Background: an optimization exercise with open tools, aiming at small area, a short achievable clock period and few clock cycles. Do not read the settings as production practice. RTL that was checked went through simulation tests only; none was proved equivalent to the original. Not every run is shown, and edits may drop behaviour that the tests do not exercise. Only the layout flow was run in run 3; the RTL was not checked for function there.

Figure 1. Routing congestion (run 1).
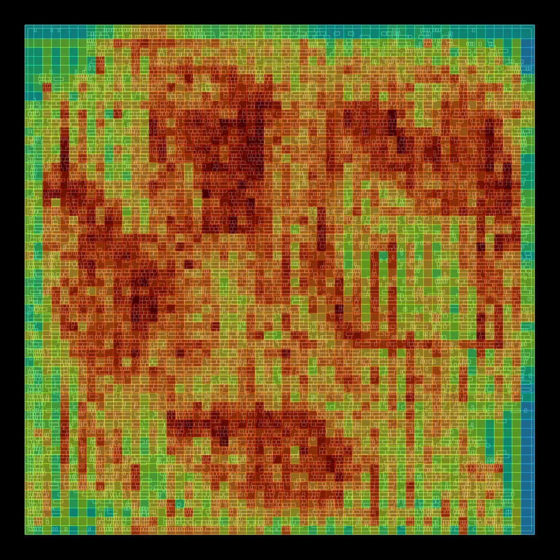
Figure 2. Metal 1 (run 1).
The bar under the picture is 100 um long.
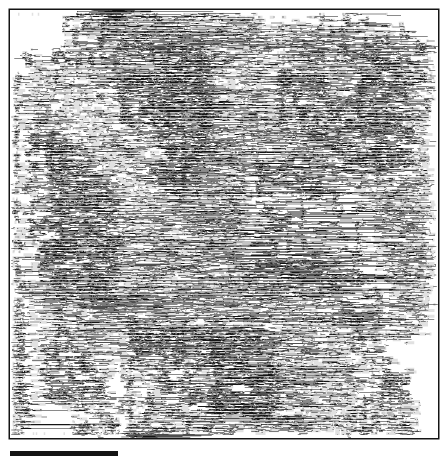
Figure 3. Register map, names as in the netlist (run 1).
Other sequential cells in the stronger gray, the rest of the logic in the fainter gray.
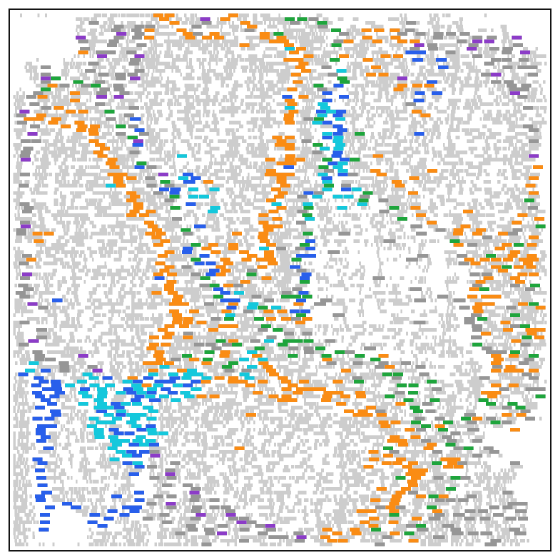
Figure 4. The routed nets (run 1).
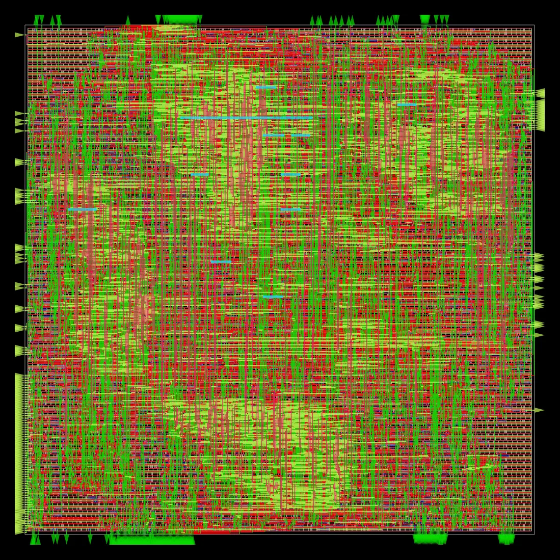
### design/flow/standard.sh
#!/bin/bash
# synth_recipe.tcl (not shown) runs the flow's synth.tcl, then flattens the netlist and writes it again
# the make line also repeats each setting of config.mk as NAME=value (left out here)
make -C /OpenROAD-flow-scripts/flow DESIGN_CONFIG=/design/flow/config.mk WORK_HOME=/design/flow/orfs CLKGATE_MAP_FILE= SYNTH_SCRIPT=/design/flow/synth_recipe.tcl "${@:-finish}"
### design/flow/design.v
module systolic_4x4 (
    input logic go,
    input logic clk,
    input logic reset,
    output logic done,
    output logic [4:0] t0_addr0,
    input logic [31:0] t0_read_data,
    output logic [4:0] t1_addr0,
    input logic [31:0] t1_read_data,
    output logic [4:0] t2_addr0,
    input logic [31:0] t2_read_data,
    output logic [4:0] t3_addr0,
    input logic [31:0] t3_read_data,
    output logic [4:0] l0_addr0,
    input logic [31:0] l0_read_data,
    output logic [4:0] l1_addr0,
    input logic [31:0] l1_read_data,
    output logic [4:0] l2_addr0,
    input logic [31:0] l2_read_data,
    output logic [4:0] l3_addr0,
    input logic [31:0] l3_read_data,
    output logic [4:0] out_mem_addr0,
    output logic [4:0] out_mem_addr1,
    output logic [31:0] out_mem_write_data,
    output logic out_mem_write_en
);
  localparam int LAT = 2;
  localparam int D = 2;
  localparam int LAST = 67 + D + LAT;
  logic [6:0] cnt;
  logic [3:0] l_addr;
  logic [3:0] t_addr [4];
  logic [1:0] row;           
  logic [31:0] lr [4+D-1];
  logic [31:0] lr3 [1:4];    
  logic [9:0] t_s1 [4];
  logic [9:0] t_s2 [4];
  logic [9:0] t_s3 [4];
  logic [9:0] t_s4 [4];
  logic [9:0] t_neg [4];
  logic [1:0] t_e [4];
  logic [3:0] first;
  logic [31:0] acc_s [4];    
  logic [31:0] acc_c [4];
  logic [31:0] ns [4];
  logic [31:0] nc [4];
  logic [3:0] fin;           
  logic [1:0] wr_row;
  logic [1:0] wr_col;
  logic [31:0] wr_data;
  logic wr_en;
  logic done_r;
  always_ff @(posedge clk) begin
    if (reset) begin
      cnt <= '0;
      l_addr <= '0;
      row <= '0;
      for (int j = 0; j < 4; j++) t_addr[j] <= 4'(-(j + D - 1));
      first <= '0;
      fin <= '0;
      wr_en <= 1'b0;
      done_r <= 1'b0;
    end else if (go) begin
      if (cnt != LAST) cnt <= cnt + 7'd1;
      l_addr <= l_addr + 4'd1;
      if (l_addr == 4'd15) row <= row + 2'd1;
      for (int j = 0; j < 4; j++) t_addr[j] <= t_addr[j] + 4'd1;
      for (int j = 0; j < 4; j++)
        first[j] <= (t_addr[j] == 4'(LAT - 1)) && (cnt >= 7'(j + D + LAT - 2)) && (cnt <= 7'(j + D + LAT + 46));
      for (int j = 0; j < 4; j++)
        fin[j] <= (t_addr[j] == 4'(LAT - 1)) && (cnt >= 7'(j + D + LAT + 14)) && (cnt <= 7'(j + D + LAT + 62));
      wr_en <= |fin;
      done_r <= (cnt == 7'(LAST - 1));
    end
  end
  function automatic [9:0] booth_sel(input logic [31:0] b, input int k);
    logic [2:0] v;
    logic x3;
    for (int r = 0; r < 10; r++) begin
      v = 3'({1'b0, b[3*r+1], 1'b0}) + 3'(b[3*r]) + 3'((r > 0) ? b[3*r-1] : 1'b0);
      x3 = b[3*r+2];
      booth_sel[r] = x3 ? (3'(4 - k) == v) : (3'(k) == v);
    end
  endfunction
  function automatic [9:0] booth_neg(input logic [31:0] b);
    for (int r = 0; r < 10; r++) booth_neg[r] = b[3*r+2];
  endfunction
  logic [31:0] td [4];
  assign td[0] = t0_read_data;
  assign td[1] = t1_read_data;
  assign td[2] = t2_read_data;
  assign td[3] = t3_read_data;
  logic [31:0] ld;
  assign ld = (row == 2'd0) ? l0_read_data :
              (row == 2'd1) ? l1_read_data :
              (row == 2'd2) ? l2_read_data : l3_read_data;
  always_ff @(posedge clk) begin
    logic [1:0] sel;
    lr[0] <= ld;
    for (int j = 1; j < 5; j++) lr[j] <= lr[j-1];
    lr3[1] <= lr[0] + {lr[0][30:0], 1'b0};
    for (int j = 2; j < 5; j++) lr3[j] <= lr3[j-1];
    for (int j = 0; j < 4; j++) begin
      t_s1[j] <= booth_sel(td[j], 1);
      t_s2[j] <= booth_sel(td[j], 2);
      t_s3[j] <= booth_sel(td[j], 3);
      t_s4[j] <= booth_sel(td[j], 4);
      t_neg[j] <= booth_neg(td[j]);
      t_e[j] <= {td[j][31] ^ (td[j][30] & td[j][29]), td[j][30] ^ td[j][29]};
    end
    for (int j = 0; j < 4; j++) begin
      acc_s[j] <= ns[j];
      acc_c[j] <= nc[j];
    end
    sel = fin[1] ? 2'd1 : fin[2] ? 2'd2 : fin[3] ? 2'd3 : 2'd0;
    wr_data <= acc_s[sel] + acc_c[sel];
    wr_col <= sel;
    wr_row <= 2'((cnt - 7'(sel) - 7'(D + LAT)) >> 4);
  end
  for (genvar j = 0; j < 4; j++) begin : g_mac
    mac32 u_mac (
        .clk(clk),
        .a(lr[j+1]), .a3(lr3[j+1]), .bs1(t_s1[j]), .bs2(t_s2[j]), .bs3(t_s3[j]), .bs4(t_s4[j]),
        .bneg(t_neg[j]), .be(t_e[j]),
        .si(first[j] ? 32'd0 : acc_s[j]), .ci(first[j] ? 32'd0 : acc_c[j]),
        .so(ns[j]), .co(nc[j]));
  end
  assign done = done_r;
  assign out_mem_write_en = wr_en;
  assign out_mem_write_data = wr_data;
  assign out_mem_addr0 = {3'd0, wr_row};
  assign out_mem_addr1 = {3'd0, wr_col};
  assign l0_addr0 = {1'b0, l_addr};
  assign l1_addr0 = {1'b0, l_addr};
  assign l2_addr0 = {1'b0, l_addr};
  assign l3_addr0 = {1'b0, l_addr};
  assign t0_addr0 = {1'b0, t_addr[0]};
  assign t1_addr0 = {1'b0, t_addr[1]};
  assign t2_addr0 = {1'b0, t_addr[2]};
  assign t3_addr0 = {1'b0, t_addr[3]};
endmodule
module mac32 (
    input  wire        clk,
    input  wire [31:0] a,
    input  wire [31:0] a3,
    input  wire [9:0]  bs1,
    input  wire [9:0]  bs2,
    input  wire [9:0]  bs3,
    input  wire [9:0]  bs4,
    input  wire [9:0]  bneg,
    input  wire [1:0]  be,
    input  wire [31:0] si,
    input  wire [31:0] ci,
    output wire [31:0] so,
    output wire [31:0] co
);
  wire pp0_0;
  wire pp0_1;
  wire pp0_2;
  wire pp0_3;
  wire pp0_4;
  wire pp0_5;
  wire pp0_6;
  wire pp0_7;
  wire pp0_8;
  wire pp0_9;
  wire pp0_10;
  wire pp0_11;
  wire pp0_12;
  wire pp0_13;
  wire pp0_14;
  wire pp0_15;
  wire pp0_16;
  wire pp0_17;
  wire pp0_18;
  wire pp0_19;
  wire pp0_20;
  wire pp0_21;
  wire pp0_22;
  wire pp0_23;
  wire pp0_24;
  wire pp0_25;
  wire pp0_26;
  wire pp0_27;
  wire pp0_28;
  wire pp0_29;
  wire pp0_30;
  wire pp0_31;
  wire pp1_0;
  wire pp1_1;
  wire pp1_2;
  wire pp1_3;
  wire pp1_4;
  wire pp1_5;
  wire pp1_6;
  wire pp1_7;
  wire pp1_8;
  wire pp1_9;
  wire pp1_10;
  wire pp1_11;
  wire pp1_12;
  wire pp1_13;
  wire pp1_14;
  wire pp1_15;
  wire pp1_16;
  wire pp1_17;
  wire pp1_18;
  wire pp1_19;
  wire pp1_20;
  wire pp1_21;
  wire pp1_22;
  wire pp1_23;
  wire pp1_24;
  wire pp1_25;
  wire pp1_26;
  wire pp1_27;
  wire pp1_28;
  wire pp2_0;
  wire pp2_1;
  wire pp2_2;
  wire pp2_3;
  wire pp2_4;
  wire pp2_5;
  wire pp2_6;
  wire pp2_7;
  wire pp2_8;
  wire pp2_9;
  wire pp2_10;
  wire pp2_11;
  wire pp2_12;
  wire pp2_13;
  wire pp2_14;
  wire pp2_15;
  wire pp2_16;
  wire pp2_17;
  wire pp2_18;
  wire pp2_19;
  wire pp2_20;
  wire pp2_21;
  wire pp2_22;
  wire pp2_23;
  wire pp2_24;
  wire pp2_25;
  wire pp3_0;
  wire pp3_1;
  wire pp3_2;
  wire pp3_3;
  wire pp3_4;
  wire pp3_5;
  wire pp3_6;
  wire pp3_7;
  wire pp3_8;
  wire pp3_9;
  wire pp3_10;
  wire pp3_11;
  wire pp3_12;
  wire pp3_13;
  wire pp3_14;
  wire pp3_15;
  wire pp3_16;
  wire pp3_17;
  wire pp3_18;
  wire pp3_19;
  wire pp3_20;
  wire pp3_21;
  wire pp3_22;
  wire pp4_0;
  wire pp4_1;
  wire pp4_2;
  wire pp4_3;
  wire pp4_4;
  wire pp4_5;
  wire pp4_6;
  wire pp4_7;
  wire pp4_8;
  wire pp4_9;
  wire pp4_10;
  wire pp4_11;
  wire pp4_12;
  wire pp4_13;
  wire pp4_14;
  wire pp4_15;
  wire pp4_16;
  wire pp4_17;
  wire pp4_18;
  wire pp4_19;
  wire pp5_0;
  wire pp5_1;
  wire pp5_2;
  wire pp5_3;
  wire pp5_4;
  wire pp5_5;
  wire pp5_6;
  wire pp5_7;
  wire pp5_8;
  wire pp5_9;
  wire pp5_10;
  wire pp5_11;
  wire pp5_12;
  wire pp5_13;
  wire pp5_14;
  wire pp5_15;
  wire pp5_16;
  wire pp6_0;
  wire pp6_1;
  wire pp6_2;
  wire pp6_3;
  wire pp6_4;
  wire pp6_5;
  wire pp6_6;
  wire pp6_7;
  wire pp6_8;
  wire pp6_9;
  wire pp6_10;
  wire pp6_11;
  wire pp6_12;
  wire pp6_13;
  wire pp7_0;
  wire pp7_1;
  wire pp7_2;
  wire pp7_3;
  wire pp7_4;
  wire pp7_5;
  wire pp7_6;
  wire pp7_7;
  wire pp7_8;
  wire pp7_9;
  wire pp7_10;
  wire pp8_0;
  wire pp8_1;
  wire pp8_2;
  wire pp8_3;
  wire pp8_4;
  wire pp8_5;
  wire pp8_6;
  wire pp8_7;
  wire pp9_0;
  wire pp9_1;
  wire pp9_2;
  wire pp9_3;
  wire pp9_4;
  wire q30, q31a, q31b;
  wire s1, c2;
  wire s3, c4;
  wire s5, c6;
  wire s7, c8;
  wire s9, c10;
  wire s11, c12;
  wire s13, c14;
  wire s15, c16;
  wire s17, c18;
  wire s19, c20;
  wire s21, c22;
  wire s23, c24;
  wire s25, c26;
  wire s27, c28;
  wire s29, c30;
  wire s31, c32;
  wire s33, c34;
  wire s35, c36;
  wire s37, c38;
  wire s39, c40;
  wire s41, c42;
  wire s43, c44;
  wire s45, c46;
  wire s47, c48;
  wire s49, c50;
  wire s51, c52;
  wire s53, c54;
  wire s55, c56;
  wire s57, c58;
  wire s59, c60;
  wire s61, c62;
  wire s63, c64;
  wire s65, c66;
  wire s67, c68;
  wire s69, c70;
  wire s71, c72;
  wire s73, c74;
  wire s75, c76;
  wire s77, c78;
  wire s79, c80;
  wire s81, c82;
  wire s83, c84;
  wire s85, c86;
  wire s87, c88;
  wire s89, c90;
  wire s91, c92;
  wire s93, c94;
  wire s95, c96;
  wire s97, c98;
  wire s99, c100;
  wire s101, c102;
  wire s103, c104;
  wire s105, c106;
  wire s107, c108;
  wire s109, c110;
  wire s111, c112;
  wire s113, c114;
  wire s115, c116;
  wire s117, c118;
  wire s119, c120;
  wire s121, c122;
  wire s123, c124;
  wire s125, c126;
  wire s127, c128;
  wire s129, c130;
  wire s131, c132;
  wire s133, c134;
  wire s135, c136;
  wire s137, c138;
  wire s139, c140;
  wire s141, c142;
  wire s143, c144;
  wire s145, c146;
  wire s147, c148;
  wire s149, c150;
  wire s151, c152;
  wire s153, c154;
  wire s155, c156;
  wire s157, c158;
  wire s159, c160;
  wire s161, c162;
  wire s163, c164;
  wire s165, c166;
  wire s167, c168;
  wire s169, c170;
  wire s171, c172;
  wire s173, c174;
  wire s175, c176;
  wire s177, c178;
  wire s179, c180;
  wire s181, c182;
  wire x183;
  wire x184;
  wire x185;
  wire x186;
  wire x187;
  wire x188;
  wire x189;
  wire x190;
  wire x191;
  wire x192;
  wire x193;
  wire x194;
  wire x195;
  wire x196;
  wire x197;
  reg [108:0] p1;
  wire s198, c199;
  wire s200, c201;
  wire s202, c203;
  wire s204, c205;
  wire s206, c207;
  wire s208, c209;
  wire s210, c211;
  wire s212, c213;
  wire s214, c215;
  wire s216, c217;
  wire s218, c219;
  wire s220, c221;
  wire s222, c223;
  wire s224, c225;
  wire s226, c227;
  wire s228, c229;
  wire s230, c231;
  wire s232, c233;
  wire s234, c235;
  wire s236, c237;
  wire s238, c239;
  wire s240, c241;
  wire s242, c243;
  wire s244, c245;
  wire s246, c247;
  wire s248, c249;
  wire s250, c251;
  wire s252, c253;
  wire s254, c255;
  wire s256, c257;
  wire s258, c259;
  wire s260, c261;
  wire s262, c263;
  wire s264, c265;
  wire s266, c267;
  wire s268, c269;
  wire s270, c271;
  wire s272, c273;
  wire s274, c275;
  wire s276, c277;
  wire s278, c279;
  wire s280, c281;
  wire s282, c283;
  wire s284, c285;
  wire s286, c287;
  wire s288, c289;
  wire s290, c291;
  wire s292, c293;
  wire s294, c295;
  wire s296, c297;
  wire s298, c299;
  wire s300, c301;
  wire s302, c303;
  wire s304, c305;
  wire s306, c307;
  wire s308, c309;
  wire s310, c311;
  wire s312, c313;
  wire s314, c315;
  wire s316, c317;
  wire s318, c319;
  wire s320, c321;
  wire s322, c323;
  wire s324, c325;
  wire s326, c327;
  wire s328, c329;
  wire s330, c331;
  wire s332, c333;
  wire s334, c335;
  wire s336, c337;
  wire s338, c339;
  wire s340, c341;
  wire s342, c343;
  wire s344, c345;
  wire s346, c347;
  wire s348, c349;
  wire s350, c351;
  wire s352, c353;
  wire s354, c355;
  wire s356, c357;
  wire s358, c359;
  wire s360, c361;
  wire s362, c363;
  wire s364, c365;
  wire s366, c367;
  wire s368, c369;
  wire s370, c371;
  wire s372, c373;
  wire s374, c375;
  wire s376, c377;
  wire s378, c379;
  wire s380, c381;
  wire s382, c383;
  wire s384, c385;
  wire s386, c387;
  wire s388, c389;
  wire s390, c391;
  wire s392, c393;
  wire s394, c395;
  wire s396, c397;
  wire s398, c399;
  wire s400, c401;
  wire s402, c403;
  wire s404, c405;
  wire s406, c407;
  wire s408, c409;
  wire s410, c411;
  wire s412, c413;
  wire x414;
  wire x415;
  wire x416;
  wire x417;
  wire x418;
  wire x419;
  wire x420;
  wire x421;
  assign pp0_0 = ((bs1[0] & a[0]) | (bs3[0] & a3[0])) ^ bneg[0];
  assign pp0_1 = ((bs1[0] & a[1]) | (bs3[0] & a3[1]) | (bs2[0] & a[0])) ^ bneg[0];
  assign pp0_2 = ((bs1[0] & a[2]) | (bs3[0] & a3[2]) | (bs2[0] & a[1]) | (bs4[0] & a[0])) ^ bneg[0];
  assign pp0_3 = ((bs1[0] & a[3]) | (bs3[0] & a3[3]) | (bs2[0] & a[2]) | (bs4[0] & a[1])) ^ bneg[0];
  assign pp0_4 = ((bs1[0] & a[4]) | (bs3[0] & a3[4]) | (bs2[0] & a[3]) | (bs4[0] & a[2])) ^ bneg[0];
  assign pp0_5 = ((bs1[0] & a[5]) | (bs3[0] & a3[5]) | (bs2[0] & a[4]) | (bs4[0] & a[3])) ^ bneg[0];
  assign pp0_6 = ((bs1[0] & a[6]) | (bs3[0] & a3[6]) | (bs2[0] & a[5]) | (bs4[0] & a[4])) ^ bneg[0];
  assign pp0_7 = ((bs1[0] & a[7]) | (bs3[0] & a3[7]) | (bs2[0] & a[6]) | (bs4[0] & a[5])) ^ bneg[0];
  assign pp0_8 = ((bs1[0] & a[8]) | (bs3[0] & a3[8]) | (bs2[0] & a[7]) | (bs4[0] & a[6])) ^ bneg[0];
  assign pp0_9 = ((bs1[0] & a[9]) | (bs3[0] & a3[9]) | (bs2[0] & a[8]) | (bs4[0] & a[7])) ^ bneg[0];
  assign pp0_10 = ((bs1[0] & a[10]) | (bs3[0] & a3[10]) | (bs2[0] & a[9]) | (bs4[0] & a[8])) ^ bneg[0];
  assign pp0_11 = ((bs1[0] & a[11]) | (bs3[0] & a3[11]) | (bs2[0] & a[10]) | (bs4[0] & a[9])) ^ bneg[0];
  assign pp0_12 = ((bs1[0] & a[12]) | (bs3[0] & a3[12]) | (bs2[0] & a[11]) | (bs4[0] & a[10])) ^ bneg[0];
  assign pp0_13 = ((bs1[0] & a[13]) | (bs3[0] & a3[13]) | (bs2[0] & a[12]) | (bs4[0] & a[11])) ^ bneg[0];
  assign pp0_14 = ((bs1[0] & a[14]) | (bs3[0] & a3[14]) | (bs2[0] & a[13]) | (bs4[0] & a[12])) ^ bneg[0];
  assign pp0_15 = ((bs1[0] & a[15]) | (bs3[0] & a3[15]) | (bs2[0] & a[14]) | (bs4[0] & a[13])) ^ bneg[0];
  assign pp0_16 = ((bs1[0] & a[16]) | (bs3[0] & a3[16]) | (bs2[0] & a[15]) | (bs4[0] & a[14])) ^ bneg[0];
  assign pp0_17 = ((bs1[0] & a[17]) | (bs3[0] & a3[17]) | (bs2[0] & a[16]) | (bs4[0] & a[15])) ^ bneg[0];
  assign pp0_18 = ((bs1[0] & a[18]) | (bs3[0] & a3[18]) | (bs2[0] & a[17]) | (bs4[0] & a[16])) ^ bneg[0];
  assign pp0_19 = ((bs1[0] & a[19]) | (bs3[0] & a3[19]) | (bs2[0] & a[18]) | (bs4[0] & a[17])) ^ bneg[0];
  assign pp0_20 = ((bs1[0] & a[20]) | (bs3[0] & a3[20]) | (bs2[0] & a[19]) | (bs4[0] & a[18])) ^ bneg[0];
  assign pp0_21 = ((bs1[0] & a[21]) | (bs3[0] & a3[21]) | (bs2[0] & a[20]) | (bs4[0] & a[19])) ^ bneg[0];
  assign pp0_22 = ((bs1[0] & a[22]) | (bs3[0] & a3[22]) | (bs2[0] & a[21]) | (bs4[0] & a[20])) ^ bneg[0];
  assign pp0_23 = ((bs1[0] & a[23]) | (bs3[0] & a3[23]) | (bs2[0] & a[22]) | (bs4[0] & a[21])) ^ bneg[0];
  assign pp0_24 = ((bs1[0] & a[24]) | (bs3[0] & a3[24]) | (bs2[0] & a[23]) | (bs4[0] & a[22])) ^ bneg[0];
  assign pp0_25 = ((bs1[0] & a[25]) | (bs3[0] & a3[25]) | (bs2[0] & a[24]) | (bs4[0] & a[23])) ^ bneg[0];
  assign pp0_26 = ((bs1[0] & a[26]) | (bs3[0] & a3[26]) | (bs2[0] & a[25]) | (bs4[0] & a[24])) ^ bneg[0];
  assign pp0_27 = ((bs1[0] & a[27]) | (bs3[0] & a3[27]) | (bs2[0] & a[26]) | (bs4[0] & a[25])) ^ bneg[0];
  assign pp0_28 = ((bs1[0] & a[28]) | (bs3[0] & a3[28]) | (bs2[0] & a[27]) | (bs4[0] & a[26])) ^ bneg[0];
  assign pp0_29 = ((bs1[0] & a[29]) | (bs3[0] & a3[29]) | (bs2[0] & a[28]) | (bs4[0] & a[27])) ^ bneg[0];
  assign pp0_30 = ((bs1[0] & a[30]) | (bs3[0] & a3[30]) | (bs2[0] & a[29]) | (bs4[0] & a[28])) ^ bneg[0];
  assign pp0_31 = ((bs1[0] & a[31]) | (bs3[0] & a3[31]) | (bs2[0] & a[30]) | (bs4[0] & a[29])) ^ bneg[0];
  assign pp1_0 = ((bs1[1] & a[0]) | (bs3[1] & a3[0])) ^ bneg[1];
  assign pp1_1 = ((bs1[1] & a[1]) | (bs3[1] & a3[1]) | (bs2[1] & a[0])) ^ bneg[1];
  assign pp1_2 = ((bs1[1] & a[2]) | (bs3[1] & a3[2]) | (bs2[1] & a[1]) | (bs4[1] & a[0])) ^ bneg[1];
  assign pp1_3 = ((bs1[1] & a[3]) | (bs3[1] & a3[3]) | (bs2[1] & a[2]) | (bs4[1] & a[1])) ^ bneg[1];
  assign pp1_4 = ((bs1[1] & a[4]) | (bs3[1] & a3[4]) | (bs2[1] & a[3]) | (bs4[1] & a[2])) ^ bneg[1];
  assign pp1_5 = ((bs1[1] & a[5]) | (bs3[1] & a3[5]) | (bs2[1] & a[4]) | (bs4[1] & a[3])) ^ bneg[1];
  assign pp1_6 = ((bs1[1] & a[6]) | (bs3[1] & a3[6]) | (bs2[1] & a[5]) | (bs4[1] & a[4])) ^ bneg[1];
  assign pp1_7 = ((bs1[1] & a[7]) | (bs3[1] & a3[7]) | (bs2[1] & a[6]) | (bs4[1] & a[5])) ^ bneg[1];
  assign pp1_8 = ((bs1[1] & a[8]) | (bs3[1] & a3[8]) | (bs2[1] & a[7]) | (bs4[1] & a[6])) ^ bneg[1];
  assign pp1_9 = ((bs1[1] & a[9]) | (bs3[1] & a3[9]) | (bs2[1] & a[8]) | (bs4[1] & a[7])) ^ bneg[1];
  assign pp1_10 = ((bs1[1] & a[10]) | (bs3[1] & a3[10]) | (bs2[1] & a[9]) | (bs4[1] & a[8])) ^ bneg[1];
  assign pp1_11 = ((bs1[1] & a[11]) | (bs3[1] & a3[11]) | (bs2[1] & a[10]) | (bs4[1] & a[9])) ^ bneg[1];
  assign pp1_12 = ((bs1[1] & a[12]) | (bs3[1] & a3[12]) | (bs2[1] & a[11]) | (bs4[1] & a[10])) ^ bneg[1];
  assign pp1_13 = ((bs1[1] & a[13]) | (bs3[1] & a3[13]) | (bs2[1] & a[12]) | (bs4[1] & a[11])) ^ bneg[1];
  assign pp1_14 = ((bs1[1] & a[14]) | (bs3[1] & a3[14]) | (bs2[1] & a[13]) | (bs4[1] & a[12])) ^ bneg[1];
  assign pp1_15 = ((bs1[1] & a[15]) | (bs3[1] & a3[15]) | (bs2[1] & a[14]) | (bs4[1] & a[13])) ^ bneg[1];
  assign pp1_16 = ((bs1[1] & a[16]) | (bs3[1] & a3[16]) | (bs2[1] & a[15]) | (bs4[1] & a[14])) ^ bneg[1];
  assign pp1_17 = ((bs1[1] & a[17]) | (bs3[1] & a3[17]) | (bs2[1] & a[16]) | (bs4[1] & a[15])) ^ bneg[1];
  assign pp1_18 = ((bs1[1] & a[18]) | (bs3[1] & a3[18]) | (bs2[1] & a[17]) | (bs4[1] & a[16])) ^ bneg[1];
  assign pp1_19 = ((bs1[1] & a[19]) | (bs3[1] & a3[19]) | (bs2[1] & a[18]) | (bs4[1] & a[17])) ^ bneg[1];
  assign pp1_20 = ((bs1[1] & a[20]) | (bs3[1] & a3[20]) | (bs2[1] & a[19]) | (bs4[1] & a[18])) ^ bneg[1];
  assign pp1_21 = ((bs1[1] & a[21]) | (bs3[1] & a3[21]) | (bs2[1] & a[20]) | (bs4[1] & a[19])) ^ bneg[1];
  assign pp1_22 = ((bs1[1] & a[22]) | (bs3[1] & a3[22]) | (bs2[1] & a[21]) | (bs4[1] & a[20])) ^ bneg[1];
  assign pp1_23 = ((bs1[1] & a[23]) | (bs3[1] & a3[23]) | (bs2[1] & a[22]) | (bs4[1] & a[21])) ^ bneg[1];
  assign pp1_24 = ((bs1[1] & a[24]) | (bs3[1] & a3[24]) | (bs2[1] & a[23]) | (bs4[1] & a[22])) ^ bneg[1];
  assign pp1_25 = ((bs1[1] & a[25]) | (bs3[1] & a3[25]) | (bs2[1] & a[24]) | (bs4[1] & a[23])) ^ bneg[1];
  assign pp1_26 = ((bs1[1] & a[26]) | (bs3[1] & a3[26]) | (bs2[1] & a[25]) | (bs4[1] & a[24])) ^ bneg[1];
  assign pp1_27 = ((bs1[1] & a[27]) | (bs3[1] & a3[27]) | (bs2[1] & a[26]) | (bs4[1] & a[25])) ^ bneg[1];
  assign pp1_28 = ((bs1[1] & a[28]) | (bs3[1] & a3[28]) | (bs2[1] & a[27]) | (bs4[1] & a[26])) ^ bneg[1];
  assign pp2_0 = ((bs1[2] & a[0]) | (bs3[2] & a3[0])) ^ bneg[2];
  assign pp2_1 = ((bs1[2] & a[1]) | (bs3[2] & a3[1]) | (bs2[2] & a[0])) ^ bneg[2];
  assign pp2_2 = ((bs1[2] & a[2]) | (bs3[2] & a3[2]) | (bs2[2] & a[1]) | (bs4[2] & a[0])) ^ bneg[2];
  assign pp2_3 = ((bs1[2] & a[3]) | (bs3[2] & a3[3]) | (bs2[2] & a[2]) | (bs4[2] & a[1])) ^ bneg[2];
  assign pp2_4 = ((bs1[2] & a[4]) | (bs3[2] & a3[4]) | (bs2[2] & a[3]) | (bs4[2] & a[2])) ^ bneg[2];
  assign pp2_5 = ((bs1[2] & a[5]) | (bs3[2] & a3[5]) | (bs2[2] & a[4]) | (bs4[2] & a[3])) ^ bneg[2];
  assign pp2_6 = ((bs1[2] & a[6]) | (bs3[2] & a3[6]) | (bs2[2] & a[5]) | (bs4[2] & a[4])) ^ bneg[2];
  assign pp2_7 = ((bs1[2] & a[7]) | (bs3[2] & a3[7]) | (bs2[2] & a[6]) | (bs4[2] & a[5])) ^ bneg[2];
  assign pp2_8 = ((bs1[2] & a[8]) | (bs3[2] & a3[8]) | (bs2[2] & a[7]) | (bs4[2] & a[6])) ^ bneg[2];
  assign pp2_9 = ((bs1[2] & a[9]) | (bs3[2] & a3[9]) | (bs2[2] & a[8]) | (bs4[2] & a[7])) ^ bneg[2];
  assign pp2_10 = ((bs1[2] & a[10]) | (bs3[2] & a3[10]) | (bs2[2] & a[9]) | (bs4[2] & a[8])) ^ bneg[2];
  assign pp2_11 = ((bs1[2] & a[11]) | (bs3[2] & a3[11]) | (bs2[2] & a[10]) | (bs4[2] & a[9])) ^ bneg[2];
  assign pp2_12 = ((bs1[2] & a[12]) | (bs3[2] & a3[12]) | (bs2[2] & a[11]) | (bs4[2] & a[10])) ^ bneg[2];
  assign pp2_13 = ((bs1[2] & a[13]) | (bs3[2] & a3[13]) | (bs2[2] & a[12]) | (bs4[2] & a[11])) ^ bneg[2];
  assign pp2_14 = ((bs1[2] & a[14]) | (bs3[2] & a3[14]) | (bs2[2] & a[13]) | (bs4[2] & a[12])) ^ bneg[2];
  assign pp2_15 = ((bs1[2] & a[15]) | (bs3[2] & a3[15]) | (bs2[2] & a[14]) | (bs4[2] & a[13])) ^ bneg[2];
  assign pp2_16 = ((bs1[2] & a[16]) | (bs3[2] & a3[16]) | (bs2[2] & a[15]) | (bs4[2] & a[14])) ^ bneg[2];
  assign pp2_17 = ((bs1[2] & a[17]) | (bs3[2] & a3[17]) | (bs2[2] & a[16]) | (bs4[2] & a[15])) ^ bneg[2];
  assign pp2_18 = ((bs1[2] & a[18]) | (bs3[2] & a3[18]) | (bs2[2] & a[17]) | (bs4[2] & a[16])) ^ bneg[2];
  assign pp2_19 = ((bs1[2] & a[19]) | (bs3[2] & a3[19]) | (bs2[2] & a[18]) | (bs4[2] & a[17])) ^ bneg[2];
  assign pp2_20 = ((bs1[2] & a[20]) | (bs3[2] & a3[20]) | (bs2[2] & a[19]) | (bs4[2] & a[18])) ^ bneg[2];
  assign pp2_21 = ((bs1[2] & a[21]) | (bs3[2] & a3[21]) | (bs2[2] & a[20]) | (bs4[2] & a[19])) ^ bneg[2];
  assign pp2_22 = ((bs1[2] & a[22]) | (bs3[2] & a3[22]) | (bs2[2] & a[21]) | (bs4[2] & a[20])) ^ bneg[2];
  assign pp2_23 = ((bs1[2] & a[23]) | (bs3[2] & a3[23]) | (bs2[2] & a[22]) | (bs4[2] & a[21])) ^ bneg[2];
  assign pp2_24 = ((bs1[2] & a[24]) | (bs3[2] & a3[24]) | (bs2[2] & a[23]) | (bs4[2] & a[22])) ^ bneg[2];
  assign pp2_25 = ((bs1[2] & a[25]) | (bs3[2] & a3[25]) | (bs2[2] & a[24]) | (bs4[2] & a[23])) ^ bneg[2];
  assign pp3_0 = ((bs1[3] & a[0]) | (bs3[3] & a3[0])) ^ bneg[3];
  assign pp3_1 = ((bs1[3] & a[1]) | (bs3[3] & a3[1]) | (bs2[3] & a[0])) ^ bneg[3];
  assign pp3_2 = ((bs1[3] & a[2]) | (bs3[3] & a3[2]) | (bs2[3] & a[1]) | (bs4[3] & a[0])) ^ bneg[3];
  assign pp3_3 = ((bs1[3] & a[3]) | (bs3[3] & a3[3]) | (bs2[3] & a[2]) | (bs4[3] & a[1])) ^ bneg[3];
  assign pp3_4 = ((bs1[3] & a[4]) | (bs3[3] & a3[4]) | (bs2[3] & a[3]) | (bs4[3] & a[2])) ^ bneg[3];
  assign pp3_5 = ((bs1[3] & a[5]) | (bs3[3] & a3[5]) | (bs2[3] & a[4]) | (bs4[3] & a[3])) ^ bneg[3];
  assign pp3_6 = ((bs1[3] & a[6]) | (bs3[3] & a3[6]) | (bs2[3] & a[5]) | (bs4[3] & a[4])) ^ bneg[3];
  assign pp3_7 = ((bs1[3] & a[7]) | (bs3[3] & a3[7]) | (bs2[3] & a[6]) | (bs4[3] & a[5])) ^ bneg[3];
  assign pp3_8 = ((bs1[3] & a[8]) | (bs3[3] & a3[8]) | (bs2[3] & a[7]) | (bs4[3] & a[6])) ^ bneg[3];
  assign pp3_9 = ((bs1[3] & a[9]) | (bs3[3] & a3[9]) | (bs2[3] & a[8]) | (bs4[3] & a[7])) ^ bneg[3];
  assign pp3_10 = ((bs1[3] & a[10]) | (bs3[3] & a3[10]) | (bs2[3] & a[9]) | (bs4[3] & a[8])) ^ bneg[3];
  assign pp3_11 = ((bs1[3] & a[11]) | (bs3[3] & a3[11]) | (bs2[3] & a[10]) | (bs4[3] & a[9])) ^ bneg[3];
  assign pp3_12 = ((bs1[3] & a[12]) | (bs3[3] & a3[12]) | (bs2[3] & a[11]) | (bs4[3] & a[10])) ^ bneg[3];
  assign pp3_13 = ((bs1[3] & a[13]) | (bs3[3] & a3[13]) | (bs2[3] & a[12]) | (bs4[3] & a[11])) ^ bneg[3];
  assign pp3_14 = ((bs1[3] & a[14]) | (bs3[3] & a3[14]) | (bs2[3] & a[13]) | (bs4[3] & a[12])) ^ bneg[3];
  assign pp3_15 = ((bs1[3] & a[15]) | (bs3[3] & a3[15]) | (bs2[3] & a[14]) | (bs4[3] & a[13])) ^ bneg[3];
  assign pp3_16 = ((bs1[3] & a[16]) | (bs3[3] & a3[16]) | (bs2[3] & a[15]) | (bs4[3] & a[14])) ^ bneg[3];
  assign pp3_17 = ((bs1[3] & a[17]) | (bs3[3] & a3[17]) | (bs2[3] & a[16]) | (bs4[3] & a[15])) ^ bneg[3];
  assign pp3_18 = ((bs1[3] & a[18]) | (bs3[3] & a3[18]) | (bs2[3] & a[17]) | (bs4[3] & a[16])) ^ bneg[3];
  assign pp3_19 = ((bs1[3] & a[19]) | (bs3[3] & a3[19]) | (bs2[3] & a[18]) | (bs4[3] & a[17])) ^ bneg[3];
  assign pp3_20 = ((bs1[3] & a[20]) | (bs3[3] & a3[20]) | (bs2[3] & a[19]) | (bs4[3] & a[18])) ^ bneg[3];
  assign pp3_21 = ((bs1[3] & a[21]) | (bs3[3] & a3[21]) | (bs2[3] & a[20]) | (bs4[3] & a[19])) ^ bneg[3];
  assign pp3_22 = ((bs1[3] & a[22]) | (bs3[3] & a3[22]) | (bs2[3] & a[21]) | (bs4[3] & a[20])) ^ bneg[3];
  assign pp4_0 = ((bs1[4] & a[0]) | (bs3[4] & a3[0])) ^ bneg[4];
  assign pp4_1 = ((bs1[4] & a[1]) | (bs3[4] & a3[1]) | (bs2[4] & a[0])) ^ bneg[4];
  assign pp4_2 = ((bs1[4] & a[2]) | (bs3[4] & a3[2]) | (bs2[4] & a[1]) | (bs4[4] & a[0])) ^ bneg[4];
  assign pp4_3 = ((bs1[4] & a[3]) | (bs3[4] & a3[3]) | (bs2[4] & a[2]) | (bs4[4] & a[1])) ^ bneg[4];
  assign pp4_4 = ((bs1[4] & a[4]) | (bs3[4] & a3[4]) | (bs2[4] & a[3]) | (bs4[4] & a[2])) ^ bneg[4];
  assign pp4_5 = ((bs1[4] & a[5]) | (bs3[4] & a3[5]) | (bs2[4] & a[4]) | (bs4[4] & a[3])) ^ bneg[4];
  assign pp4_6 = ((bs1[4] & a[6]) | (bs3[4] & a3[6]) | (bs2[4] & a[5]) | (bs4[4] & a[4])) ^ bneg[4];
  assign pp4_7 = ((bs1[4] & a[7]) | (bs3[4] & a3[7]) | (bs2[4] & a[6]) | (bs4[4] & a[5])) ^ bneg[4];
  assign pp4_8 = ((bs1[4] & a[8]) | (bs3[4] & a3[8]) | (bs2[4] & a[7]) | (bs4[4] & a[6])) ^ bneg[4];
  assign pp4_9 = ((bs1[4] & a[9]) | (bs3[4] & a3[9]) | (bs2[4] & a[8]) | (bs4[4] & a[7])) ^ bneg[4];
  assign pp4_10 = ((bs1[4] & a[10]) | (bs3[4] & a3[10]) | (bs2[4] & a[9]) | (bs4[4] & a[8])) ^ bneg[4];
  assign pp4_11 = ((bs1[4] & a[11]) | (bs3[4] & a3[11]) | (bs2[4] & a[10]) | (bs4[4] & a[9])) ^ bneg[4];
  assign pp4_12 = ((bs1[4] & a[12]) | (bs3[4] & a3[12]) | (bs2[4] & a[11]) | (bs4[4] & a[10])) ^ bneg[4];
  assign pp4_13 = ((bs1[4] & a[13]) | (bs3[4] & a3[13]) | (bs2[4] & a[12]) | (bs4[4] & a[11])) ^ bneg[4];
  assign pp4_14 = ((bs1[4] & a[14]) | (bs3[4] & a3[14]) | (bs2[4] & a[13]) | (bs4[4] & a[12])) ^ bneg[4];
  assign pp4_15 = ((bs1[4] & a[15]) | (bs3[4] & a3[15]) | (bs2[4] & a[14]) | (bs4[4] & a[13])) ^ bneg[4];
  assign pp4_16 = ((bs1[4] & a[16]) | (bs3[4] & a3[16]) | (bs2[4] & a[15]) | (bs4[4] & a[14])) ^ bneg[4];
  assign pp4_17 = ((bs1[4] & a[17]) | (bs3[4] & a3[17]) | (bs2[4] & a[16]) | (bs4[4] & a[15])) ^ bneg[4];
  assign pp4_18 = ((bs1[4] & a[18]) | (bs3[4] & a3[18]) | (bs2[4] & a[17]) | (bs4[4] & a[16])) ^ bneg[4];
  assign pp4_19 = ((bs1[4] & a[19]) | (bs3[4] & a3[19]) | (bs2[4] & a[18]) | (bs4[4] & a[17])) ^ bneg[4];
  assign pp5_0 = ((bs1[5] & a[0]) | (bs3[5] & a3[0])) ^ bneg[5];
  assign pp5_1 = ((bs1[5] & a[1]) | (bs3[5] & a3[1]) | (bs2[5] & a[0])) ^ bneg[5];
  assign pp5_2 = ((bs1[5] & a[2]) | (bs3[5] & a3[2]) | (bs2[5] & a[1]) | (bs4[5] & a[0])) ^ bneg[5];
  assign pp5_3 = ((bs1[5] & a[3]) | (bs3[5] & a3[3]) | (bs2[5] & a[2]) | (bs4[5] & a[1])) ^ bneg[5];
  assign pp5_4 = ((bs1[5] & a[4]) | (bs3[5] & a3[4]) | (bs2[5] & a[3]) | (bs4[5] & a[2])) ^ bneg[5];
  assign pp5_5 = ((bs1[5] & a[5]) | (bs3[5] & a3[5]) | (bs2[5] & a[4]) | (bs4[5] & a[3])) ^ bneg[5];
  assign pp5_6 = ((bs1[5] & a[6]) | (bs3[5] & a3[6]) | (bs2[5] & a[5]) | (bs4[5] & a[4])) ^ bneg[5];
  assign pp5_7 = ((bs1[5] & a[7]) | (bs3[5] & a3[7]) | (bs2[5] & a[6]) | (bs4[5] & a[5])) ^ bneg[5];
  assign pp5_8 = ((bs1[5] & a[8]) | (bs3[5] & a3[8]) | (bs2[5] & a[7]) | (bs4[5] & a[6])) ^ bneg[5];
  assign pp5_9 = ((bs1[5] & a[9]) | (bs3[5] & a3[9]) | (bs2[5] & a[8]) | (bs4[5] & a[7])) ^ bneg[5];
  assign pp5_10 = ((bs1[5] & a[10]) | (bs3[5] & a3[10]) | (bs2[5] & a[9]) | (bs4[5] & a[8])) ^ bneg[5];
  assign pp5_11 = ((bs1[5] & a[11]) | (bs3[5] & a3[11]) | (bs2[5] & a[10]) | (bs4[5] & a[9])) ^ bneg[5];
  assign pp5_12 = ((bs1[5] & a[12]) | (bs3[5] & a3[12]) | (bs2[5] & a[11]) | (bs4[5] & a[10])) ^ bneg[5];
  assign pp5_13 = ((bs1[5] & a[13]) | (bs3[5] & a3[13]) | (bs2[5] & a[12]) | (bs4[5] & a[11])) ^ bneg[5];
  assign pp5_14 = ((bs1[5] & a[14]) | (bs3[5] & a3[14]) | (bs2[5] & a[13]) | (bs4[5] & a[12])) ^ bneg[5];
  assign pp5_15 = ((bs1[5] & a[15]) | (bs3[5] & a3[15]) | (bs2[5] & a[14]) | (bs4[5] & a[13])) ^ bneg[5];
  assign pp5_16 = ((bs1[5] & a[16]) | (bs3[5] & a3[16]) | (bs2[5] & a[15]) | (bs4[5] & a[14])) ^ bneg[5];
  assign pp6_0 = ((bs1[6] & a[0]) | (bs3[6] & a3[0])) ^ bneg[6];
  assign pp6_1 = ((bs1[6] & a[1]) | (bs3[6] & a3[1]) | (bs2[6] & a[0])) ^ bneg[6];
  assign pp6_2 = ((bs1[6] & a[2]) | (bs3[6] & a3[2]) | (bs2[6] & a[1]) | (bs4[6] & a[0])) ^ bneg[6];
  assign pp6_3 = ((bs1[6] & a[3]) | (bs3[6] & a3[3]) | (bs2[6] & a[2]) | (bs4[6] & a[1])) ^ bneg[6];
  assign pp6_4 = ((bs1[6] & a[4]) | (bs3[6] & a3[4]) | (bs2[6] & a[3]) | (bs4[6] & a[2])) ^ bneg[6];
  assign pp6_5 = ((bs1[6] & a[5]) | (bs3[6] & a3[5]) | (bs2[6] & a[4]) | (bs4[6] & a[3])) ^ bneg[6];
  assign pp6_6 = ((bs1[6] & a[6]) | (bs3[6] & a3[6]) | (bs2[6] & a[5]) | (bs4[6] & a[4])) ^ bneg[6];
  assign pp6_7 = ((bs1[6] & a[7]) | (bs3[6] & a3[7]) | (bs2[6] & a[6]) | (bs4[6] & a[5])) ^ bneg[6];
  assign pp6_8 = ((bs1[6] & a[8]) | (bs3[6] & a3[8]) | (bs2[6] & a[7]) | (bs4[6] & a[6])) ^ bneg[6];
  assign pp6_9 = ((bs1[6] & a[9]) | (bs3[6] & a3[9]) | (bs2[6] & a[8]) | (bs4[6] & a[7])) ^ bneg[6];
  assign pp6_10 = ((bs1[6] & a[10]) | (bs3[6] & a3[10]) | (bs2[6] & a[9]) | (bs4[6] & a[8])) ^ bneg[6];
  assign pp6_11 = ((bs1[6] & a[11]) | (bs3[6] & a3[11]) | (bs2[6] & a[10]) | (bs4[6] & a[9])) ^ bneg[6];
  assign pp6_12 = ((bs1[6] & a[12]) | (bs3[6] & a3[12]) | (bs2[6] & a[11]) | (bs4[6] & a[10])) ^ bneg[6];
  assign pp6_13 = ((bs1[6] & a[13]) | (bs3[6] & a3[13]) | (bs2[6] & a[12]) | (bs4[6] & a[11])) ^ bneg[6];
  assign pp7_0 = ((bs1[7] & a[0]) | (bs3[7] & a3[0])) ^ bneg[7];
  assign pp7_1 = ((bs1[7] & a[1]) | (bs3[7] & a3[1]) | (bs2[7] & a[0])) ^ bneg[7];
  assign pp7_2 = ((bs1[7] & a[2]) | (bs3[7] & a3[2]) | (bs2[7] & a[1]) | (bs4[7] & a[0])) ^ bneg[7];
  assign pp7_3 = ((bs1[7] & a[3]) | (bs3[7] & a3[3]) | (bs2[7] & a[2]) | (bs4[7] & a[1])) ^ bneg[7];
  assign pp7_4 = ((bs1[7] & a[4]) | (bs3[7] & a3[4]) | (bs2[7] & a[3]) | (bs4[7] & a[2])) ^ bneg[7];
  assign pp7_5 = ((bs1[7] & a[5]) | (bs3[7] & a3[5]) | (bs2[7] & a[4]) | (bs4[7] & a[3])) ^ bneg[7];
  assign pp7_6 = ((bs1[7] & a[6]) | (bs3[7] & a3[6]) | (bs2[7] & a[5]) | (bs4[7] & a[4])) ^ bneg[7];
  assign pp7_7 = ((bs1[7] & a[7]) | (bs3[7] & a3[7]) | (bs2[7] & a[6]) | (bs4[7] & a[5])) ^ bneg[7];
  assign pp7_8 = ((bs1[7] & a[8]) | (bs3[7] & a3[8]) | (bs2[7] & a[7]) | (bs4[7] & a[6])) ^ bneg[7];
  assign pp7_9 = ((bs1[7] & a[9]) | (bs3[7] & a3[9]) | (bs2[7] & a[8]) | (bs4[7] & a[7])) ^ bneg[7];
  assign pp7_10 = ((bs1[7] & a[10]) | (bs3[7] & a3[10]) | (bs2[7] & a[9]) | (bs4[7] & a[8])) ^ bneg[7];
  assign pp8_0 = ((bs1[8] & a[0]) | (bs3[8] & a3[0])) ^ bneg[8];
  assign pp8_1 = ((bs1[8] & a[1]) | (bs3[8] & a3[1]) | (bs2[8] & a[0])) ^ bneg[8];
  assign pp8_2 = ((bs1[8] & a[2]) | (bs3[8] & a3[2]) | (bs2[8] & a[1]) | (bs4[8] & a[0])) ^ bneg[8];
  assign pp8_3 = ((bs1[8] & a[3]) | (bs3[8] & a3[3]) | (bs2[8] & a[2]) | (bs4[8] & a[1])) ^ bneg[8];
  assign pp8_4 = ((bs1[8] & a[4]) | (bs3[8] & a3[4]) | (bs2[8] & a[3]) | (bs4[8] & a[2])) ^ bneg[8];
  assign pp8_5 = ((bs1[8] & a[5]) | (bs3[8] & a3[5]) | (bs2[8] & a[4]) | (bs4[8] & a[3])) ^ bneg[8];
  assign pp8_6 = ((bs1[8] & a[6]) | (bs3[8] & a3[6]) | (bs2[8] & a[5]) | (bs4[8] & a[4])) ^ bneg[8];
  assign pp8_7 = ((bs1[8] & a[7]) | (bs3[8] & a3[7]) | (bs2[8] & a[6]) | (bs4[8] & a[5])) ^ bneg[8];
  assign pp9_0 = ((bs1[9] & a[0]) | (bs3[9] & a3[0])) ^ bneg[9];
  assign pp9_1 = ((bs1[9] & a[1]) | (bs3[9] & a3[1]) | (bs2[9] & a[0])) ^ bneg[9];
  assign pp9_2 = ((bs1[9] & a[2]) | (bs3[9] & a3[2]) | (bs2[9] & a[1]) | (bs4[9] & a[0])) ^ bneg[9];
  assign pp9_3 = ((bs1[9] & a[3]) | (bs3[9] & a3[3]) | (bs2[9] & a[2]) | (bs4[9] & a[1])) ^ bneg[9];
  assign pp9_4 = ((bs1[9] & a[4]) | (bs3[9] & a3[4]) | (bs2[9] & a[3]) | (bs4[9] & a[2])) ^ bneg[9];
  assign q30 = be[0] & a[0];
  assign q31a = be[1] & a[0];
  assign q31b = be[0] & a[1];
  assign s1 = bneg[8] ^ pp0_24 ^ pp1_21;
  assign c2 = (bneg[8] & pp0_24) | (pp1_21 & (bneg[8] ^ pp0_24));
  assign s3 = pp0_25 ^ pp1_22 ^ pp2_19;
  assign c4 = (pp0_25 & pp1_22) | (pp2_19 & (pp0_25 ^ pp1_22));
  assign s5 = pp0_26 ^ pp1_23 ^ pp2_20;
  assign c6 = (pp0_26 & pp1_23) | (pp2_20 & (pp0_26 ^ pp1_23));
  assign s7 = bneg[9] ^ pp0_27 ^ pp1_24;
  assign c8 = (bneg[9] & pp0_27) | (pp1_24 & (bneg[9] ^ pp0_27));
  assign s9 = pp2_21 ^ pp3_18 ^ pp4_15;
  assign c10 = (pp2_21 & pp3_18) | (pp4_15 & (pp2_21 ^ pp3_18));
  assign s11 = pp0_28 ^ pp1_25 ^ pp2_22;
  assign c12 = (pp0_28 & pp1_25) | (pp2_22 & (pp0_28 ^ pp1_25));
  assign s13 = pp3_19 ^ pp4_16 ^ pp5_13;
  assign c14 = (pp3_19 & pp4_16) | (pp5_13 & (pp3_19 ^ pp4_16));
  assign s15 = pp0_29 ^ pp1_26 ^ pp2_23;
  assign c16 = (pp0_29 & pp1_26) | (pp2_23 & (pp0_29 ^ pp1_26));
  assign s17 = pp3_20 ^ pp4_17 ^ pp5_14;
  assign c18 = (pp3_20 & pp4_17) | (pp5_14 & (pp3_20 ^ pp4_17));
  assign s19 = q30 ^ pp0_30 ^ pp1_27;
  assign c20 = (q30 & pp0_30) | (pp1_27 & (q30 ^ pp0_30));
  assign s21 = pp2_24 ^ pp3_21 ^ pp4_18;
  assign c22 = (pp2_24 & pp3_21) | (pp4_18 & (pp2_24 ^ pp3_21));
  assign s23 = bneg[5] ^ pp0_15 ^ pp1_12;
  assign c24 = (bneg[5] & pp0_15) | (pp1_12 & (bneg[5] ^ pp0_15));
  assign s25 = pp0_16 ^ pp1_13 ^ pp2_10;
  assign c26 = (pp0_16 & pp1_13) | (pp2_10 & (pp0_16 ^ pp1_13));
  assign s27 = pp0_17 ^ pp1_14 ^ pp2_11;
  assign c28 = (pp0_17 & pp1_14) | (pp2_11 & (pp0_17 ^ pp1_14));
  assign s29 = bneg[6] ^ pp0_18 ^ pp1_15;
  assign c30 = (bneg[6] & pp0_18) | (pp1_15 & (bneg[6] ^ pp0_18));
  assign s31 = pp2_12 ^ pp3_9 ^ pp4_6;
  assign c32 = (pp2_12 & pp3_9) | (pp4_6 & (pp2_12 ^ pp3_9));
  assign s33 = pp0_19 ^ pp1_16 ^ pp2_13;
  assign c34 = (pp0_19 & pp1_16) | (pp2_13 & (pp0_19 ^ pp1_16));
  assign s35 = pp3_10 ^ pp4_7 ^ pp5_4;
  assign c36 = (pp3_10 & pp4_7) | (pp5_4 & (pp3_10 ^ pp4_7));
  assign s37 = pp0_20 ^ pp1_17 ^ pp2_14;
  assign c38 = (pp0_20 & pp1_17) | (pp2_14 & (pp0_20 ^ pp1_17));
  assign s39 = pp3_11 ^ pp4_8 ^ pp5_5;
  assign c40 = (pp3_11 & pp4_8) | (pp5_5 & (pp3_11 ^ pp4_8));
  assign s41 = bneg[7] ^ pp0_21 ^ pp1_18;
  assign c42 = (bneg[7] & pp0_21) | (pp1_18 & (bneg[7] ^ pp0_21));
  assign s43 = pp2_15 ^ pp3_12 ^ pp4_9;
  assign c44 = (pp2_15 & pp3_12) | (pp4_9 & (pp2_15 ^ pp3_12));
  assign s45 = pp5_6 ^ pp6_3 ^ pp7_0;
  assign c46 = (pp5_6 & pp6_3) | (pp7_0 & (pp5_6 ^ pp6_3));
  assign s47 = pp0_22 ^ pp1_19 ^ pp2_16;
  assign c48 = (pp0_22 & pp1_19) | (pp2_16 & (pp0_22 ^ pp1_19));
  assign s49 = pp3_13 ^ pp4_10 ^ pp5_7;
  assign c50 = (pp3_13 & pp4_10) | (pp5_7 & (pp3_13 ^ pp4_10));
  assign s51 = pp6_4 ^ pp7_1;
  assign c52 = pp6_4 & pp7_1;
  assign s53 = pp0_23 ^ pp1_20 ^ pp2_17;
  assign c54 = (pp0_23 & pp1_20) | (pp2_17 & (pp0_23 ^ pp1_20));
  assign s55 = pp3_14 ^ pp4_11 ^ pp5_8;
  assign c56 = (pp3_14 & pp4_11) | (pp5_8 & (pp3_14 ^ pp4_11));
  assign s57 = pp6_5 ^ pp7_2;
  assign c58 = pp6_5 & pp7_2;
  assign s59 = pp2_18 ^ pp3_15 ^ pp4_12;
  assign c60 = (pp2_18 & pp3_15) | (pp4_12 & (pp2_18 ^ pp3_15));
  assign s61 = pp5_9 ^ pp6_6 ^ pp7_3;
  assign c62 = (pp5_9 & pp6_6) | (pp7_3 & (pp5_9 ^ pp6_6));
  assign s63 = pp8_0 ^ s1;
  assign c64 = pp8_0 & s1;
  assign s65 = pp3_16 ^ pp4_13 ^ pp5_10;
  assign c66 = (pp3_16 & pp4_13) | (pp5_10 & (pp3_16 ^ pp4_13));
  assign s67 = pp6_7 ^ pp7_4 ^ pp8_1;
  assign c68 = (pp6_7 & pp7_4) | (pp8_1 & (pp6_7 ^ pp7_4));
  assign s69 = c2 ^ s3;
  assign c70 = c2 & s3;
  assign s71 = pp3_17 ^ pp4_14 ^ pp5_11;
  assign c72 = (pp3_17 & pp4_14) | (pp5_11 & (pp3_17 ^ pp4_14));
  assign s73 = pp6_8 ^ pp7_5 ^ pp8_2;
  assign c74 = (pp6_8 & pp7_5) | (pp8_2 & (pp6_8 ^ pp7_5));
  assign s75 = c4 ^ s5;
  assign c76 = c4 & s5;
  assign s77 = pp5_12 ^ pp6_9 ^ pp7_6;
  assign c78 = (pp5_12 & pp6_9) | (pp7_6 & (pp5_12 ^ pp6_9));
  assign s79 = pp8_3 ^ pp9_0 ^ c6;
  assign c80 = (pp8_3 & pp9_0) | (c6 & (pp8_3 ^ pp9_0));
  assign s81 = s7 ^ s9;
  assign c82 = s7 & s9;
  assign s83 = pp6_10 ^ pp7_7 ^ pp8_4;
  assign c84 = (pp6_10 & pp7_7) | (pp8_4 & (pp6_10 ^ pp7_7));
  assign s85 = pp9_1 ^ c10 ^ c8;
  assign c86 = (pp9_1 & c10) | (c8 & (pp9_1 ^ c10));
  assign s87 = s11 ^ s13;
  assign c88 = s11 & s13;
  assign s89 = pp6_11 ^ pp7_8 ^ pp8_5;
  assign c90 = (pp6_11 & pp7_8) | (pp8_5 & (pp6_11 ^ pp7_8));
  assign s91 = pp9_2 ^ c12 ^ c14;
  assign c92 = (pp9_2 & c12) | (c14 & (pp9_2 ^ c12));
  assign s93 = s15 ^ s17;
  assign c94 = s15 & s17;
  assign s95 = pp5_15 ^ pp6_12 ^ pp7_9;
  assign c96 = (pp5_15 & pp6_12) | (pp7_9 & (pp5_15 ^ pp6_12));
  assign s97 = pp8_6 ^ pp9_3 ^ c16;
  assign c98 = (pp8_6 & pp9_3) | (c16 & (pp8_6 ^ pp9_3));
  assign s99 = c18 ^ s19 ^ s21;
  assign c100 = (c18 & s19) | (s21 & (c18 ^ s19));
  assign s101 = bneg[3] ^ pp0_9 ^ pp1_6;
  assign c102 = (bneg[3] & pp0_9) | (pp1_6 & (bneg[3] ^ pp0_9));
  assign s103 = pp0_10 ^ pp1_7 ^ pp2_4;
  assign c104 = (pp0_10 & pp1_7) | (pp2_4 & (pp0_10 ^ pp1_7));
  assign s105 = pp0_11 ^ pp1_8 ^ pp2_5;
  assign c106 = (pp0_11 & pp1_8) | (pp2_5 & (pp0_11 ^ pp1_8));
  assign s107 = bneg[4] ^ pp0_12 ^ pp1_9;
  assign c108 = (bneg[4] & pp0_12) | (pp1_9 & (bneg[4] ^ pp0_12));
  assign s109 = pp2_6 ^ pp3_3 ^ pp4_0;
  assign c110 = (pp2_6 & pp3_3) | (pp4_0 & (pp2_6 ^ pp3_3));
  assign s111 = pp0_13 ^ pp1_10 ^ pp2_7;
  assign c112 = (pp0_13 & pp1_10) | (pp2_7 & (pp0_13 ^ pp1_10));
  assign s113 = pp3_4 ^ pp4_1;
  assign c114 = pp3_4 & pp4_1;
  assign s115 = pp0_14 ^ pp1_11 ^ pp2_8;
  assign c116 = (pp0_14 & pp1_11) | (pp2_8 & (pp0_14 ^ pp1_11));
  assign s117 = pp3_5 ^ pp4_2;
  assign c118 = pp3_5 & pp4_2;
  assign s119 = pp2_9 ^ pp3_6 ^ pp4_3;
  assign c120 = (pp2_9 & pp3_6) | (pp4_3 & (pp2_9 ^ pp3_6));
  assign s121 = pp5_0 ^ s23;
  assign c122 = pp5_0 & s23;
  assign s123 = pp3_7 ^ pp4_4 ^ pp5_1;
  assign c124 = (pp3_7 & pp4_4) | (pp5_1 & (pp3_7 ^ pp4_4));
  assign s125 = c24 ^ s25;
  assign c126 = c24 & s25;
  assign s127 = pp3_8 ^ pp4_5 ^ pp5_2;
  assign c128 = (pp3_8 & pp4_5) | (pp5_2 & (pp3_8 ^ pp4_5));
  assign s129 = c26 ^ s27;
  assign c130 = c26 & s27;
  assign s131 = pp5_3 ^ pp6_0 ^ c28;
  assign c132 = (pp5_3 & pp6_0) | (c28 & (pp5_3 ^ pp6_0));
  assign s133 = s29 ^ s31;
  assign c134 = s29 & s31;
  assign s135 = pp6_1 ^ c30 ^ c32;
  assign c136 = (pp6_1 & c30) | (c32 & (pp6_1 ^ c30));
  assign s137 = s33 ^ s35;
  assign c138 = s33 & s35;
  assign s139 = pp6_2 ^ c34 ^ c36;
  assign c140 = (pp6_2 & c34) | (c36 & (pp6_2 ^ c34));
  assign s141 = s37 ^ s39;
  assign c142 = s37 & s39;
  assign s143 = c38 ^ c40 ^ s41;
  assign c144 = (c38 & c40) | (s41 & (c38 ^ c40));
  assign s145 = s43 ^ s45;
  assign c146 = s43 & s45;
  assign s147 = s51 ^ c42 ^ c44;
  assign c148 = (s51 & c42) | (c44 & (s51 ^ c42));
  assign s149 = c46 ^ s47 ^ s49;
  assign c150 = (c46 & s47) | (s49 & (c46 ^ s47));
  assign s151 = c52 ^ s57 ^ c48;
  assign c152 = (c52 & s57) | (c48 & (c52 ^ s57));
  assign s153 = c50 ^ s53 ^ s55;
  assign c154 = (c50 & s53) | (s55 & (c50 ^ s53));
  assign s155 = c58 ^ c54 ^ c56;
  assign c156 = (c58 & c54) | (c56 & (c58 ^ c54));
  assign s157 = s59 ^ s61 ^ s63;
  assign c158 = (s59 & s61) | (s63 & (s59 ^ s61));
  assign s159 = c60 ^ c62 ^ s65;
  assign c160 = (c60 & c62) | (s65 & (c60 ^ c62));
  assign s161 = s67 ^ c64 ^ s69;
  assign c162 = (s67 & c64) | (s69 & (s67 ^ c64));
  assign s163 = c66 ^ c68 ^ s71;
  assign c164 = (c66 & c68) | (s71 & (c66 ^ c68));
  assign s165 = s73 ^ c70 ^ s75;
  assign c166 = (s73 & c70) | (s75 & (s73 ^ c70));
  assign s167 = c72 ^ c74 ^ s77;
  assign c168 = (c72 & c74) | (s77 & (c72 ^ c74));
  assign s169 = c76 ^ s81 ^ s79;
  assign c170 = (c76 & s81) | (s79 & (c76 ^ s81));
  assign s171 = c78 ^ s83 ^ c82;
  assign c172 = (c78 & s83) | (c82 & (c78 ^ s83));
  assign s173 = s87 ^ c80 ^ s85;
  assign c174 = (s87 & c80) | (s85 & (s87 ^ c80));
  assign s175 = c84 ^ s89 ^ c88;
  assign c176 = (c84 & s89) | (c88 & (c84 ^ s89));
  assign s177 = s93 ^ c86 ^ s91;
  assign c178 = (s93 & c86) | (s91 & (s93 ^ c86));
  assign s179 = c90 ^ s95 ^ c94;
  assign c180 = (c90 & s95) | (c94 & (c90 ^ s95));
  assign s181 = c92 ^ s97 ^ s99;
  assign c182 = (c92 & s97) | (s99 & (c92 ^ s97));
  assign x183 = q31a ^ q31b;
  assign x184 = x183 ^ pp0_31;
  assign x185 = pp1_28 ^ pp2_25;
  assign x186 = pp3_22 ^ pp4_19;
  assign x187 = pp5_16 ^ pp6_13;
  assign x188 = pp7_10 ^ pp8_7;
  assign x189 = pp9_4 ^ x184;
  assign x190 = x185 ^ x186;
  assign x191 = x187 ^ x188;
  assign x192 = c20 ^ c22;
  assign x193 = c96 ^ x189;
  assign x194 = x190 ^ x191;
  assign x195 = x192 ^ x193;
  assign x196 = x194 ^ c100;
  assign x197 = c98 ^ x195;
  assign s198 = ci[3] ^ p1[4] ^ p1[5];
  assign c199 = (ci[3] & p1[4]) | (p1[5] & (ci[3] ^ p1[4]));
  assign s200 = ci[4] ^ p1[7] ^ p1[8];
  assign c201 = (ci[4] & p1[7]) | (p1[8] & (ci[4] ^ p1[7]));
  assign s202 = ci[5] ^ p1[10] ^ p1[9];
  assign c203 = (ci[5] & p1[10]) | (p1[9] & (ci[5] ^ p1[10]));
  assign s204 = ci[6] ^ p1[11] ^ p1[12];
  assign c205 = (ci[6] & p1[11]) | (p1[12] & (ci[6] ^ p1[11]));
  assign s206 = p1[13] ^ p1[14] ^ si[6];
  assign c207 = (p1[13] & p1[14]) | (si[6] & (p1[13] ^ p1[14]));
  assign s208 = ci[7] ^ p1[15] ^ p1[16];
  assign c209 = (ci[7] & p1[15]) | (p1[16] & (ci[7] ^ p1[15]));
  assign s210 = p1[17] ^ si[7];
  assign c211 = p1[17] & si[7];
  assign s212 = ci[8] ^ p1[18] ^ p1[19];
  assign c213 = (ci[8] & p1[18]) | (p1[19] & (ci[8] ^ p1[18]));
  assign s214 = p1[20] ^ si[8];
  assign c215 = p1[20] & si[8];
  assign s216 = ci[9] ^ p1[21] ^ p1[22];
  assign c217 = (ci[9] & p1[21]) | (p1[22] & (ci[9] ^ p1[21]));
  assign s218 = p1[23] ^ si[9];
  assign c219 = p1[23] & si[9];
  assign s220 = ci[10] ^ p1[24] ^ p1[25];
  assign c221 = (ci[10] & p1[24]) | (p1[25] & (ci[10] ^ p1[24]));
  assign s222 = p1[26] ^ si[10];
  assign c223 = p1[26] & si[10];
  assign s224 = ci[11] ^ p1[27] ^ p1[28];
  assign c225 = (ci[11] & p1[27]) | (p1[28] & (ci[11] ^ p1[27]));
  assign s226 = p1[29] ^ si[11];
  assign c227 = p1[29] & si[11];
  assign s228 = ci[12] ^ p1[30] ^ p1[31];
  assign c229 = (ci[12] & p1[30]) | (p1[31] & (ci[12] ^ p1[30]));
  assign s230 = p1[32] ^ si[12];
  assign c231 = p1[32] & si[12];
  assign s232 = ci[13] ^ p1[33] ^ p1[34];
  assign c233 = (ci[13] & p1[33]) | (p1[34] & (ci[13] ^ p1[33]));
  assign s234 = p1[35] ^ p1[36] ^ si[13];
  assign c235 = (p1[35] & p1[36]) | (si[13] & (p1[35] ^ p1[36]));
  assign s236 = ci[14] ^ p1[37] ^ p1[38];
  assign c237 = (ci[14] & p1[37]) | (p1[38] & (ci[14] ^ p1[37]));
  assign s238 = p1[39] ^ p1[40] ^ si[14];
  assign c239 = (p1[39] & p1[40]) | (si[14] & (p1[39] ^ p1[40]));
  assign s240 = ci[15] ^ p1[41] ^ p1[42];
  assign c241 = (ci[15] & p1[41]) | (p1[42] & (ci[15] ^ p1[41]));
  assign s242 = p1[43] ^ p1[44] ^ si[15];
  assign c243 = (p1[43] & p1[44]) | (si[15] & (p1[43] ^ p1[44]));
  assign s244 = ci[16] ^ p1[45] ^ p1[46];
  assign c245 = (ci[16] & p1[45]) | (p1[46] & (ci[16] ^ p1[45]));
  assign s246 = p1[47] ^ p1[48] ^ si[16];
  assign c247 = (p1[47] & p1[48]) | (si[16] & (p1[47] ^ p1[48]));
  assign s248 = ci[17] ^ p1[49] ^ p1[50];
  assign c249 = (ci[17] & p1[49]) | (p1[50] & (ci[17] ^ p1[49]));
  assign s250 = p1[51] ^ p1[52] ^ si[17];
  assign c251 = (p1[51] & p1[52]) | (si[17] & (p1[51] ^ p1[52]));
  assign s252 = ci[18] ^ p1[53] ^ p1[54];
  assign c253 = (ci[18] & p1[53]) | (p1[54] & (ci[18] ^ p1[53]));
  assign s254 = p1[55] ^ p1[56] ^ si[18];
  assign c255 = (p1[55] & p1[56]) | (si[18] & (p1[55] ^ p1[56]));
  assign s256 = ci[19] ^ p1[57] ^ p1[58];
  assign c257 = (ci[19] & p1[57]) | (p1[58] & (ci[19] ^ p1[57]));
  assign s258 = p1[59] ^ p1[60] ^ si[19];
  assign c259 = (p1[59] & p1[60]) | (si[19] & (p1[59] ^ p1[60]));
  assign s260 = ci[20] ^ p1[61] ^ p1[62];
  assign c261 = (ci[20] & p1[61]) | (p1[62] & (ci[20] ^ p1[61]));
  assign s262 = p1[63] ^ p1[64] ^ si[20];
  assign c263 = (p1[63] & p1[64]) | (si[20] & (p1[63] ^ p1[64]));
  assign s264 = ci[21] ^ p1[65] ^ p1[66];
  assign c265 = (ci[21] & p1[65]) | (p1[66] & (ci[21] ^ p1[65]));
  assign s266 = p1[67] ^ p1[68] ^ si[21];
  assign c267 = (p1[67] & p1[68]) | (si[21] & (p1[67] ^ p1[68]));
  assign s268 = ci[22] ^ p1[69] ^ p1[70];
  assign c269 = (ci[22] & p1[69]) | (p1[70] & (ci[22] ^ p1[69]));
  assign s270 = p1[71] ^ p1[72] ^ si[22];
  assign c271 = (p1[71] & p1[72]) | (si[22] & (p1[71] ^ p1[72]));
  assign s272 = ci[23] ^ p1[73] ^ p1[74];
  assign c273 = (ci[23] & p1[73]) | (p1[74] & (ci[23] ^ p1[73]));
  assign s274 = p1[75] ^ p1[76] ^ si[23];
  assign c275 = (p1[75] & p1[76]) | (si[23] & (p1[75] ^ p1[76]));
  assign s276 = ci[24] ^ p1[77] ^ p1[78];
  assign c277 = (ci[24] & p1[77]) | (p1[78] & (ci[24] ^ p1[77]));
  assign s278 = p1[79] ^ p1[80] ^ si[24];
  assign c279 = (p1[79] & p1[80]) | (si[24] & (p1[79] ^ p1[80]));
  assign s280 = ci[25] ^ p1[81] ^ p1[82];
  assign c281 = (ci[25] & p1[81]) | (p1[82] & (ci[25] ^ p1[81]));
  assign s282 = p1[83] ^ p1[84] ^ si[25];
  assign c283 = (p1[83] & p1[84]) | (si[25] & (p1[83] ^ p1[84]));
  assign s284 = ci[26] ^ p1[85] ^ p1[86];
  assign c285 = (ci[26] & p1[85]) | (p1[86] & (ci[26] ^ p1[85]));
  assign s286 = p1[87] ^ p1[88] ^ si[26];
  assign c287 = (p1[87] & p1[88]) | (si[26] & (p1[87] ^ p1[88]));
  assign s288 = ci[27] ^ p1[89] ^ p1[90];
  assign c289 = (ci[27] & p1[89]) | (p1[90] & (ci[27] ^ p1[89]));
  assign s290 = p1[91] ^ p1[92] ^ si[27];
  assign c291 = (p1[91] & p1[92]) | (si[27] & (p1[91] ^ p1[92]));
  assign s292 = ci[28] ^ p1[93] ^ p1[94];
  assign c293 = (ci[28] & p1[93]) | (p1[94] & (ci[28] ^ p1[93]));
  assign s294 = p1[95] ^ p1[96] ^ si[28];
  assign c295 = (p1[95] & p1[96]) | (si[28] & (p1[95] ^ p1[96]));
  assign s296 = ci[29] ^ p1[100] ^ p1[97];
  assign c297 = (ci[29] & p1[100]) | (p1[97] & (ci[29] ^ p1[100]));
  assign s298 = p1[98] ^ p1[99] ^ si[29];
  assign c299 = (p1[98] & p1[99]) | (si[29] & (p1[98] ^ p1[99]));
  assign s300 = ci[30] ^ p1[101] ^ p1[102];
  assign c301 = (ci[30] & p1[101]) | (p1[102] & (ci[30] ^ p1[101]));
  assign s302 = p1[103] ^ p1[104] ^ si[30];
  assign c303 = (p1[103] & p1[104]) | (si[30] & (p1[103] ^ p1[104]));
  assign s304 = ci[0] ^ p1[0] ^ p1[1];
  assign c305 = (ci[0] & p1[0]) | (p1[1] & (ci[0] ^ p1[0]));
  assign s306 = ci[1] ^ p1[2] ^ si[1];
  assign c307 = (ci[1] & p1[2]) | (si[1] & (ci[1] ^ p1[2]));
  assign s308 = ci[2] ^ p1[3] ^ si[2];
  assign c309 = (ci[2] & p1[3]) | (si[2] & (ci[2] ^ p1[3]));
  assign s310 = p1[6] ^ si[3] ^ s198;
  assign c311 = (p1[6] & si[3]) | (s198 & (p1[6] ^ si[3]));
  assign s312 = si[4] ^ c199 ^ s200;
  assign c313 = (si[4] & c199) | (s200 & (si[4] ^ c199));
  assign s314 = si[5] ^ c201 ^ s202;
  assign c315 = (si[5] & c201) | (s202 & (si[5] ^ c201));
  assign s316 = c203 ^ s204 ^ s206;
  assign c317 = (c203 & s204) | (s206 & (c203 ^ s204));
  assign s318 = s210 ^ c205 ^ c207;
  assign c319 = (s210 & c205) | (c207 & (s210 ^ c205));
  assign s320 = c211 ^ s214 ^ c209;
  assign c321 = (c211 & s214) | (c209 & (c211 ^ s214));
  assign s322 = c215 ^ s218 ^ c213;
  assign c323 = (c215 & s218) | (c213 & (c215 ^ s218));
  assign s324 = c219 ^ s222 ^ c217;
  assign c325 = (c219 & s222) | (c217 & (c219 ^ s222));
  assign s326 = c223 ^ s226 ^ c221;
  assign c327 = (c223 & s226) | (c221 & (c223 ^ s226));
  assign s328 = c227 ^ s230 ^ c225;
  assign c329 = (c227 & s230) | (c225 & (c227 ^ s230));
  assign s330 = c231 ^ c229 ^ s232;
  assign c331 = (c231 & c229) | (s232 & (c231 ^ c229));
  assign s332 = c233 ^ c235 ^ s236;
  assign c333 = (c233 & c235) | (s236 & (c233 ^ c235));
  assign s334 = c237 ^ c239 ^ s240;
  assign c335 = (c237 & c239) | (s240 & (c237 ^ c239));
  assign s336 = c241 ^ c243 ^ s244;
  assign c337 = (c241 & c243) | (s244 & (c241 ^ c243));
  assign s338 = c245 ^ c247 ^ s248;
  assign c339 = (c245 & c247) | (s248 & (c245 ^ c247));
  assign s340 = c249 ^ c251 ^ s252;
  assign c341 = (c249 & c251) | (s252 & (c249 ^ c251));
  assign s342 = c253 ^ c255 ^ s256;
  assign c343 = (c253 & c255) | (s256 & (c253 ^ c255));
  assign s344 = c257 ^ c259 ^ s260;
  assign c345 = (c257 & c259) | (s260 & (c257 ^ c259));
  assign s346 = c261 ^ c263 ^ s264;
  assign c347 = (c261 & c263) | (s264 & (c261 ^ c263));
  assign s348 = c265 ^ c267 ^ s268;
  assign c349 = (c265 & c267) | (s268 & (c265 ^ c267));
  assign s350 = c269 ^ c271 ^ s272;
  assign c351 = (c269 & c271) | (s272 & (c269 ^ c271));
  assign s352 = c273 ^ c275 ^ s276;
  assign c353 = (c273 & c275) | (s276 & (c273 ^ c275));
  assign s354 = c277 ^ c279 ^ s280;
  assign c355 = (c277 & c279) | (s280 & (c277 ^ c279));
  assign s356 = c281 ^ c283 ^ s284;
  assign c357 = (c281 & c283) | (s284 & (c281 ^ c283));
  assign s358 = c285 ^ c287 ^ s288;
  assign c359 = (c285 & c287) | (s288 & (c285 ^ c287));
  assign s360 = c289 ^ c291 ^ s292;
  assign c361 = (c289 & c291) | (s292 & (c289 ^ c291));
  assign s362 = c293 ^ c295 ^ s296;
  assign c363 = (c293 & c295) | (s296 & (c293 ^ c295));
  assign s364 = c297 ^ c299 ^ s300;
  assign c365 = (c297 & c299) | (s300 & (c297 ^ c299));
  assign s366 = s208 ^ c317 ^ s318;
  assign c367 = (s208 & c317) | (s318 & (s208 ^ c317));
  assign s368 = s212 ^ c319 ^ s320;
  assign c369 = (s212 & c319) | (s320 & (s212 ^ c319));
  assign s370 = s216 ^ c321 ^ s322;
  assign c371 = (s216 & c321) | (s322 & (s216 ^ c321));
  assign s372 = s220 ^ c323 ^ s324;
  assign c373 = (s220 & c323) | (s324 & (s220 ^ c323));
  assign s374 = s224 ^ c325 ^ s326;
  assign c375 = (s224 & c325) | (s326 & (s224 ^ c325));
  assign s376 = s228 ^ c327 ^ s328;
  assign c377 = (s228 & c327) | (s328 & (s228 ^ c327));
  assign s378 = s234 ^ c329 ^ s330;
  assign c379 = (s234 & c329) | (s330 & (s234 ^ c329));
  assign s380 = s238 ^ c331 ^ s332;
  assign c381 = (s238 & c331) | (s332 & (s238 ^ c331));
  assign s382 = s242 ^ c333 ^ s334;
  assign c383 = (s242 & c333) | (s334 & (s242 ^ c333));
  assign s384 = s246 ^ c335 ^ s336;
  assign c385 = (s246 & c335) | (s336 & (s246 ^ c335));
  assign s386 = s250 ^ c337 ^ s338;
  assign c387 = (s250 & c337) | (s338 & (s250 ^ c337));
  assign s388 = s254 ^ c339 ^ s340;
  assign c389 = (s254 & c339) | (s340 & (s254 ^ c339));
  assign s390 = s258 ^ c341 ^ s342;
  assign c391 = (s258 & c341) | (s342 & (s258 ^ c341));
  assign s392 = s262 ^ c343 ^ s344;
  assign c393 = (s262 & c343) | (s344 & (s262 ^ c343));
  assign s394 = s266 ^ c345 ^ s346;
  assign c395 = (s266 & c345) | (s346 & (s266 ^ c345));
  assign s396 = s270 ^ c347 ^ s348;
  assign c397 = (s270 & c347) | (s348 & (s270 ^ c347));
  assign s398 = s274 ^ c349 ^ s350;
  assign c399 = (s274 & c349) | (s350 & (s274 ^ c349));
  assign s400 = s278 ^ c351 ^ s352;
  assign c401 = (s278 & c351) | (s352 & (s278 ^ c351));
  assign s402 = s282 ^ c353 ^ s354;
  assign c403 = (s282 & c353) | (s354 & (s282 ^ c353));
  assign s404 = s286 ^ c355 ^ s356;
  assign c405 = (s286 & c355) | (s356 & (s286 ^ c355));
  assign s406 = s290 ^ c357 ^ s358;
  assign c407 = (s290 & c357) | (s358 & (s290 ^ c357));
  assign s408 = s294 ^ c359 ^ s360;
  assign c409 = (s294 & c359) | (s360 & (s294 ^ c359));
  assign s410 = s298 ^ c361 ^ s362;
  assign c411 = (s298 & c361) | (s362 & (s298 ^ c361));
  assign s412 = s302 ^ c363 ^ s364;
  assign c413 = (s302 & c363) | (s364 & (s302 ^ c363));
  assign x414 = ci[31] ^ p1[105];
  assign x415 = p1[106] ^ p1[107];
  assign x416 = p1[108] ^ si[31];
  assign x417 = x414 ^ x415;
  assign x418 = x416 ^ c301;
  assign x419 = c303 ^ x417;
  assign x420 = x418 ^ x419;
  assign x421 = c365 ^ x420;
  always @(posedge clk) p1 <= {x197, c182, x196, c180, c178, c176, s181, s179, c174, c172, s177, s175, c170, c168, s173, s171, c166, c164, s169, s167, c162, c160, s165, s163, c158, c156, s161, s159, c154, c152, s157, s155, c150, c148, s153, s151, c146, c144, s149, s147, c142, c140, s145, s143, c138, c136, s141, s139, c134, c132, s137, s135, c130, c128, s133, s131, c126, c124, s129, s127, c122, c120, s125, s123, c118, c116, s121, s119, c114, c112, s117, s115, c110, c108, s113, s111, c106, s109, s107, c104, pp3_2, s105, c102, pp3_1, s103, pp3_0, pp2_3, s101, pp2_2, pp1_5, pp0_8, pp2_1, pp1_4, pp0_7, pp2_0, pp1_3, pp0_6, bneg[2], pp1_2, pp0_5, pp1_1, pp0_4, pp1_0, pp0_3, bneg[1], pp0_2, pp0_1, pp0_0, bneg[0]};
  assign so[0] = si[0];
  assign co[0] = s304;
  assign so[1] = c305;
  assign co[1] = s306;
  assign so[2] = c307;
  assign co[2] = s308;
  assign so[3] = c309;
  assign co[3] = s310;
  assign so[4] = c311;
  assign co[4] = s312;
  assign so[5] = c313;
  assign co[5] = s314;
  assign so[6] = c315;
  assign co[6] = s316;
  assign so[7] = s366;
  assign co[7] = 1'b0;
  assign so[8] = s368;
  assign co[8] = c367;
  assign so[9] = s370;
  assign co[9] = c369;
  assign so[10] = s372;
  assign co[10] = c371;
  assign so[11] = s374;
  assign co[11] = c373;
  assign so[12] = s376;
  assign co[12] = c375;
  assign so[13] = s378;
  assign co[13] = c377;
  assign so[14] = s380;
  assign co[14] = c379;
  assign so[15] = s382;
  assign co[15] = c381;
  assign so[16] = s384;
  assign co[16] = c383;
  assign so[17] = s386;
  assign co[17] = c385;
  assign so[18] = s388;
  assign co[18] = c387;
  assign so[19] = s390;
  assign co[19] = c389;
  assign so[20] = s392;
  assign co[20] = c391;
  assign so[21] = s394;
  assign co[21] = c393;
  assign so[22] = s396;
  assign co[22] = c395;
  assign so[23] = s398;
  assign co[23] = c397;
  assign so[24] = s400;
  assign co[24] = c399;
  assign so[25] = s402;
  assign co[25] = c401;
  assign so[26] = s404;
  assign co[26] = c403;
  assign so[27] = s406;
  assign co[27] = c405;
  assign so[28] = s408;
  assign co[28] = c407;
  assign so[29] = s410;
  assign co[29] = c409;
  assign so[30] = s412;
  assign co[30] = c411;
  assign so[31] = c413;
  assign co[31] = x421;
endmodule
### design/flow/flow/run.sh
#!/bin/bash
# The standard layout, with timing repair aiming for a setup slack of
# MARGIN ns at the design's clock period (so the repair works on paths the
# 10 ns constraint alone would leave untouched), and the port buffers made
# with buf_2 cells.
set -euo pipefail
MARGIN=6.75
bash standard.sh SETUP_SLACK_MARGIN=$MARGIN \
  "BUFFER_PORTS_ARGS=-buffer_cell sky130_fd_sc_hd__buf_2" finish > standard_finish.log 2>&1
### design/flow/constraint.sdc
create_clock -name core_clock -period 10.0 [get_ports {clk}]
set_input_delay 2.0000 -clock core_clock [delete_from_list [all_inputs] [get_ports {clk}]]
set_output_delay 2.0000 -clock core_clock [all_outputs]
set_load 0.01 [all_outputs]
### design/flow/config.mk
export PLATFORM = sky130hd
export DESIGN_NAME = systolic_4x4
export DESIGN_NICKNAME = systolic_4x4
export VERILOG_FILES = /design/flow/design.v
export SDC_FILE = /design/flow/constraint.sdc
export NUM_CORES = 4
export LEC_CHECK = 0
export ABC_AREA = 1
export CAP_MARGIN = 20
export CORE_MARGIN = 2
export CORE_UTILIZATION = 50
export CTS_CLUSTER_DIAMETER = 100
export CTS_CLUSTER_SIZE = 20
export PLACE_DENSITY = 0.6
export SLEW_MARGIN = 20
==> summary.txt, run 1 <==
row cnt 144; peak fanout along the critical path 1; Slew Viols, Final 0; min-delay src lr3[2][20]$_DFF_P_; first-pass GRT wire length 446 mm; Crit path required time 8.00 ns; register with the most flip-flops g_mac.u_mac.p1; CTS Buf Count 77; Post-synth top flop dfxtp_1; Min-Delay Path Class reg -> reg; hpwl dp 238 mm; initial antenna violation count 30; Finished Layout Cells 10700; Critical Path Sink Type output port; XOR/XNOR Fraction of Synth Area 10.1%; Max Freq 304 MHz; max reg flops 436; Worst-path clk slew 0.09 ns; CTS tree built; Critical Path Source Type flop; Synth area leader dfxtp_1; Simple-Gate Fraction of Synth Area 7.28%; Reg2Reg Depth 7; post-synthesis compound-gate area fraction 16.8%; CTS Hold Buffers Added 0; Sink Count 1251; post-synthesis sequential area ratio 32.4%; CP Cell Sequence buf_6; worst-margin pin slew 1.16 ns; Post-synth EDFFs 0; arrival time worst endpoint 1.29 ns; fillers 14200; vias in the first global route 64200; # DRC 0; Crit Reg-Reg Startpoint t_s3[0][0]$_DFF_P_; Cells on Worst Hold Path 0; insertion delay to the later sink of the worst-skew pair 0.73 ns; most frequent cell after synthesis inv_1; post-synthesis mux area share 0.415%; Setup Skew 0.0358 ns; largest net degree at the start of global routing 65; initial DRC count 9409; setup TNS 0 ns; final net count 9803; Placer Congestion 1.04; antenna-violating nets left 0; CP delay by family, top flip-flops; period utilisation layout 32.9%; Async SR Flop Fraction 0%; Synth Area in Adders 22.2%; number of buffers and inverters on the critical path 1; status complete, no violations; Worst Setup SP wr_data[16]$_DFF_P_; layout cell share with drive strength beyond 1 10.3%; multi-input logic area 44400 um^2; Starting Density 50.3%; die width 397 um; synth top area cells dfxtp_1 (32%), fa_1 (18%), xor2_1 (9.0%); Die Ht 397 um; share of the synthesized area in the top cell type 32.4%; Commonest cells post-synth inv_1 (1508), dfxtp_1 (1251), xor2_1 (794); synth-to-layout area growth 8.88%; first drt pass iteration count 12; WHS 0.343 ns; Cells after Synth 8528; via/cell ratio 6.12; syn avg cell area 9.06 um^2; H-tree depth 3; Ports 343; main combinational cell family by area after synthesis adder cells; Inst Count DP 10500; Synth Register Bits 1251; critical path depth 1; critical path class reg -> out; final setup violation count 0
Testbench counts for the RTL of run 1, summed over its fixed seeds: cycles 3,456.
About Figure 1:
GR Util met3: 12.4%
GRT Resource Usage Total: 38.7%
GRT met2 Usage: 58.2%
gr busiest metal: met2
Final Core Density: 54.7%

About Figure 2:
share of all routed wire	38%
longest straight run	86.0 um
wire length on this layer	118 mm
main direction	horizontal
met1 GRT Util: 48.8%
Detailed Route WL: 311 mm

About Figure 3:
color	netlist name	sequential cells
purple	t_s3	40
green	acc_s	124
cyan	lr3	128
blue	lr	156
orange	g_mac.u_mac.p1	436
fraction of area in registers: 30.0%
Register Area: 25200 um^2

About Figure 4:
met2 WL post-DR: 131 mm
via count: 65300
Detail Route met3 WL: 37.2 mm
wire per inst: 29.1 um
top layer in use: met5

==> run 1: per-layer routing <==
metal	wire length [um]	GRT usage [%]
met1	118000	48.8
met4	24400	22.5
met3	37200	12.4
met2	131000	58.2
met5	242	0
==> run 1: through the flow <==
stage | worst slack, ns | utilization, % | area [um^2]
floorplan | 7.00 | - | 77300
global placement | 5.65 | 52.1 | 80100
detailed placement | 5.55 | 52.1 | 80100
CTS | 6.67 | 54.1 | 83200
global route | 6.62 | 54.7 | 84100
finish | 6.71 | 54.7 | 84100
==> run 1: worst register-to-register path, cell delays in order (launching register included) <==
cell,delay (ns)
dfxtp_1,0.41
inv_4,0.30
o22ai_1,0.15
a221oi_1,0.78
xor2_1,0.23
fa_1,0.44
ha_1,0.34
fa_1,0.53
==> run 1: timing repair <==
item	CTS	global route
buffers inserted	24	32
setup endpoints to repair	200	89
pin swaps	1	10
gates cloned	8	5
gates resized for setup	186	177
==> run 1: cells in the final DEF (no fill, tap or decap), types with 77 or more instances in the layout <==
| master | count |
|---|---|
| inv_1 | 1490 |
| dfxtp_1 | 1145 |
| xor2_1 | 791 |
| fa_1 | 701 |
| nand2_1 | 695 |
| o22ai_1 | 655 |
| a221oi_1 | 634 |
| nor2_1 | 412 |
| buf_2 | 294 |
| a21oi_1 | 247 |
| ha_1 | 237 |
| o21ai_0 | 172 |
| buf_4 | 143 |
| nor3_1 | 132 |
| xnor2_1 | 101 |
| clkbuf_16 | 79 |
| dfxtp_2 | 77 |
==> run 1: final timing paths <==
check                                  end  slack [ns]
max                 out_mem_write_data[16]        6.71
min                     lr3[3][20]$_DFF_P_        0.34
max reg2reg  g_mac[0].u_mac.p1[78]$_DFF_P_        6.76
min reg2reg             lr3[3][20]$_DFF_P_        0.34
==> run 1: final cells by class <==
class / instances / area share [%]
Inverter: 1630 / 7.49
Multi-Input combinational cell: 5138 / 52.8
Clock inverter: 20 / 0.373
Clock buffer: 79 / 2.32
Tap cell: 2044 / 3.04
Sequential cell: 1251 / 30.0
Antenna cell: 18 / 0.0536
Timing Repair inverter: 8 / 0.0476
Timing Repair Buffer: 488 / 3.89
## Run 2: what changed since run 1
--- a/design/flow/flow/run.sh
+++ b/design/flow/flow/run.sh
@@ -4,6 +4,6 @@
 # 10 ns constraint alone would leave untouched), and the port buffers made
 # with buf_2 cells.
 set -euo pipefail
-MARGIN=6.75
+MARGIN=6.6
 bash standard.sh SETUP_SLACK_MARGIN=$MARGIN \
   "BUFFER_PORTS_ARGS=-buffer_cell sky130_fd_sc_hd__buf_2" finish > standard_finish.log 2>&1
==> run 2 against run 1 <==
Fmax down 3.9%; worst setup slack worse by 0.13 ns; sequential share of layout area up 0.20 points; utilization decreased by 0.67 points; global-route usage decreased by 0.072 points; wire length is essentially flat; critical path depth increased by 6; flip-flop and latch count unchanged; first-iteration DRC count increased by 4.8%.
==> summary.txt, run 2 <==
Synth Register Bits 1251; largest net degree at the start of global routing 65; critical path class reg -> reg; share of the synthesized area in the top cell type 32.4%; top layer in use met5; Worst-path clk slew 0.09 ns; CTS tree built; Inst Count DP 10500; vias in the first global route 63800; CP delay by family, top adder cells; Setup Skew 0.0387 ns; syn avg cell area 9.06 um^2; H-tree depth 3; die width 397 um; post-route worst setup slack 6.57 ns; insertion delay to the later sink of the worst-skew pair 0.74 ns; CTS Buf Count 77; first drt pass iteration count 11; Synth area leader dfxtp_1; final net count 9761; initial DRC count 9857; post-route cell area 83100 um^2; Placer Congestion 1.04; via/cell ratio 6.16; post-synthesis sequential area ratio 32.4%; Post-synth EDFFs 0; register with the most flip-flops g_mac.u_mac.p1; Crit path required time 10.67 ns; number of buffers and inverters on the critical path 1; worst-margin pin slew 1.26 ns; setup TNS 0 ns; # DRC 0; most frequent cell after synthesis inv_1; first-pass GRT wire length 445 mm; period utilisation layout 34.3%; layout cell share with drive strength beyond 1 8.52%; Starting Density 50.3%; Async SR Flop Fraction 0%; max reg flops 436; row cnt 144; peak fanout along the critical path 28; synth-to-layout area growth 7.55%; Die Ht 397 um; Max Freq 292 MHz; status complete, no violations; pre-CTS setup slack 5.55 ns; WHS 0.349 ns; final setup violation count 0; Sink Count 1251; Post-synth top flop dfxtp_1; fillers 14300; Finished Layout Cells 10600
[run 2: cell types whose count changed in the layout (fill, tap and decap cells not counted), sizes merged]
cell,previous run,this run
clkinvlp,31,23
buf,484,443
clkinv,88,99
inv,1536,1531
clkbuf,81,82
diode,18,15
[run 2: final cells by class]
| cell class | instances | area (um^2) | area share (%) |
|---|---|---|---|
| inverter | 1630 | 6220 | 7.49 |
| antenna | 15 | 37.5 | 0.0452 |
| clock inverter | 20 | 314 | 0.378 |
| sequential | 1251 | 25100 | 30.2 |
| clock buffer | 79 | 1950 | 2.35 |
| tap | 2044 | 2560 | 3.08 |
| timing repair buffer | 448 | 2720 | 3.27 |
| timing repair inverter | 6 | 30.0 | 0.0361 |
| multi-input combinational | 5138 | 44100 | 53.1 |
[run 2: worst paths after layout]
check	from	to	slack, ns	depth (start not counted)
setup / recovery	t_s1[0][0]$_DFF_P_	g_mac[0].u_mac.p1[82]$_DFF_P_	6.57	7
setup reg to reg	t_s1[0][0]$_DFF_P_	g_mac[0].u_mac.p1[82]$_DFF_P_	6.57	7
hold reg to reg	lr[2][28]$_DFF_P_	lr[3][28]$_DFF_P_	0.35	0
hold / removal	lr[2][28]$_DFF_P_	lr[3][28]$_DFF_P_	0.35	0
[run 2: what timing repair did]
action                                  CTS  global route
resized for setup                        50            89
pin swaps                                 0             4
cloned                                    4             7
endpoints found under the setup margin  104            58
setup buffers                             1            15
hold buffers                              0             0
[run 2: cells by family after synthesis]
kind of cell             after synthesis  share of synthesized area [%]
adder cells (fa/ha/maj)              950                           22.2
other                                  1                        0.00486
buffers and inverters               2152                           10.7
AO/OA/AOI/OAI                       1865                           16.8
multiplexers                          32                          0.415
AND/OR/NAND/NOR                     1382                           7.28
XOR/XNOR                             895                           10.1
flip-flops                          1251                           32.4
[run 2: metal layers]
metal | track usage [%] | vias to the layer above
met5 | 0 | -
met4 | 21.4 | 32
met3 | 12.0 | 1274
met2 | 58.4 | 4584
met1 | 49.2 | 31400
li1 | - | 28200
Figure 5. Metal layers overlaid (run 2).
Two of the layers only.
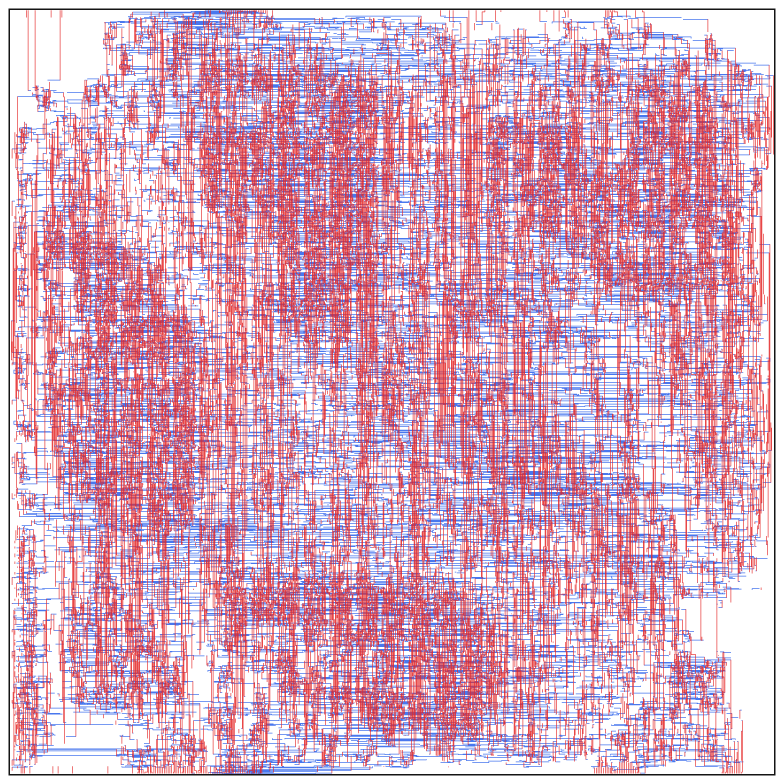
color	layer	wire length
red	M2	132 mm
blue	M1	118 mm

Figure 6. Metal 1 (run 2).
The bar under the picture is 100 um long.
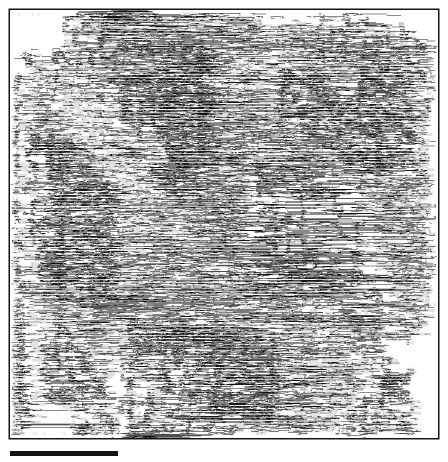
share of all routed wire	38%
longest straight run	100 um
main direction	horizontal
via count: 65500
met1 GRT Util: 49.2%
Detailed Route WL: 311 mm

Figure 7. Routing congestion (run 2).
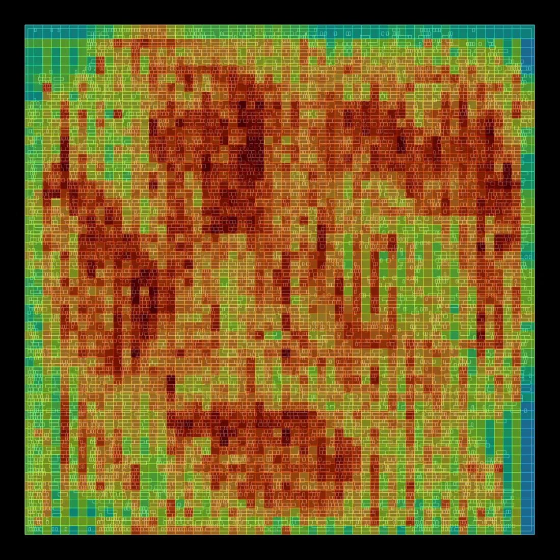
Final Core Density: 54.1%
GRT Resource Usage Total: 38.6%
wire per inst: 29.2 um
GR Util met3: 12.0%

--- run 3: outline of the changes from run 2 ---
design/flow/design.v: 1240 -> 1260 lines; modules unchanged: 0
  systolic_4x4: edited, 141 -> 142 lines
  mac32: edited, 1099 -> 1118 lines
==> module systolic_4x4 as of run 3 <==
module systolic_4x4 (
    input logic go,
    input logic clk,
    input logic reset,
    output logic done,
    output logic [4:0] t0_addr0,
    input logic [31:0] t0_read_data,
    output logic [4:0] t1_addr0,
    input logic [31:0] t1_read_data,
    output logic [4:0] t2_addr0,
    input logic [31:0] t2_read_data,
    output logic [4:0] t3_addr0,
    input logic [31:0] t3_read_data,
    output logic [4:0] l0_addr0,
    input logic [31:0] l0_read_data,
    output logic [4:0] l1_addr0,
    input logic [31:0] l1_read_data,
    output logic [4:0] l2_addr0,
    input logic [31:0] l2_read_data,
    output logic [4:0] l3_addr0,
    input logic [31:0] l3_read_data,
    output logic [4:0] out_mem_addr0,
    output logic [4:0] out_mem_addr1,
    output logic [31:0] out_mem_write_data,
    output logic out_mem_write_en
);
  localparam int LAT = 1;
  localparam int LAST = 68 + LAT;
  logic [6:0] cnt;
  logic [3:0] l_addr;
  logic [3:0] t_addr [4];
  logic [1:0] row;           
  logic [31:0] lr [4];
  logic [31:0] lr3 [4];      
  logic [9:0] t_s1 [4];
  logic [9:0] t_s2 [4];
  logic [9:0] t_s3 [4];
  logic [9:0] t_s4 [4];
  logic [9:0] t_neg [4];
  logic [1:0] t_e [4];
  logic [3:0] first;
  logic [31:0] acc_s [4];    
  logic [31:0] acc_c [4];
  logic [31:0] ns [4];
  logic [31:0] nc [4];
  logic [3:0] fin;           
  logic [1:0] wr_row;
  logic [1:0] wr_col;
  logic [31:0] wr_data;
  logic wr_en;
  logic done_r;
  always_ff @(posedge clk) begin
    if (reset) begin
      cnt <= '0;
      l_addr <= '0;
      row <= '0;
      for (int j = 0; j < 4; j++) t_addr[j] <= 4'(-j);
      first <= '0;
      fin <= '0;
      wr_en <= 1'b0;
      done_r <= 1'b0;
    end else if (go) begin
      if (cnt != LAST) cnt <= cnt + 7'd1;
      l_addr <= l_addr + 4'd1;
      if (l_addr == 4'd15) row <= row + 2'd1;
      for (int j = 0; j < 4; j++) t_addr[j] <= t_addr[j] + 4'd1;
      for (int j = 0; j < 4; j++)
        first[j] <= (t_addr[j] == 4'(LAT - 1)) && (cnt >= 7'(j + LAT - 1)) && (cnt <= 7'(j + LAT + 47));
      for (int j = 0; j < 4; j++)
        fin[j] <= (t_addr[j] == 4'(LAT - 1)) && (cnt >= 7'(j + LAT + 15)) && (cnt <= 7'(j + LAT + 63));
      wr_en <= |fin;
      done_r <= (cnt == 7'(LAST - 1));
    end
  end
  function automatic [9:0] booth_sel(input logic [31:0] b, input int k);
    logic [2:0] v;
    logic x3;
    for (int r = 0; r < 10; r++) begin
      v = 3'({1'b0, b[3*r+1], 1'b0}) + 3'(b[3*r]) + 3'((r > 0) ? b[3*r-1] : 1'b0);
      x3 = b[3*r+2];
      booth_sel[r] = x3 ? (3'(4 - k) == v) : (3'(k) == v);
    end
  endfunction
  function automatic [9:0] booth_neg(input logic [31:0] b);
    for (int r = 0; r < 10; r++) booth_neg[r] = b[3*r+2];
  endfunction
  logic [31:0] td [4];
  assign td[0] = t0_read_data;
  assign td[1] = t1_read_data;
  assign td[2] = t2_read_data;
  assign td[3] = t3_read_data;
  logic [31:0] ld;
  assign ld = (row == 2'd0) ? l0_read_data :
              (row == 2'd1) ? l1_read_data :
              (row == 2'd2) ? l2_read_data : l3_read_data;
  always_ff @(posedge clk) begin
    logic [1:0] sel;
    lr[0] <= ld;
    lr3[0] <= ld + {ld[30:0], 1'b0};
    for (int j = 1; j < 4; j++) begin
      lr[j] <= lr[j-1];
      lr3[j] <= lr3[j-1];
    end
    for (int j = 0; j < 4; j++) begin
      t_s1[j] <= booth_sel(td[j], 1);
      t_s2[j] <= booth_sel(td[j], 2);
      t_s3[j] <= booth_sel(td[j], 3);
      t_s4[j] <= booth_sel(td[j], 4);
      t_neg[j] <= booth_neg(td[j]);
      t_e[j] <= {td[j][31] ^ (td[j][30] & td[j][29]), td[j][30] ^ td[j][29]};
    end
    for (int j = 0; j < 4; j++) begin
      acc_s[j] <= ns[j];
      acc_c[j] <= nc[j];
    end
    sel = fin[1] ? 2'd1 : fin[2] ? 2'd2 : fin[3] ? 2'd3 : 2'd0;
    wr_data <= acc_s[sel] + acc_c[sel];
    wr_col <= sel;
    wr_row <= 2'((cnt - 7'(sel) - 7'(LAT + 1)) >> 4);
  end
  for (genvar j = 0; j < 4; j++) begin : g_mac
    mac32 u_mac (
        .clk(clk),
        .a(lr[j]), .a3(lr3[j]), .bs1(t_s1[j]), .bs2(t_s2[j]), .bs3(t_s3[j]), .bs4(t_s4[j]),
        .bneg(t_neg[j]), .be(t_e[j]),
        .si(first[j] ? 32'd0 : acc_s[j]), .ci(first[j] ? 32'd0 : acc_c[j]),
        .so(ns[j]), .co(nc[j]));
  end
  assign done = done_r;
  assign out_mem_write_en = wr_en;
  assign out_mem_write_data = wr_data;
  assign out_mem_addr0 = {3'd0, wr_row};
  assign out_mem_addr1 = {3'd0, wr_col};
  assign l0_addr0 = {1'b0, l_addr};
  assign l1_addr0 = {1'b0, l_addr};
  assign l2_addr0 = {1'b0, l_addr};
  assign l3_addr0 = {1'b0, l_addr};
  assign t0_addr0 = {1'b0, t_addr[0]};
  assign t1_addr0 = {1'b0, t_addr[1]};
  assign t2_addr0 = {1'b0, t_addr[2]};
  assign t3_addr0 = {1'b0, t_addr[3]};
endmodule
==> design/flow/flow/run.sh (replaced) <==
#!/bin/bash
# The standard layout, with timing repair aiming for a setup slack of
# MARGIN ns at the design's clock period (so the repair works on paths the
# 10 ns constraint alone would leave untouched).
set -euo pipefail
MARGIN=6.2
bash standard.sh SETUP_SLACK_MARGIN=$MARGIN finish > standard_finish.log 2>&1
--- a/design/flow/config.mk
+++ b/design/flow/config.mk
@@ -10,6 +10,4 @@
 export CORE_MARGIN = 2
 export CORE_UTILIZATION = 50
-export CTS_CLUSTER_DIAMETER = 100
-export CTS_CLUSTER_SIZE = 20
 export PLACE_DENSITY = 0.6
 export SLEW_MARGIN = 20
==> run 3 against run 2 <==
Still clean; fmax is 12% lower; first-iteration DRC count rose by 2.0%; global-route usage rose by 4.9 points; register-to-register slack got worse by 0.49 ns; die area down 11%; non-clock buffer count up 449; clock skew is 0.0040 ns lower.
==> summary.txt, run 3 <==
CP Cell Sequence clkinvlp_4 > buf_6 > buf_4 > o22ai_4 > a221oi_4 > xor2_2 > fa_1 > fa_1 > inv_1 > fa_2 > fa_1 > inv_1 > fa_2 > inv_1; pre-CTS setup slack 4.93 ns; Post-synth top flop dfxtp_1; Critical Path Source Type flop; worst setup path endpoint acc_s[1][26]$_DFF_P_; vias in the first global route 65500; worst reg-to-reg setup slack 6.08 ns; syn avg cell area 8.32 um^2; post-route worst setup slack 6.08 ns; wire per inst 29.7 um; layout cell share with drive strength beyond 1 20.2%; row cnt 135; Synth area leader dfxtp_1; die width 374 um; Post-synth EDFFs 0; via/cell ratio 6.40; commonest cells after routing, fill and taps aside inv_1 (1176), nand2_1 (982), xor2_1 (729); status complete, no violations; Crit Reg-Reg Startpoint t_s3[1][3]$_DFF_P_; Finished Layout Cells 10600; Worst-path clk slew 0.08 ns; Sink Count 791; most common cell after layout, fill and taps aside inv_1; Worst R2R End acc_s[1][26]$_DFF_P_; antenna-violating nets left 0; final net count 9973; setup TNS 0 ns; number of buffers and inverters on the critical path 6; Crit path required time 10.63 ns; critical path class reg -> reg; Max Freq 255 MHz; Starting Density 50.5%; Placer Congestion 1.21; Critical Path Sink Type flop; final setup violation count 0; arrival time worst endpoint 4.55 ns; share of the synthesized area in the top cell type 23.1%; Die Ht 374 um; insertion delay to the later sink of the worst-skew pair 0.75 ns; Slew Viols, Final 0
run 3: cell types whose count changed after synthesis, moves of 32 or more:
cell / before / now
dfxtp_1: 1251 / 791
nand2_1: 699 / 1014
inv_1: 1508 / 1376
o21ai_0: 176 / 262
buf_2: 57 / 128
nand3_1: 65 / 129
clkbuf_1: 362 / 307
a221oi_1: 663 / 620
o22ai_1: 655 / 617
xor2_1: 794 / 759
a21oi_1: 254 / 220
mux2i_1: 32 / 0
run 3: worst min-delay path by stage:
stage,from,cells past startpoint,to
after floorplan,lr3[1][0]$_DFF_P_,0,lr3[2][0]$_DFF_P_
after global placement,lr3[0][5]$_DFF_P_,0,lr3[1][5]$_DFF_P_
after detailed placement,lr3[0][3]$_DFF_P_,0,lr3[1][3]$_DFF_P_
after CTS,lr3[2][8]$_DFF_P_,0,lr3[3][8]$_DFF_P_
after global routing,lr3[2][8]$_DFF_P_,0,lr3[3][8]$_DFF_P_
final,lr3[2][8]$_DFF_P_,0,lr3[3][8]$_DFF_P_
run 3: repair_timing:
| action | 4_1_cts | 5_1_grt |
|---|---|---|
| endpoints found under the setup margin | 187 | 140 |
| cloned | 39 | 10 |
| setup buffers | 232 | 207 |
| endpoints found under the hold margin | 0 | 0 |
| gates resized for setup | 743 | 779 |
| pin swaps | 74 | 207 |
run 3: metal layers:
layer	up-vias	wire [um]	global-route usage, %
li1	28500	-	-
met4	22	32700	34.0
met3	1835	42400	16.9
met2	5368	131000	64.2
met5	-	303	0.617
met1	32100	109000	50.5
run 3: area by class of cell:
class,count,area (um^2)
fillers,11600,50500
multi-input cells,5434,47900
flip-flops and latches,791,16300
repair buffers,897,8690
inverters,1479,6410
clock buffers,118,2630
well taps,1781,2230
clock inverters,59,691
repair inverters,36,228
diodes,9,22.5
run 3: logic make-up (layout without fill, tap and decap cells):
| kind of cell | count (synthesis) | after routing | synth area share (%) |
|---|---|---|---|
| other cells | 1 | 23 | 0.00548 |
| simple gates | 1724 | 1724 | 10.2 |
| xor+xnor | 838 | 838 | 10.7 |
| buf+inv | 2018 | 2589 | 11.5 |
| compound gates | 1878 | 1878 | 18.8 |
| flops | 791 | 791 | 23.1 |
| fa+ha+maj | 980 | 980 | 25.6 |
Figure 8. The routed nets (run 3).
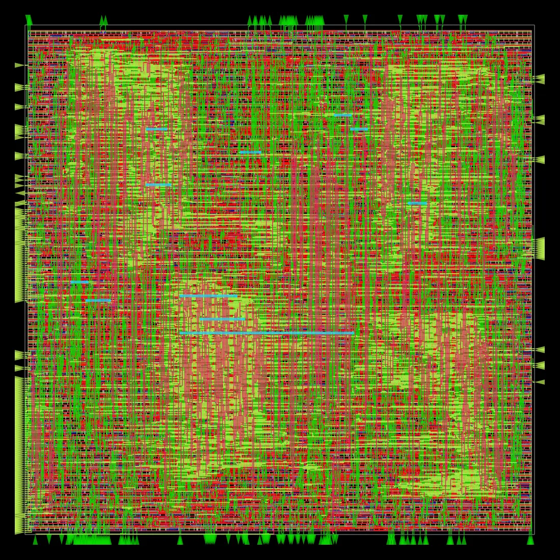
met2 WL post-DR: 131 mm
DRT met1 WL: 109 mm
Detailed Route WL: 315 mm
via count: 67800
GRT Resource Usage Total: 43.5%

Figure 9. Clock wires, drivers and flops (run 3).
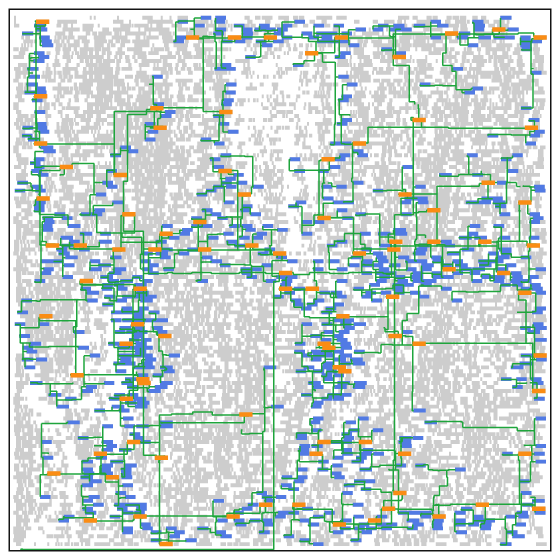
[orange] clock-net drivers | count: 95
[blue] flip-flops | count: 791
[green] clock wires | length: 12200 um
routed clock nets	96
flops lie	spread over the die

Figure 10. Register map, names as in the netlist (run 3).
Other sequential cells in the stronger gray, the rest of the logic in the fainter gray.
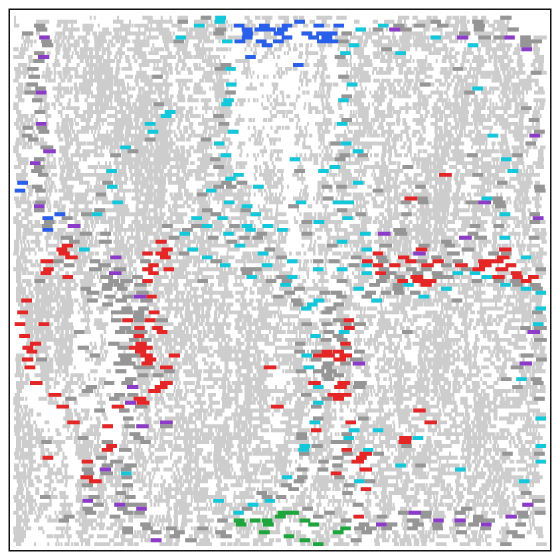
color	netlist name	sequential cells
purple	t_s3	40
red	lr	124
green	t_addr	16
cyan	acc_s	128
blue	wr_data	32
not colored	451
Final Core Density: 62.8%
fraction of area in registers: 19.2%
Register Area: 16300 um^2

-- static timing again, ports no longer ideal --
In the flow no input, the clock included, has a driving cell. The finished layouts below were timed again as built, in two steps.
Step 1 (the two cells are an assumption about what drives the block):
set clk [get_ports {clk}]
set_driving_cell -lib_cell sky130_fd_sc_hd__clkbuf_16 $clk
set_driving_cell -lib_cell sky130_fd_sc_hd__buf_2 [delete_from_list [all_inputs] $clk]
Step 2 moves the port delays by t, midway between the first and last clock arrival at a register: inputs arrive t later, outputs are due t later. That takes back most of the time a late clock gives input paths.
a / b / c = ideal ports / drivers / drivers and shift; a / b = the first two.
| run | shift t [ns] | slack for setup (ns) | hold WS [ns] | slew at the worst register clock pin (ns) |
|---|---|---|---|---|
| run 1 | 0.809 | 6.706 / 6.612 / 6.197 | 0.343 / 0.343 / 0.343 | 0.09 / 0.09 |
| run 2 | 0.811 | 6.571 / 6.534 / 6.154 | 0.349 / 0.349 / 0.349 | 0.09 / 0.09 |
| run 3 | 0.802 | 6.084 / 6.084 / 5.495 | 0.357 / 0.357 / 0.357 | 0.08 / 0.08 |
After both steps setup and hold are still met in every run listed. The setup slack of run 3, which loses most, moves by 0.000 ns with the drivers and by -0.589 ns with both steps.
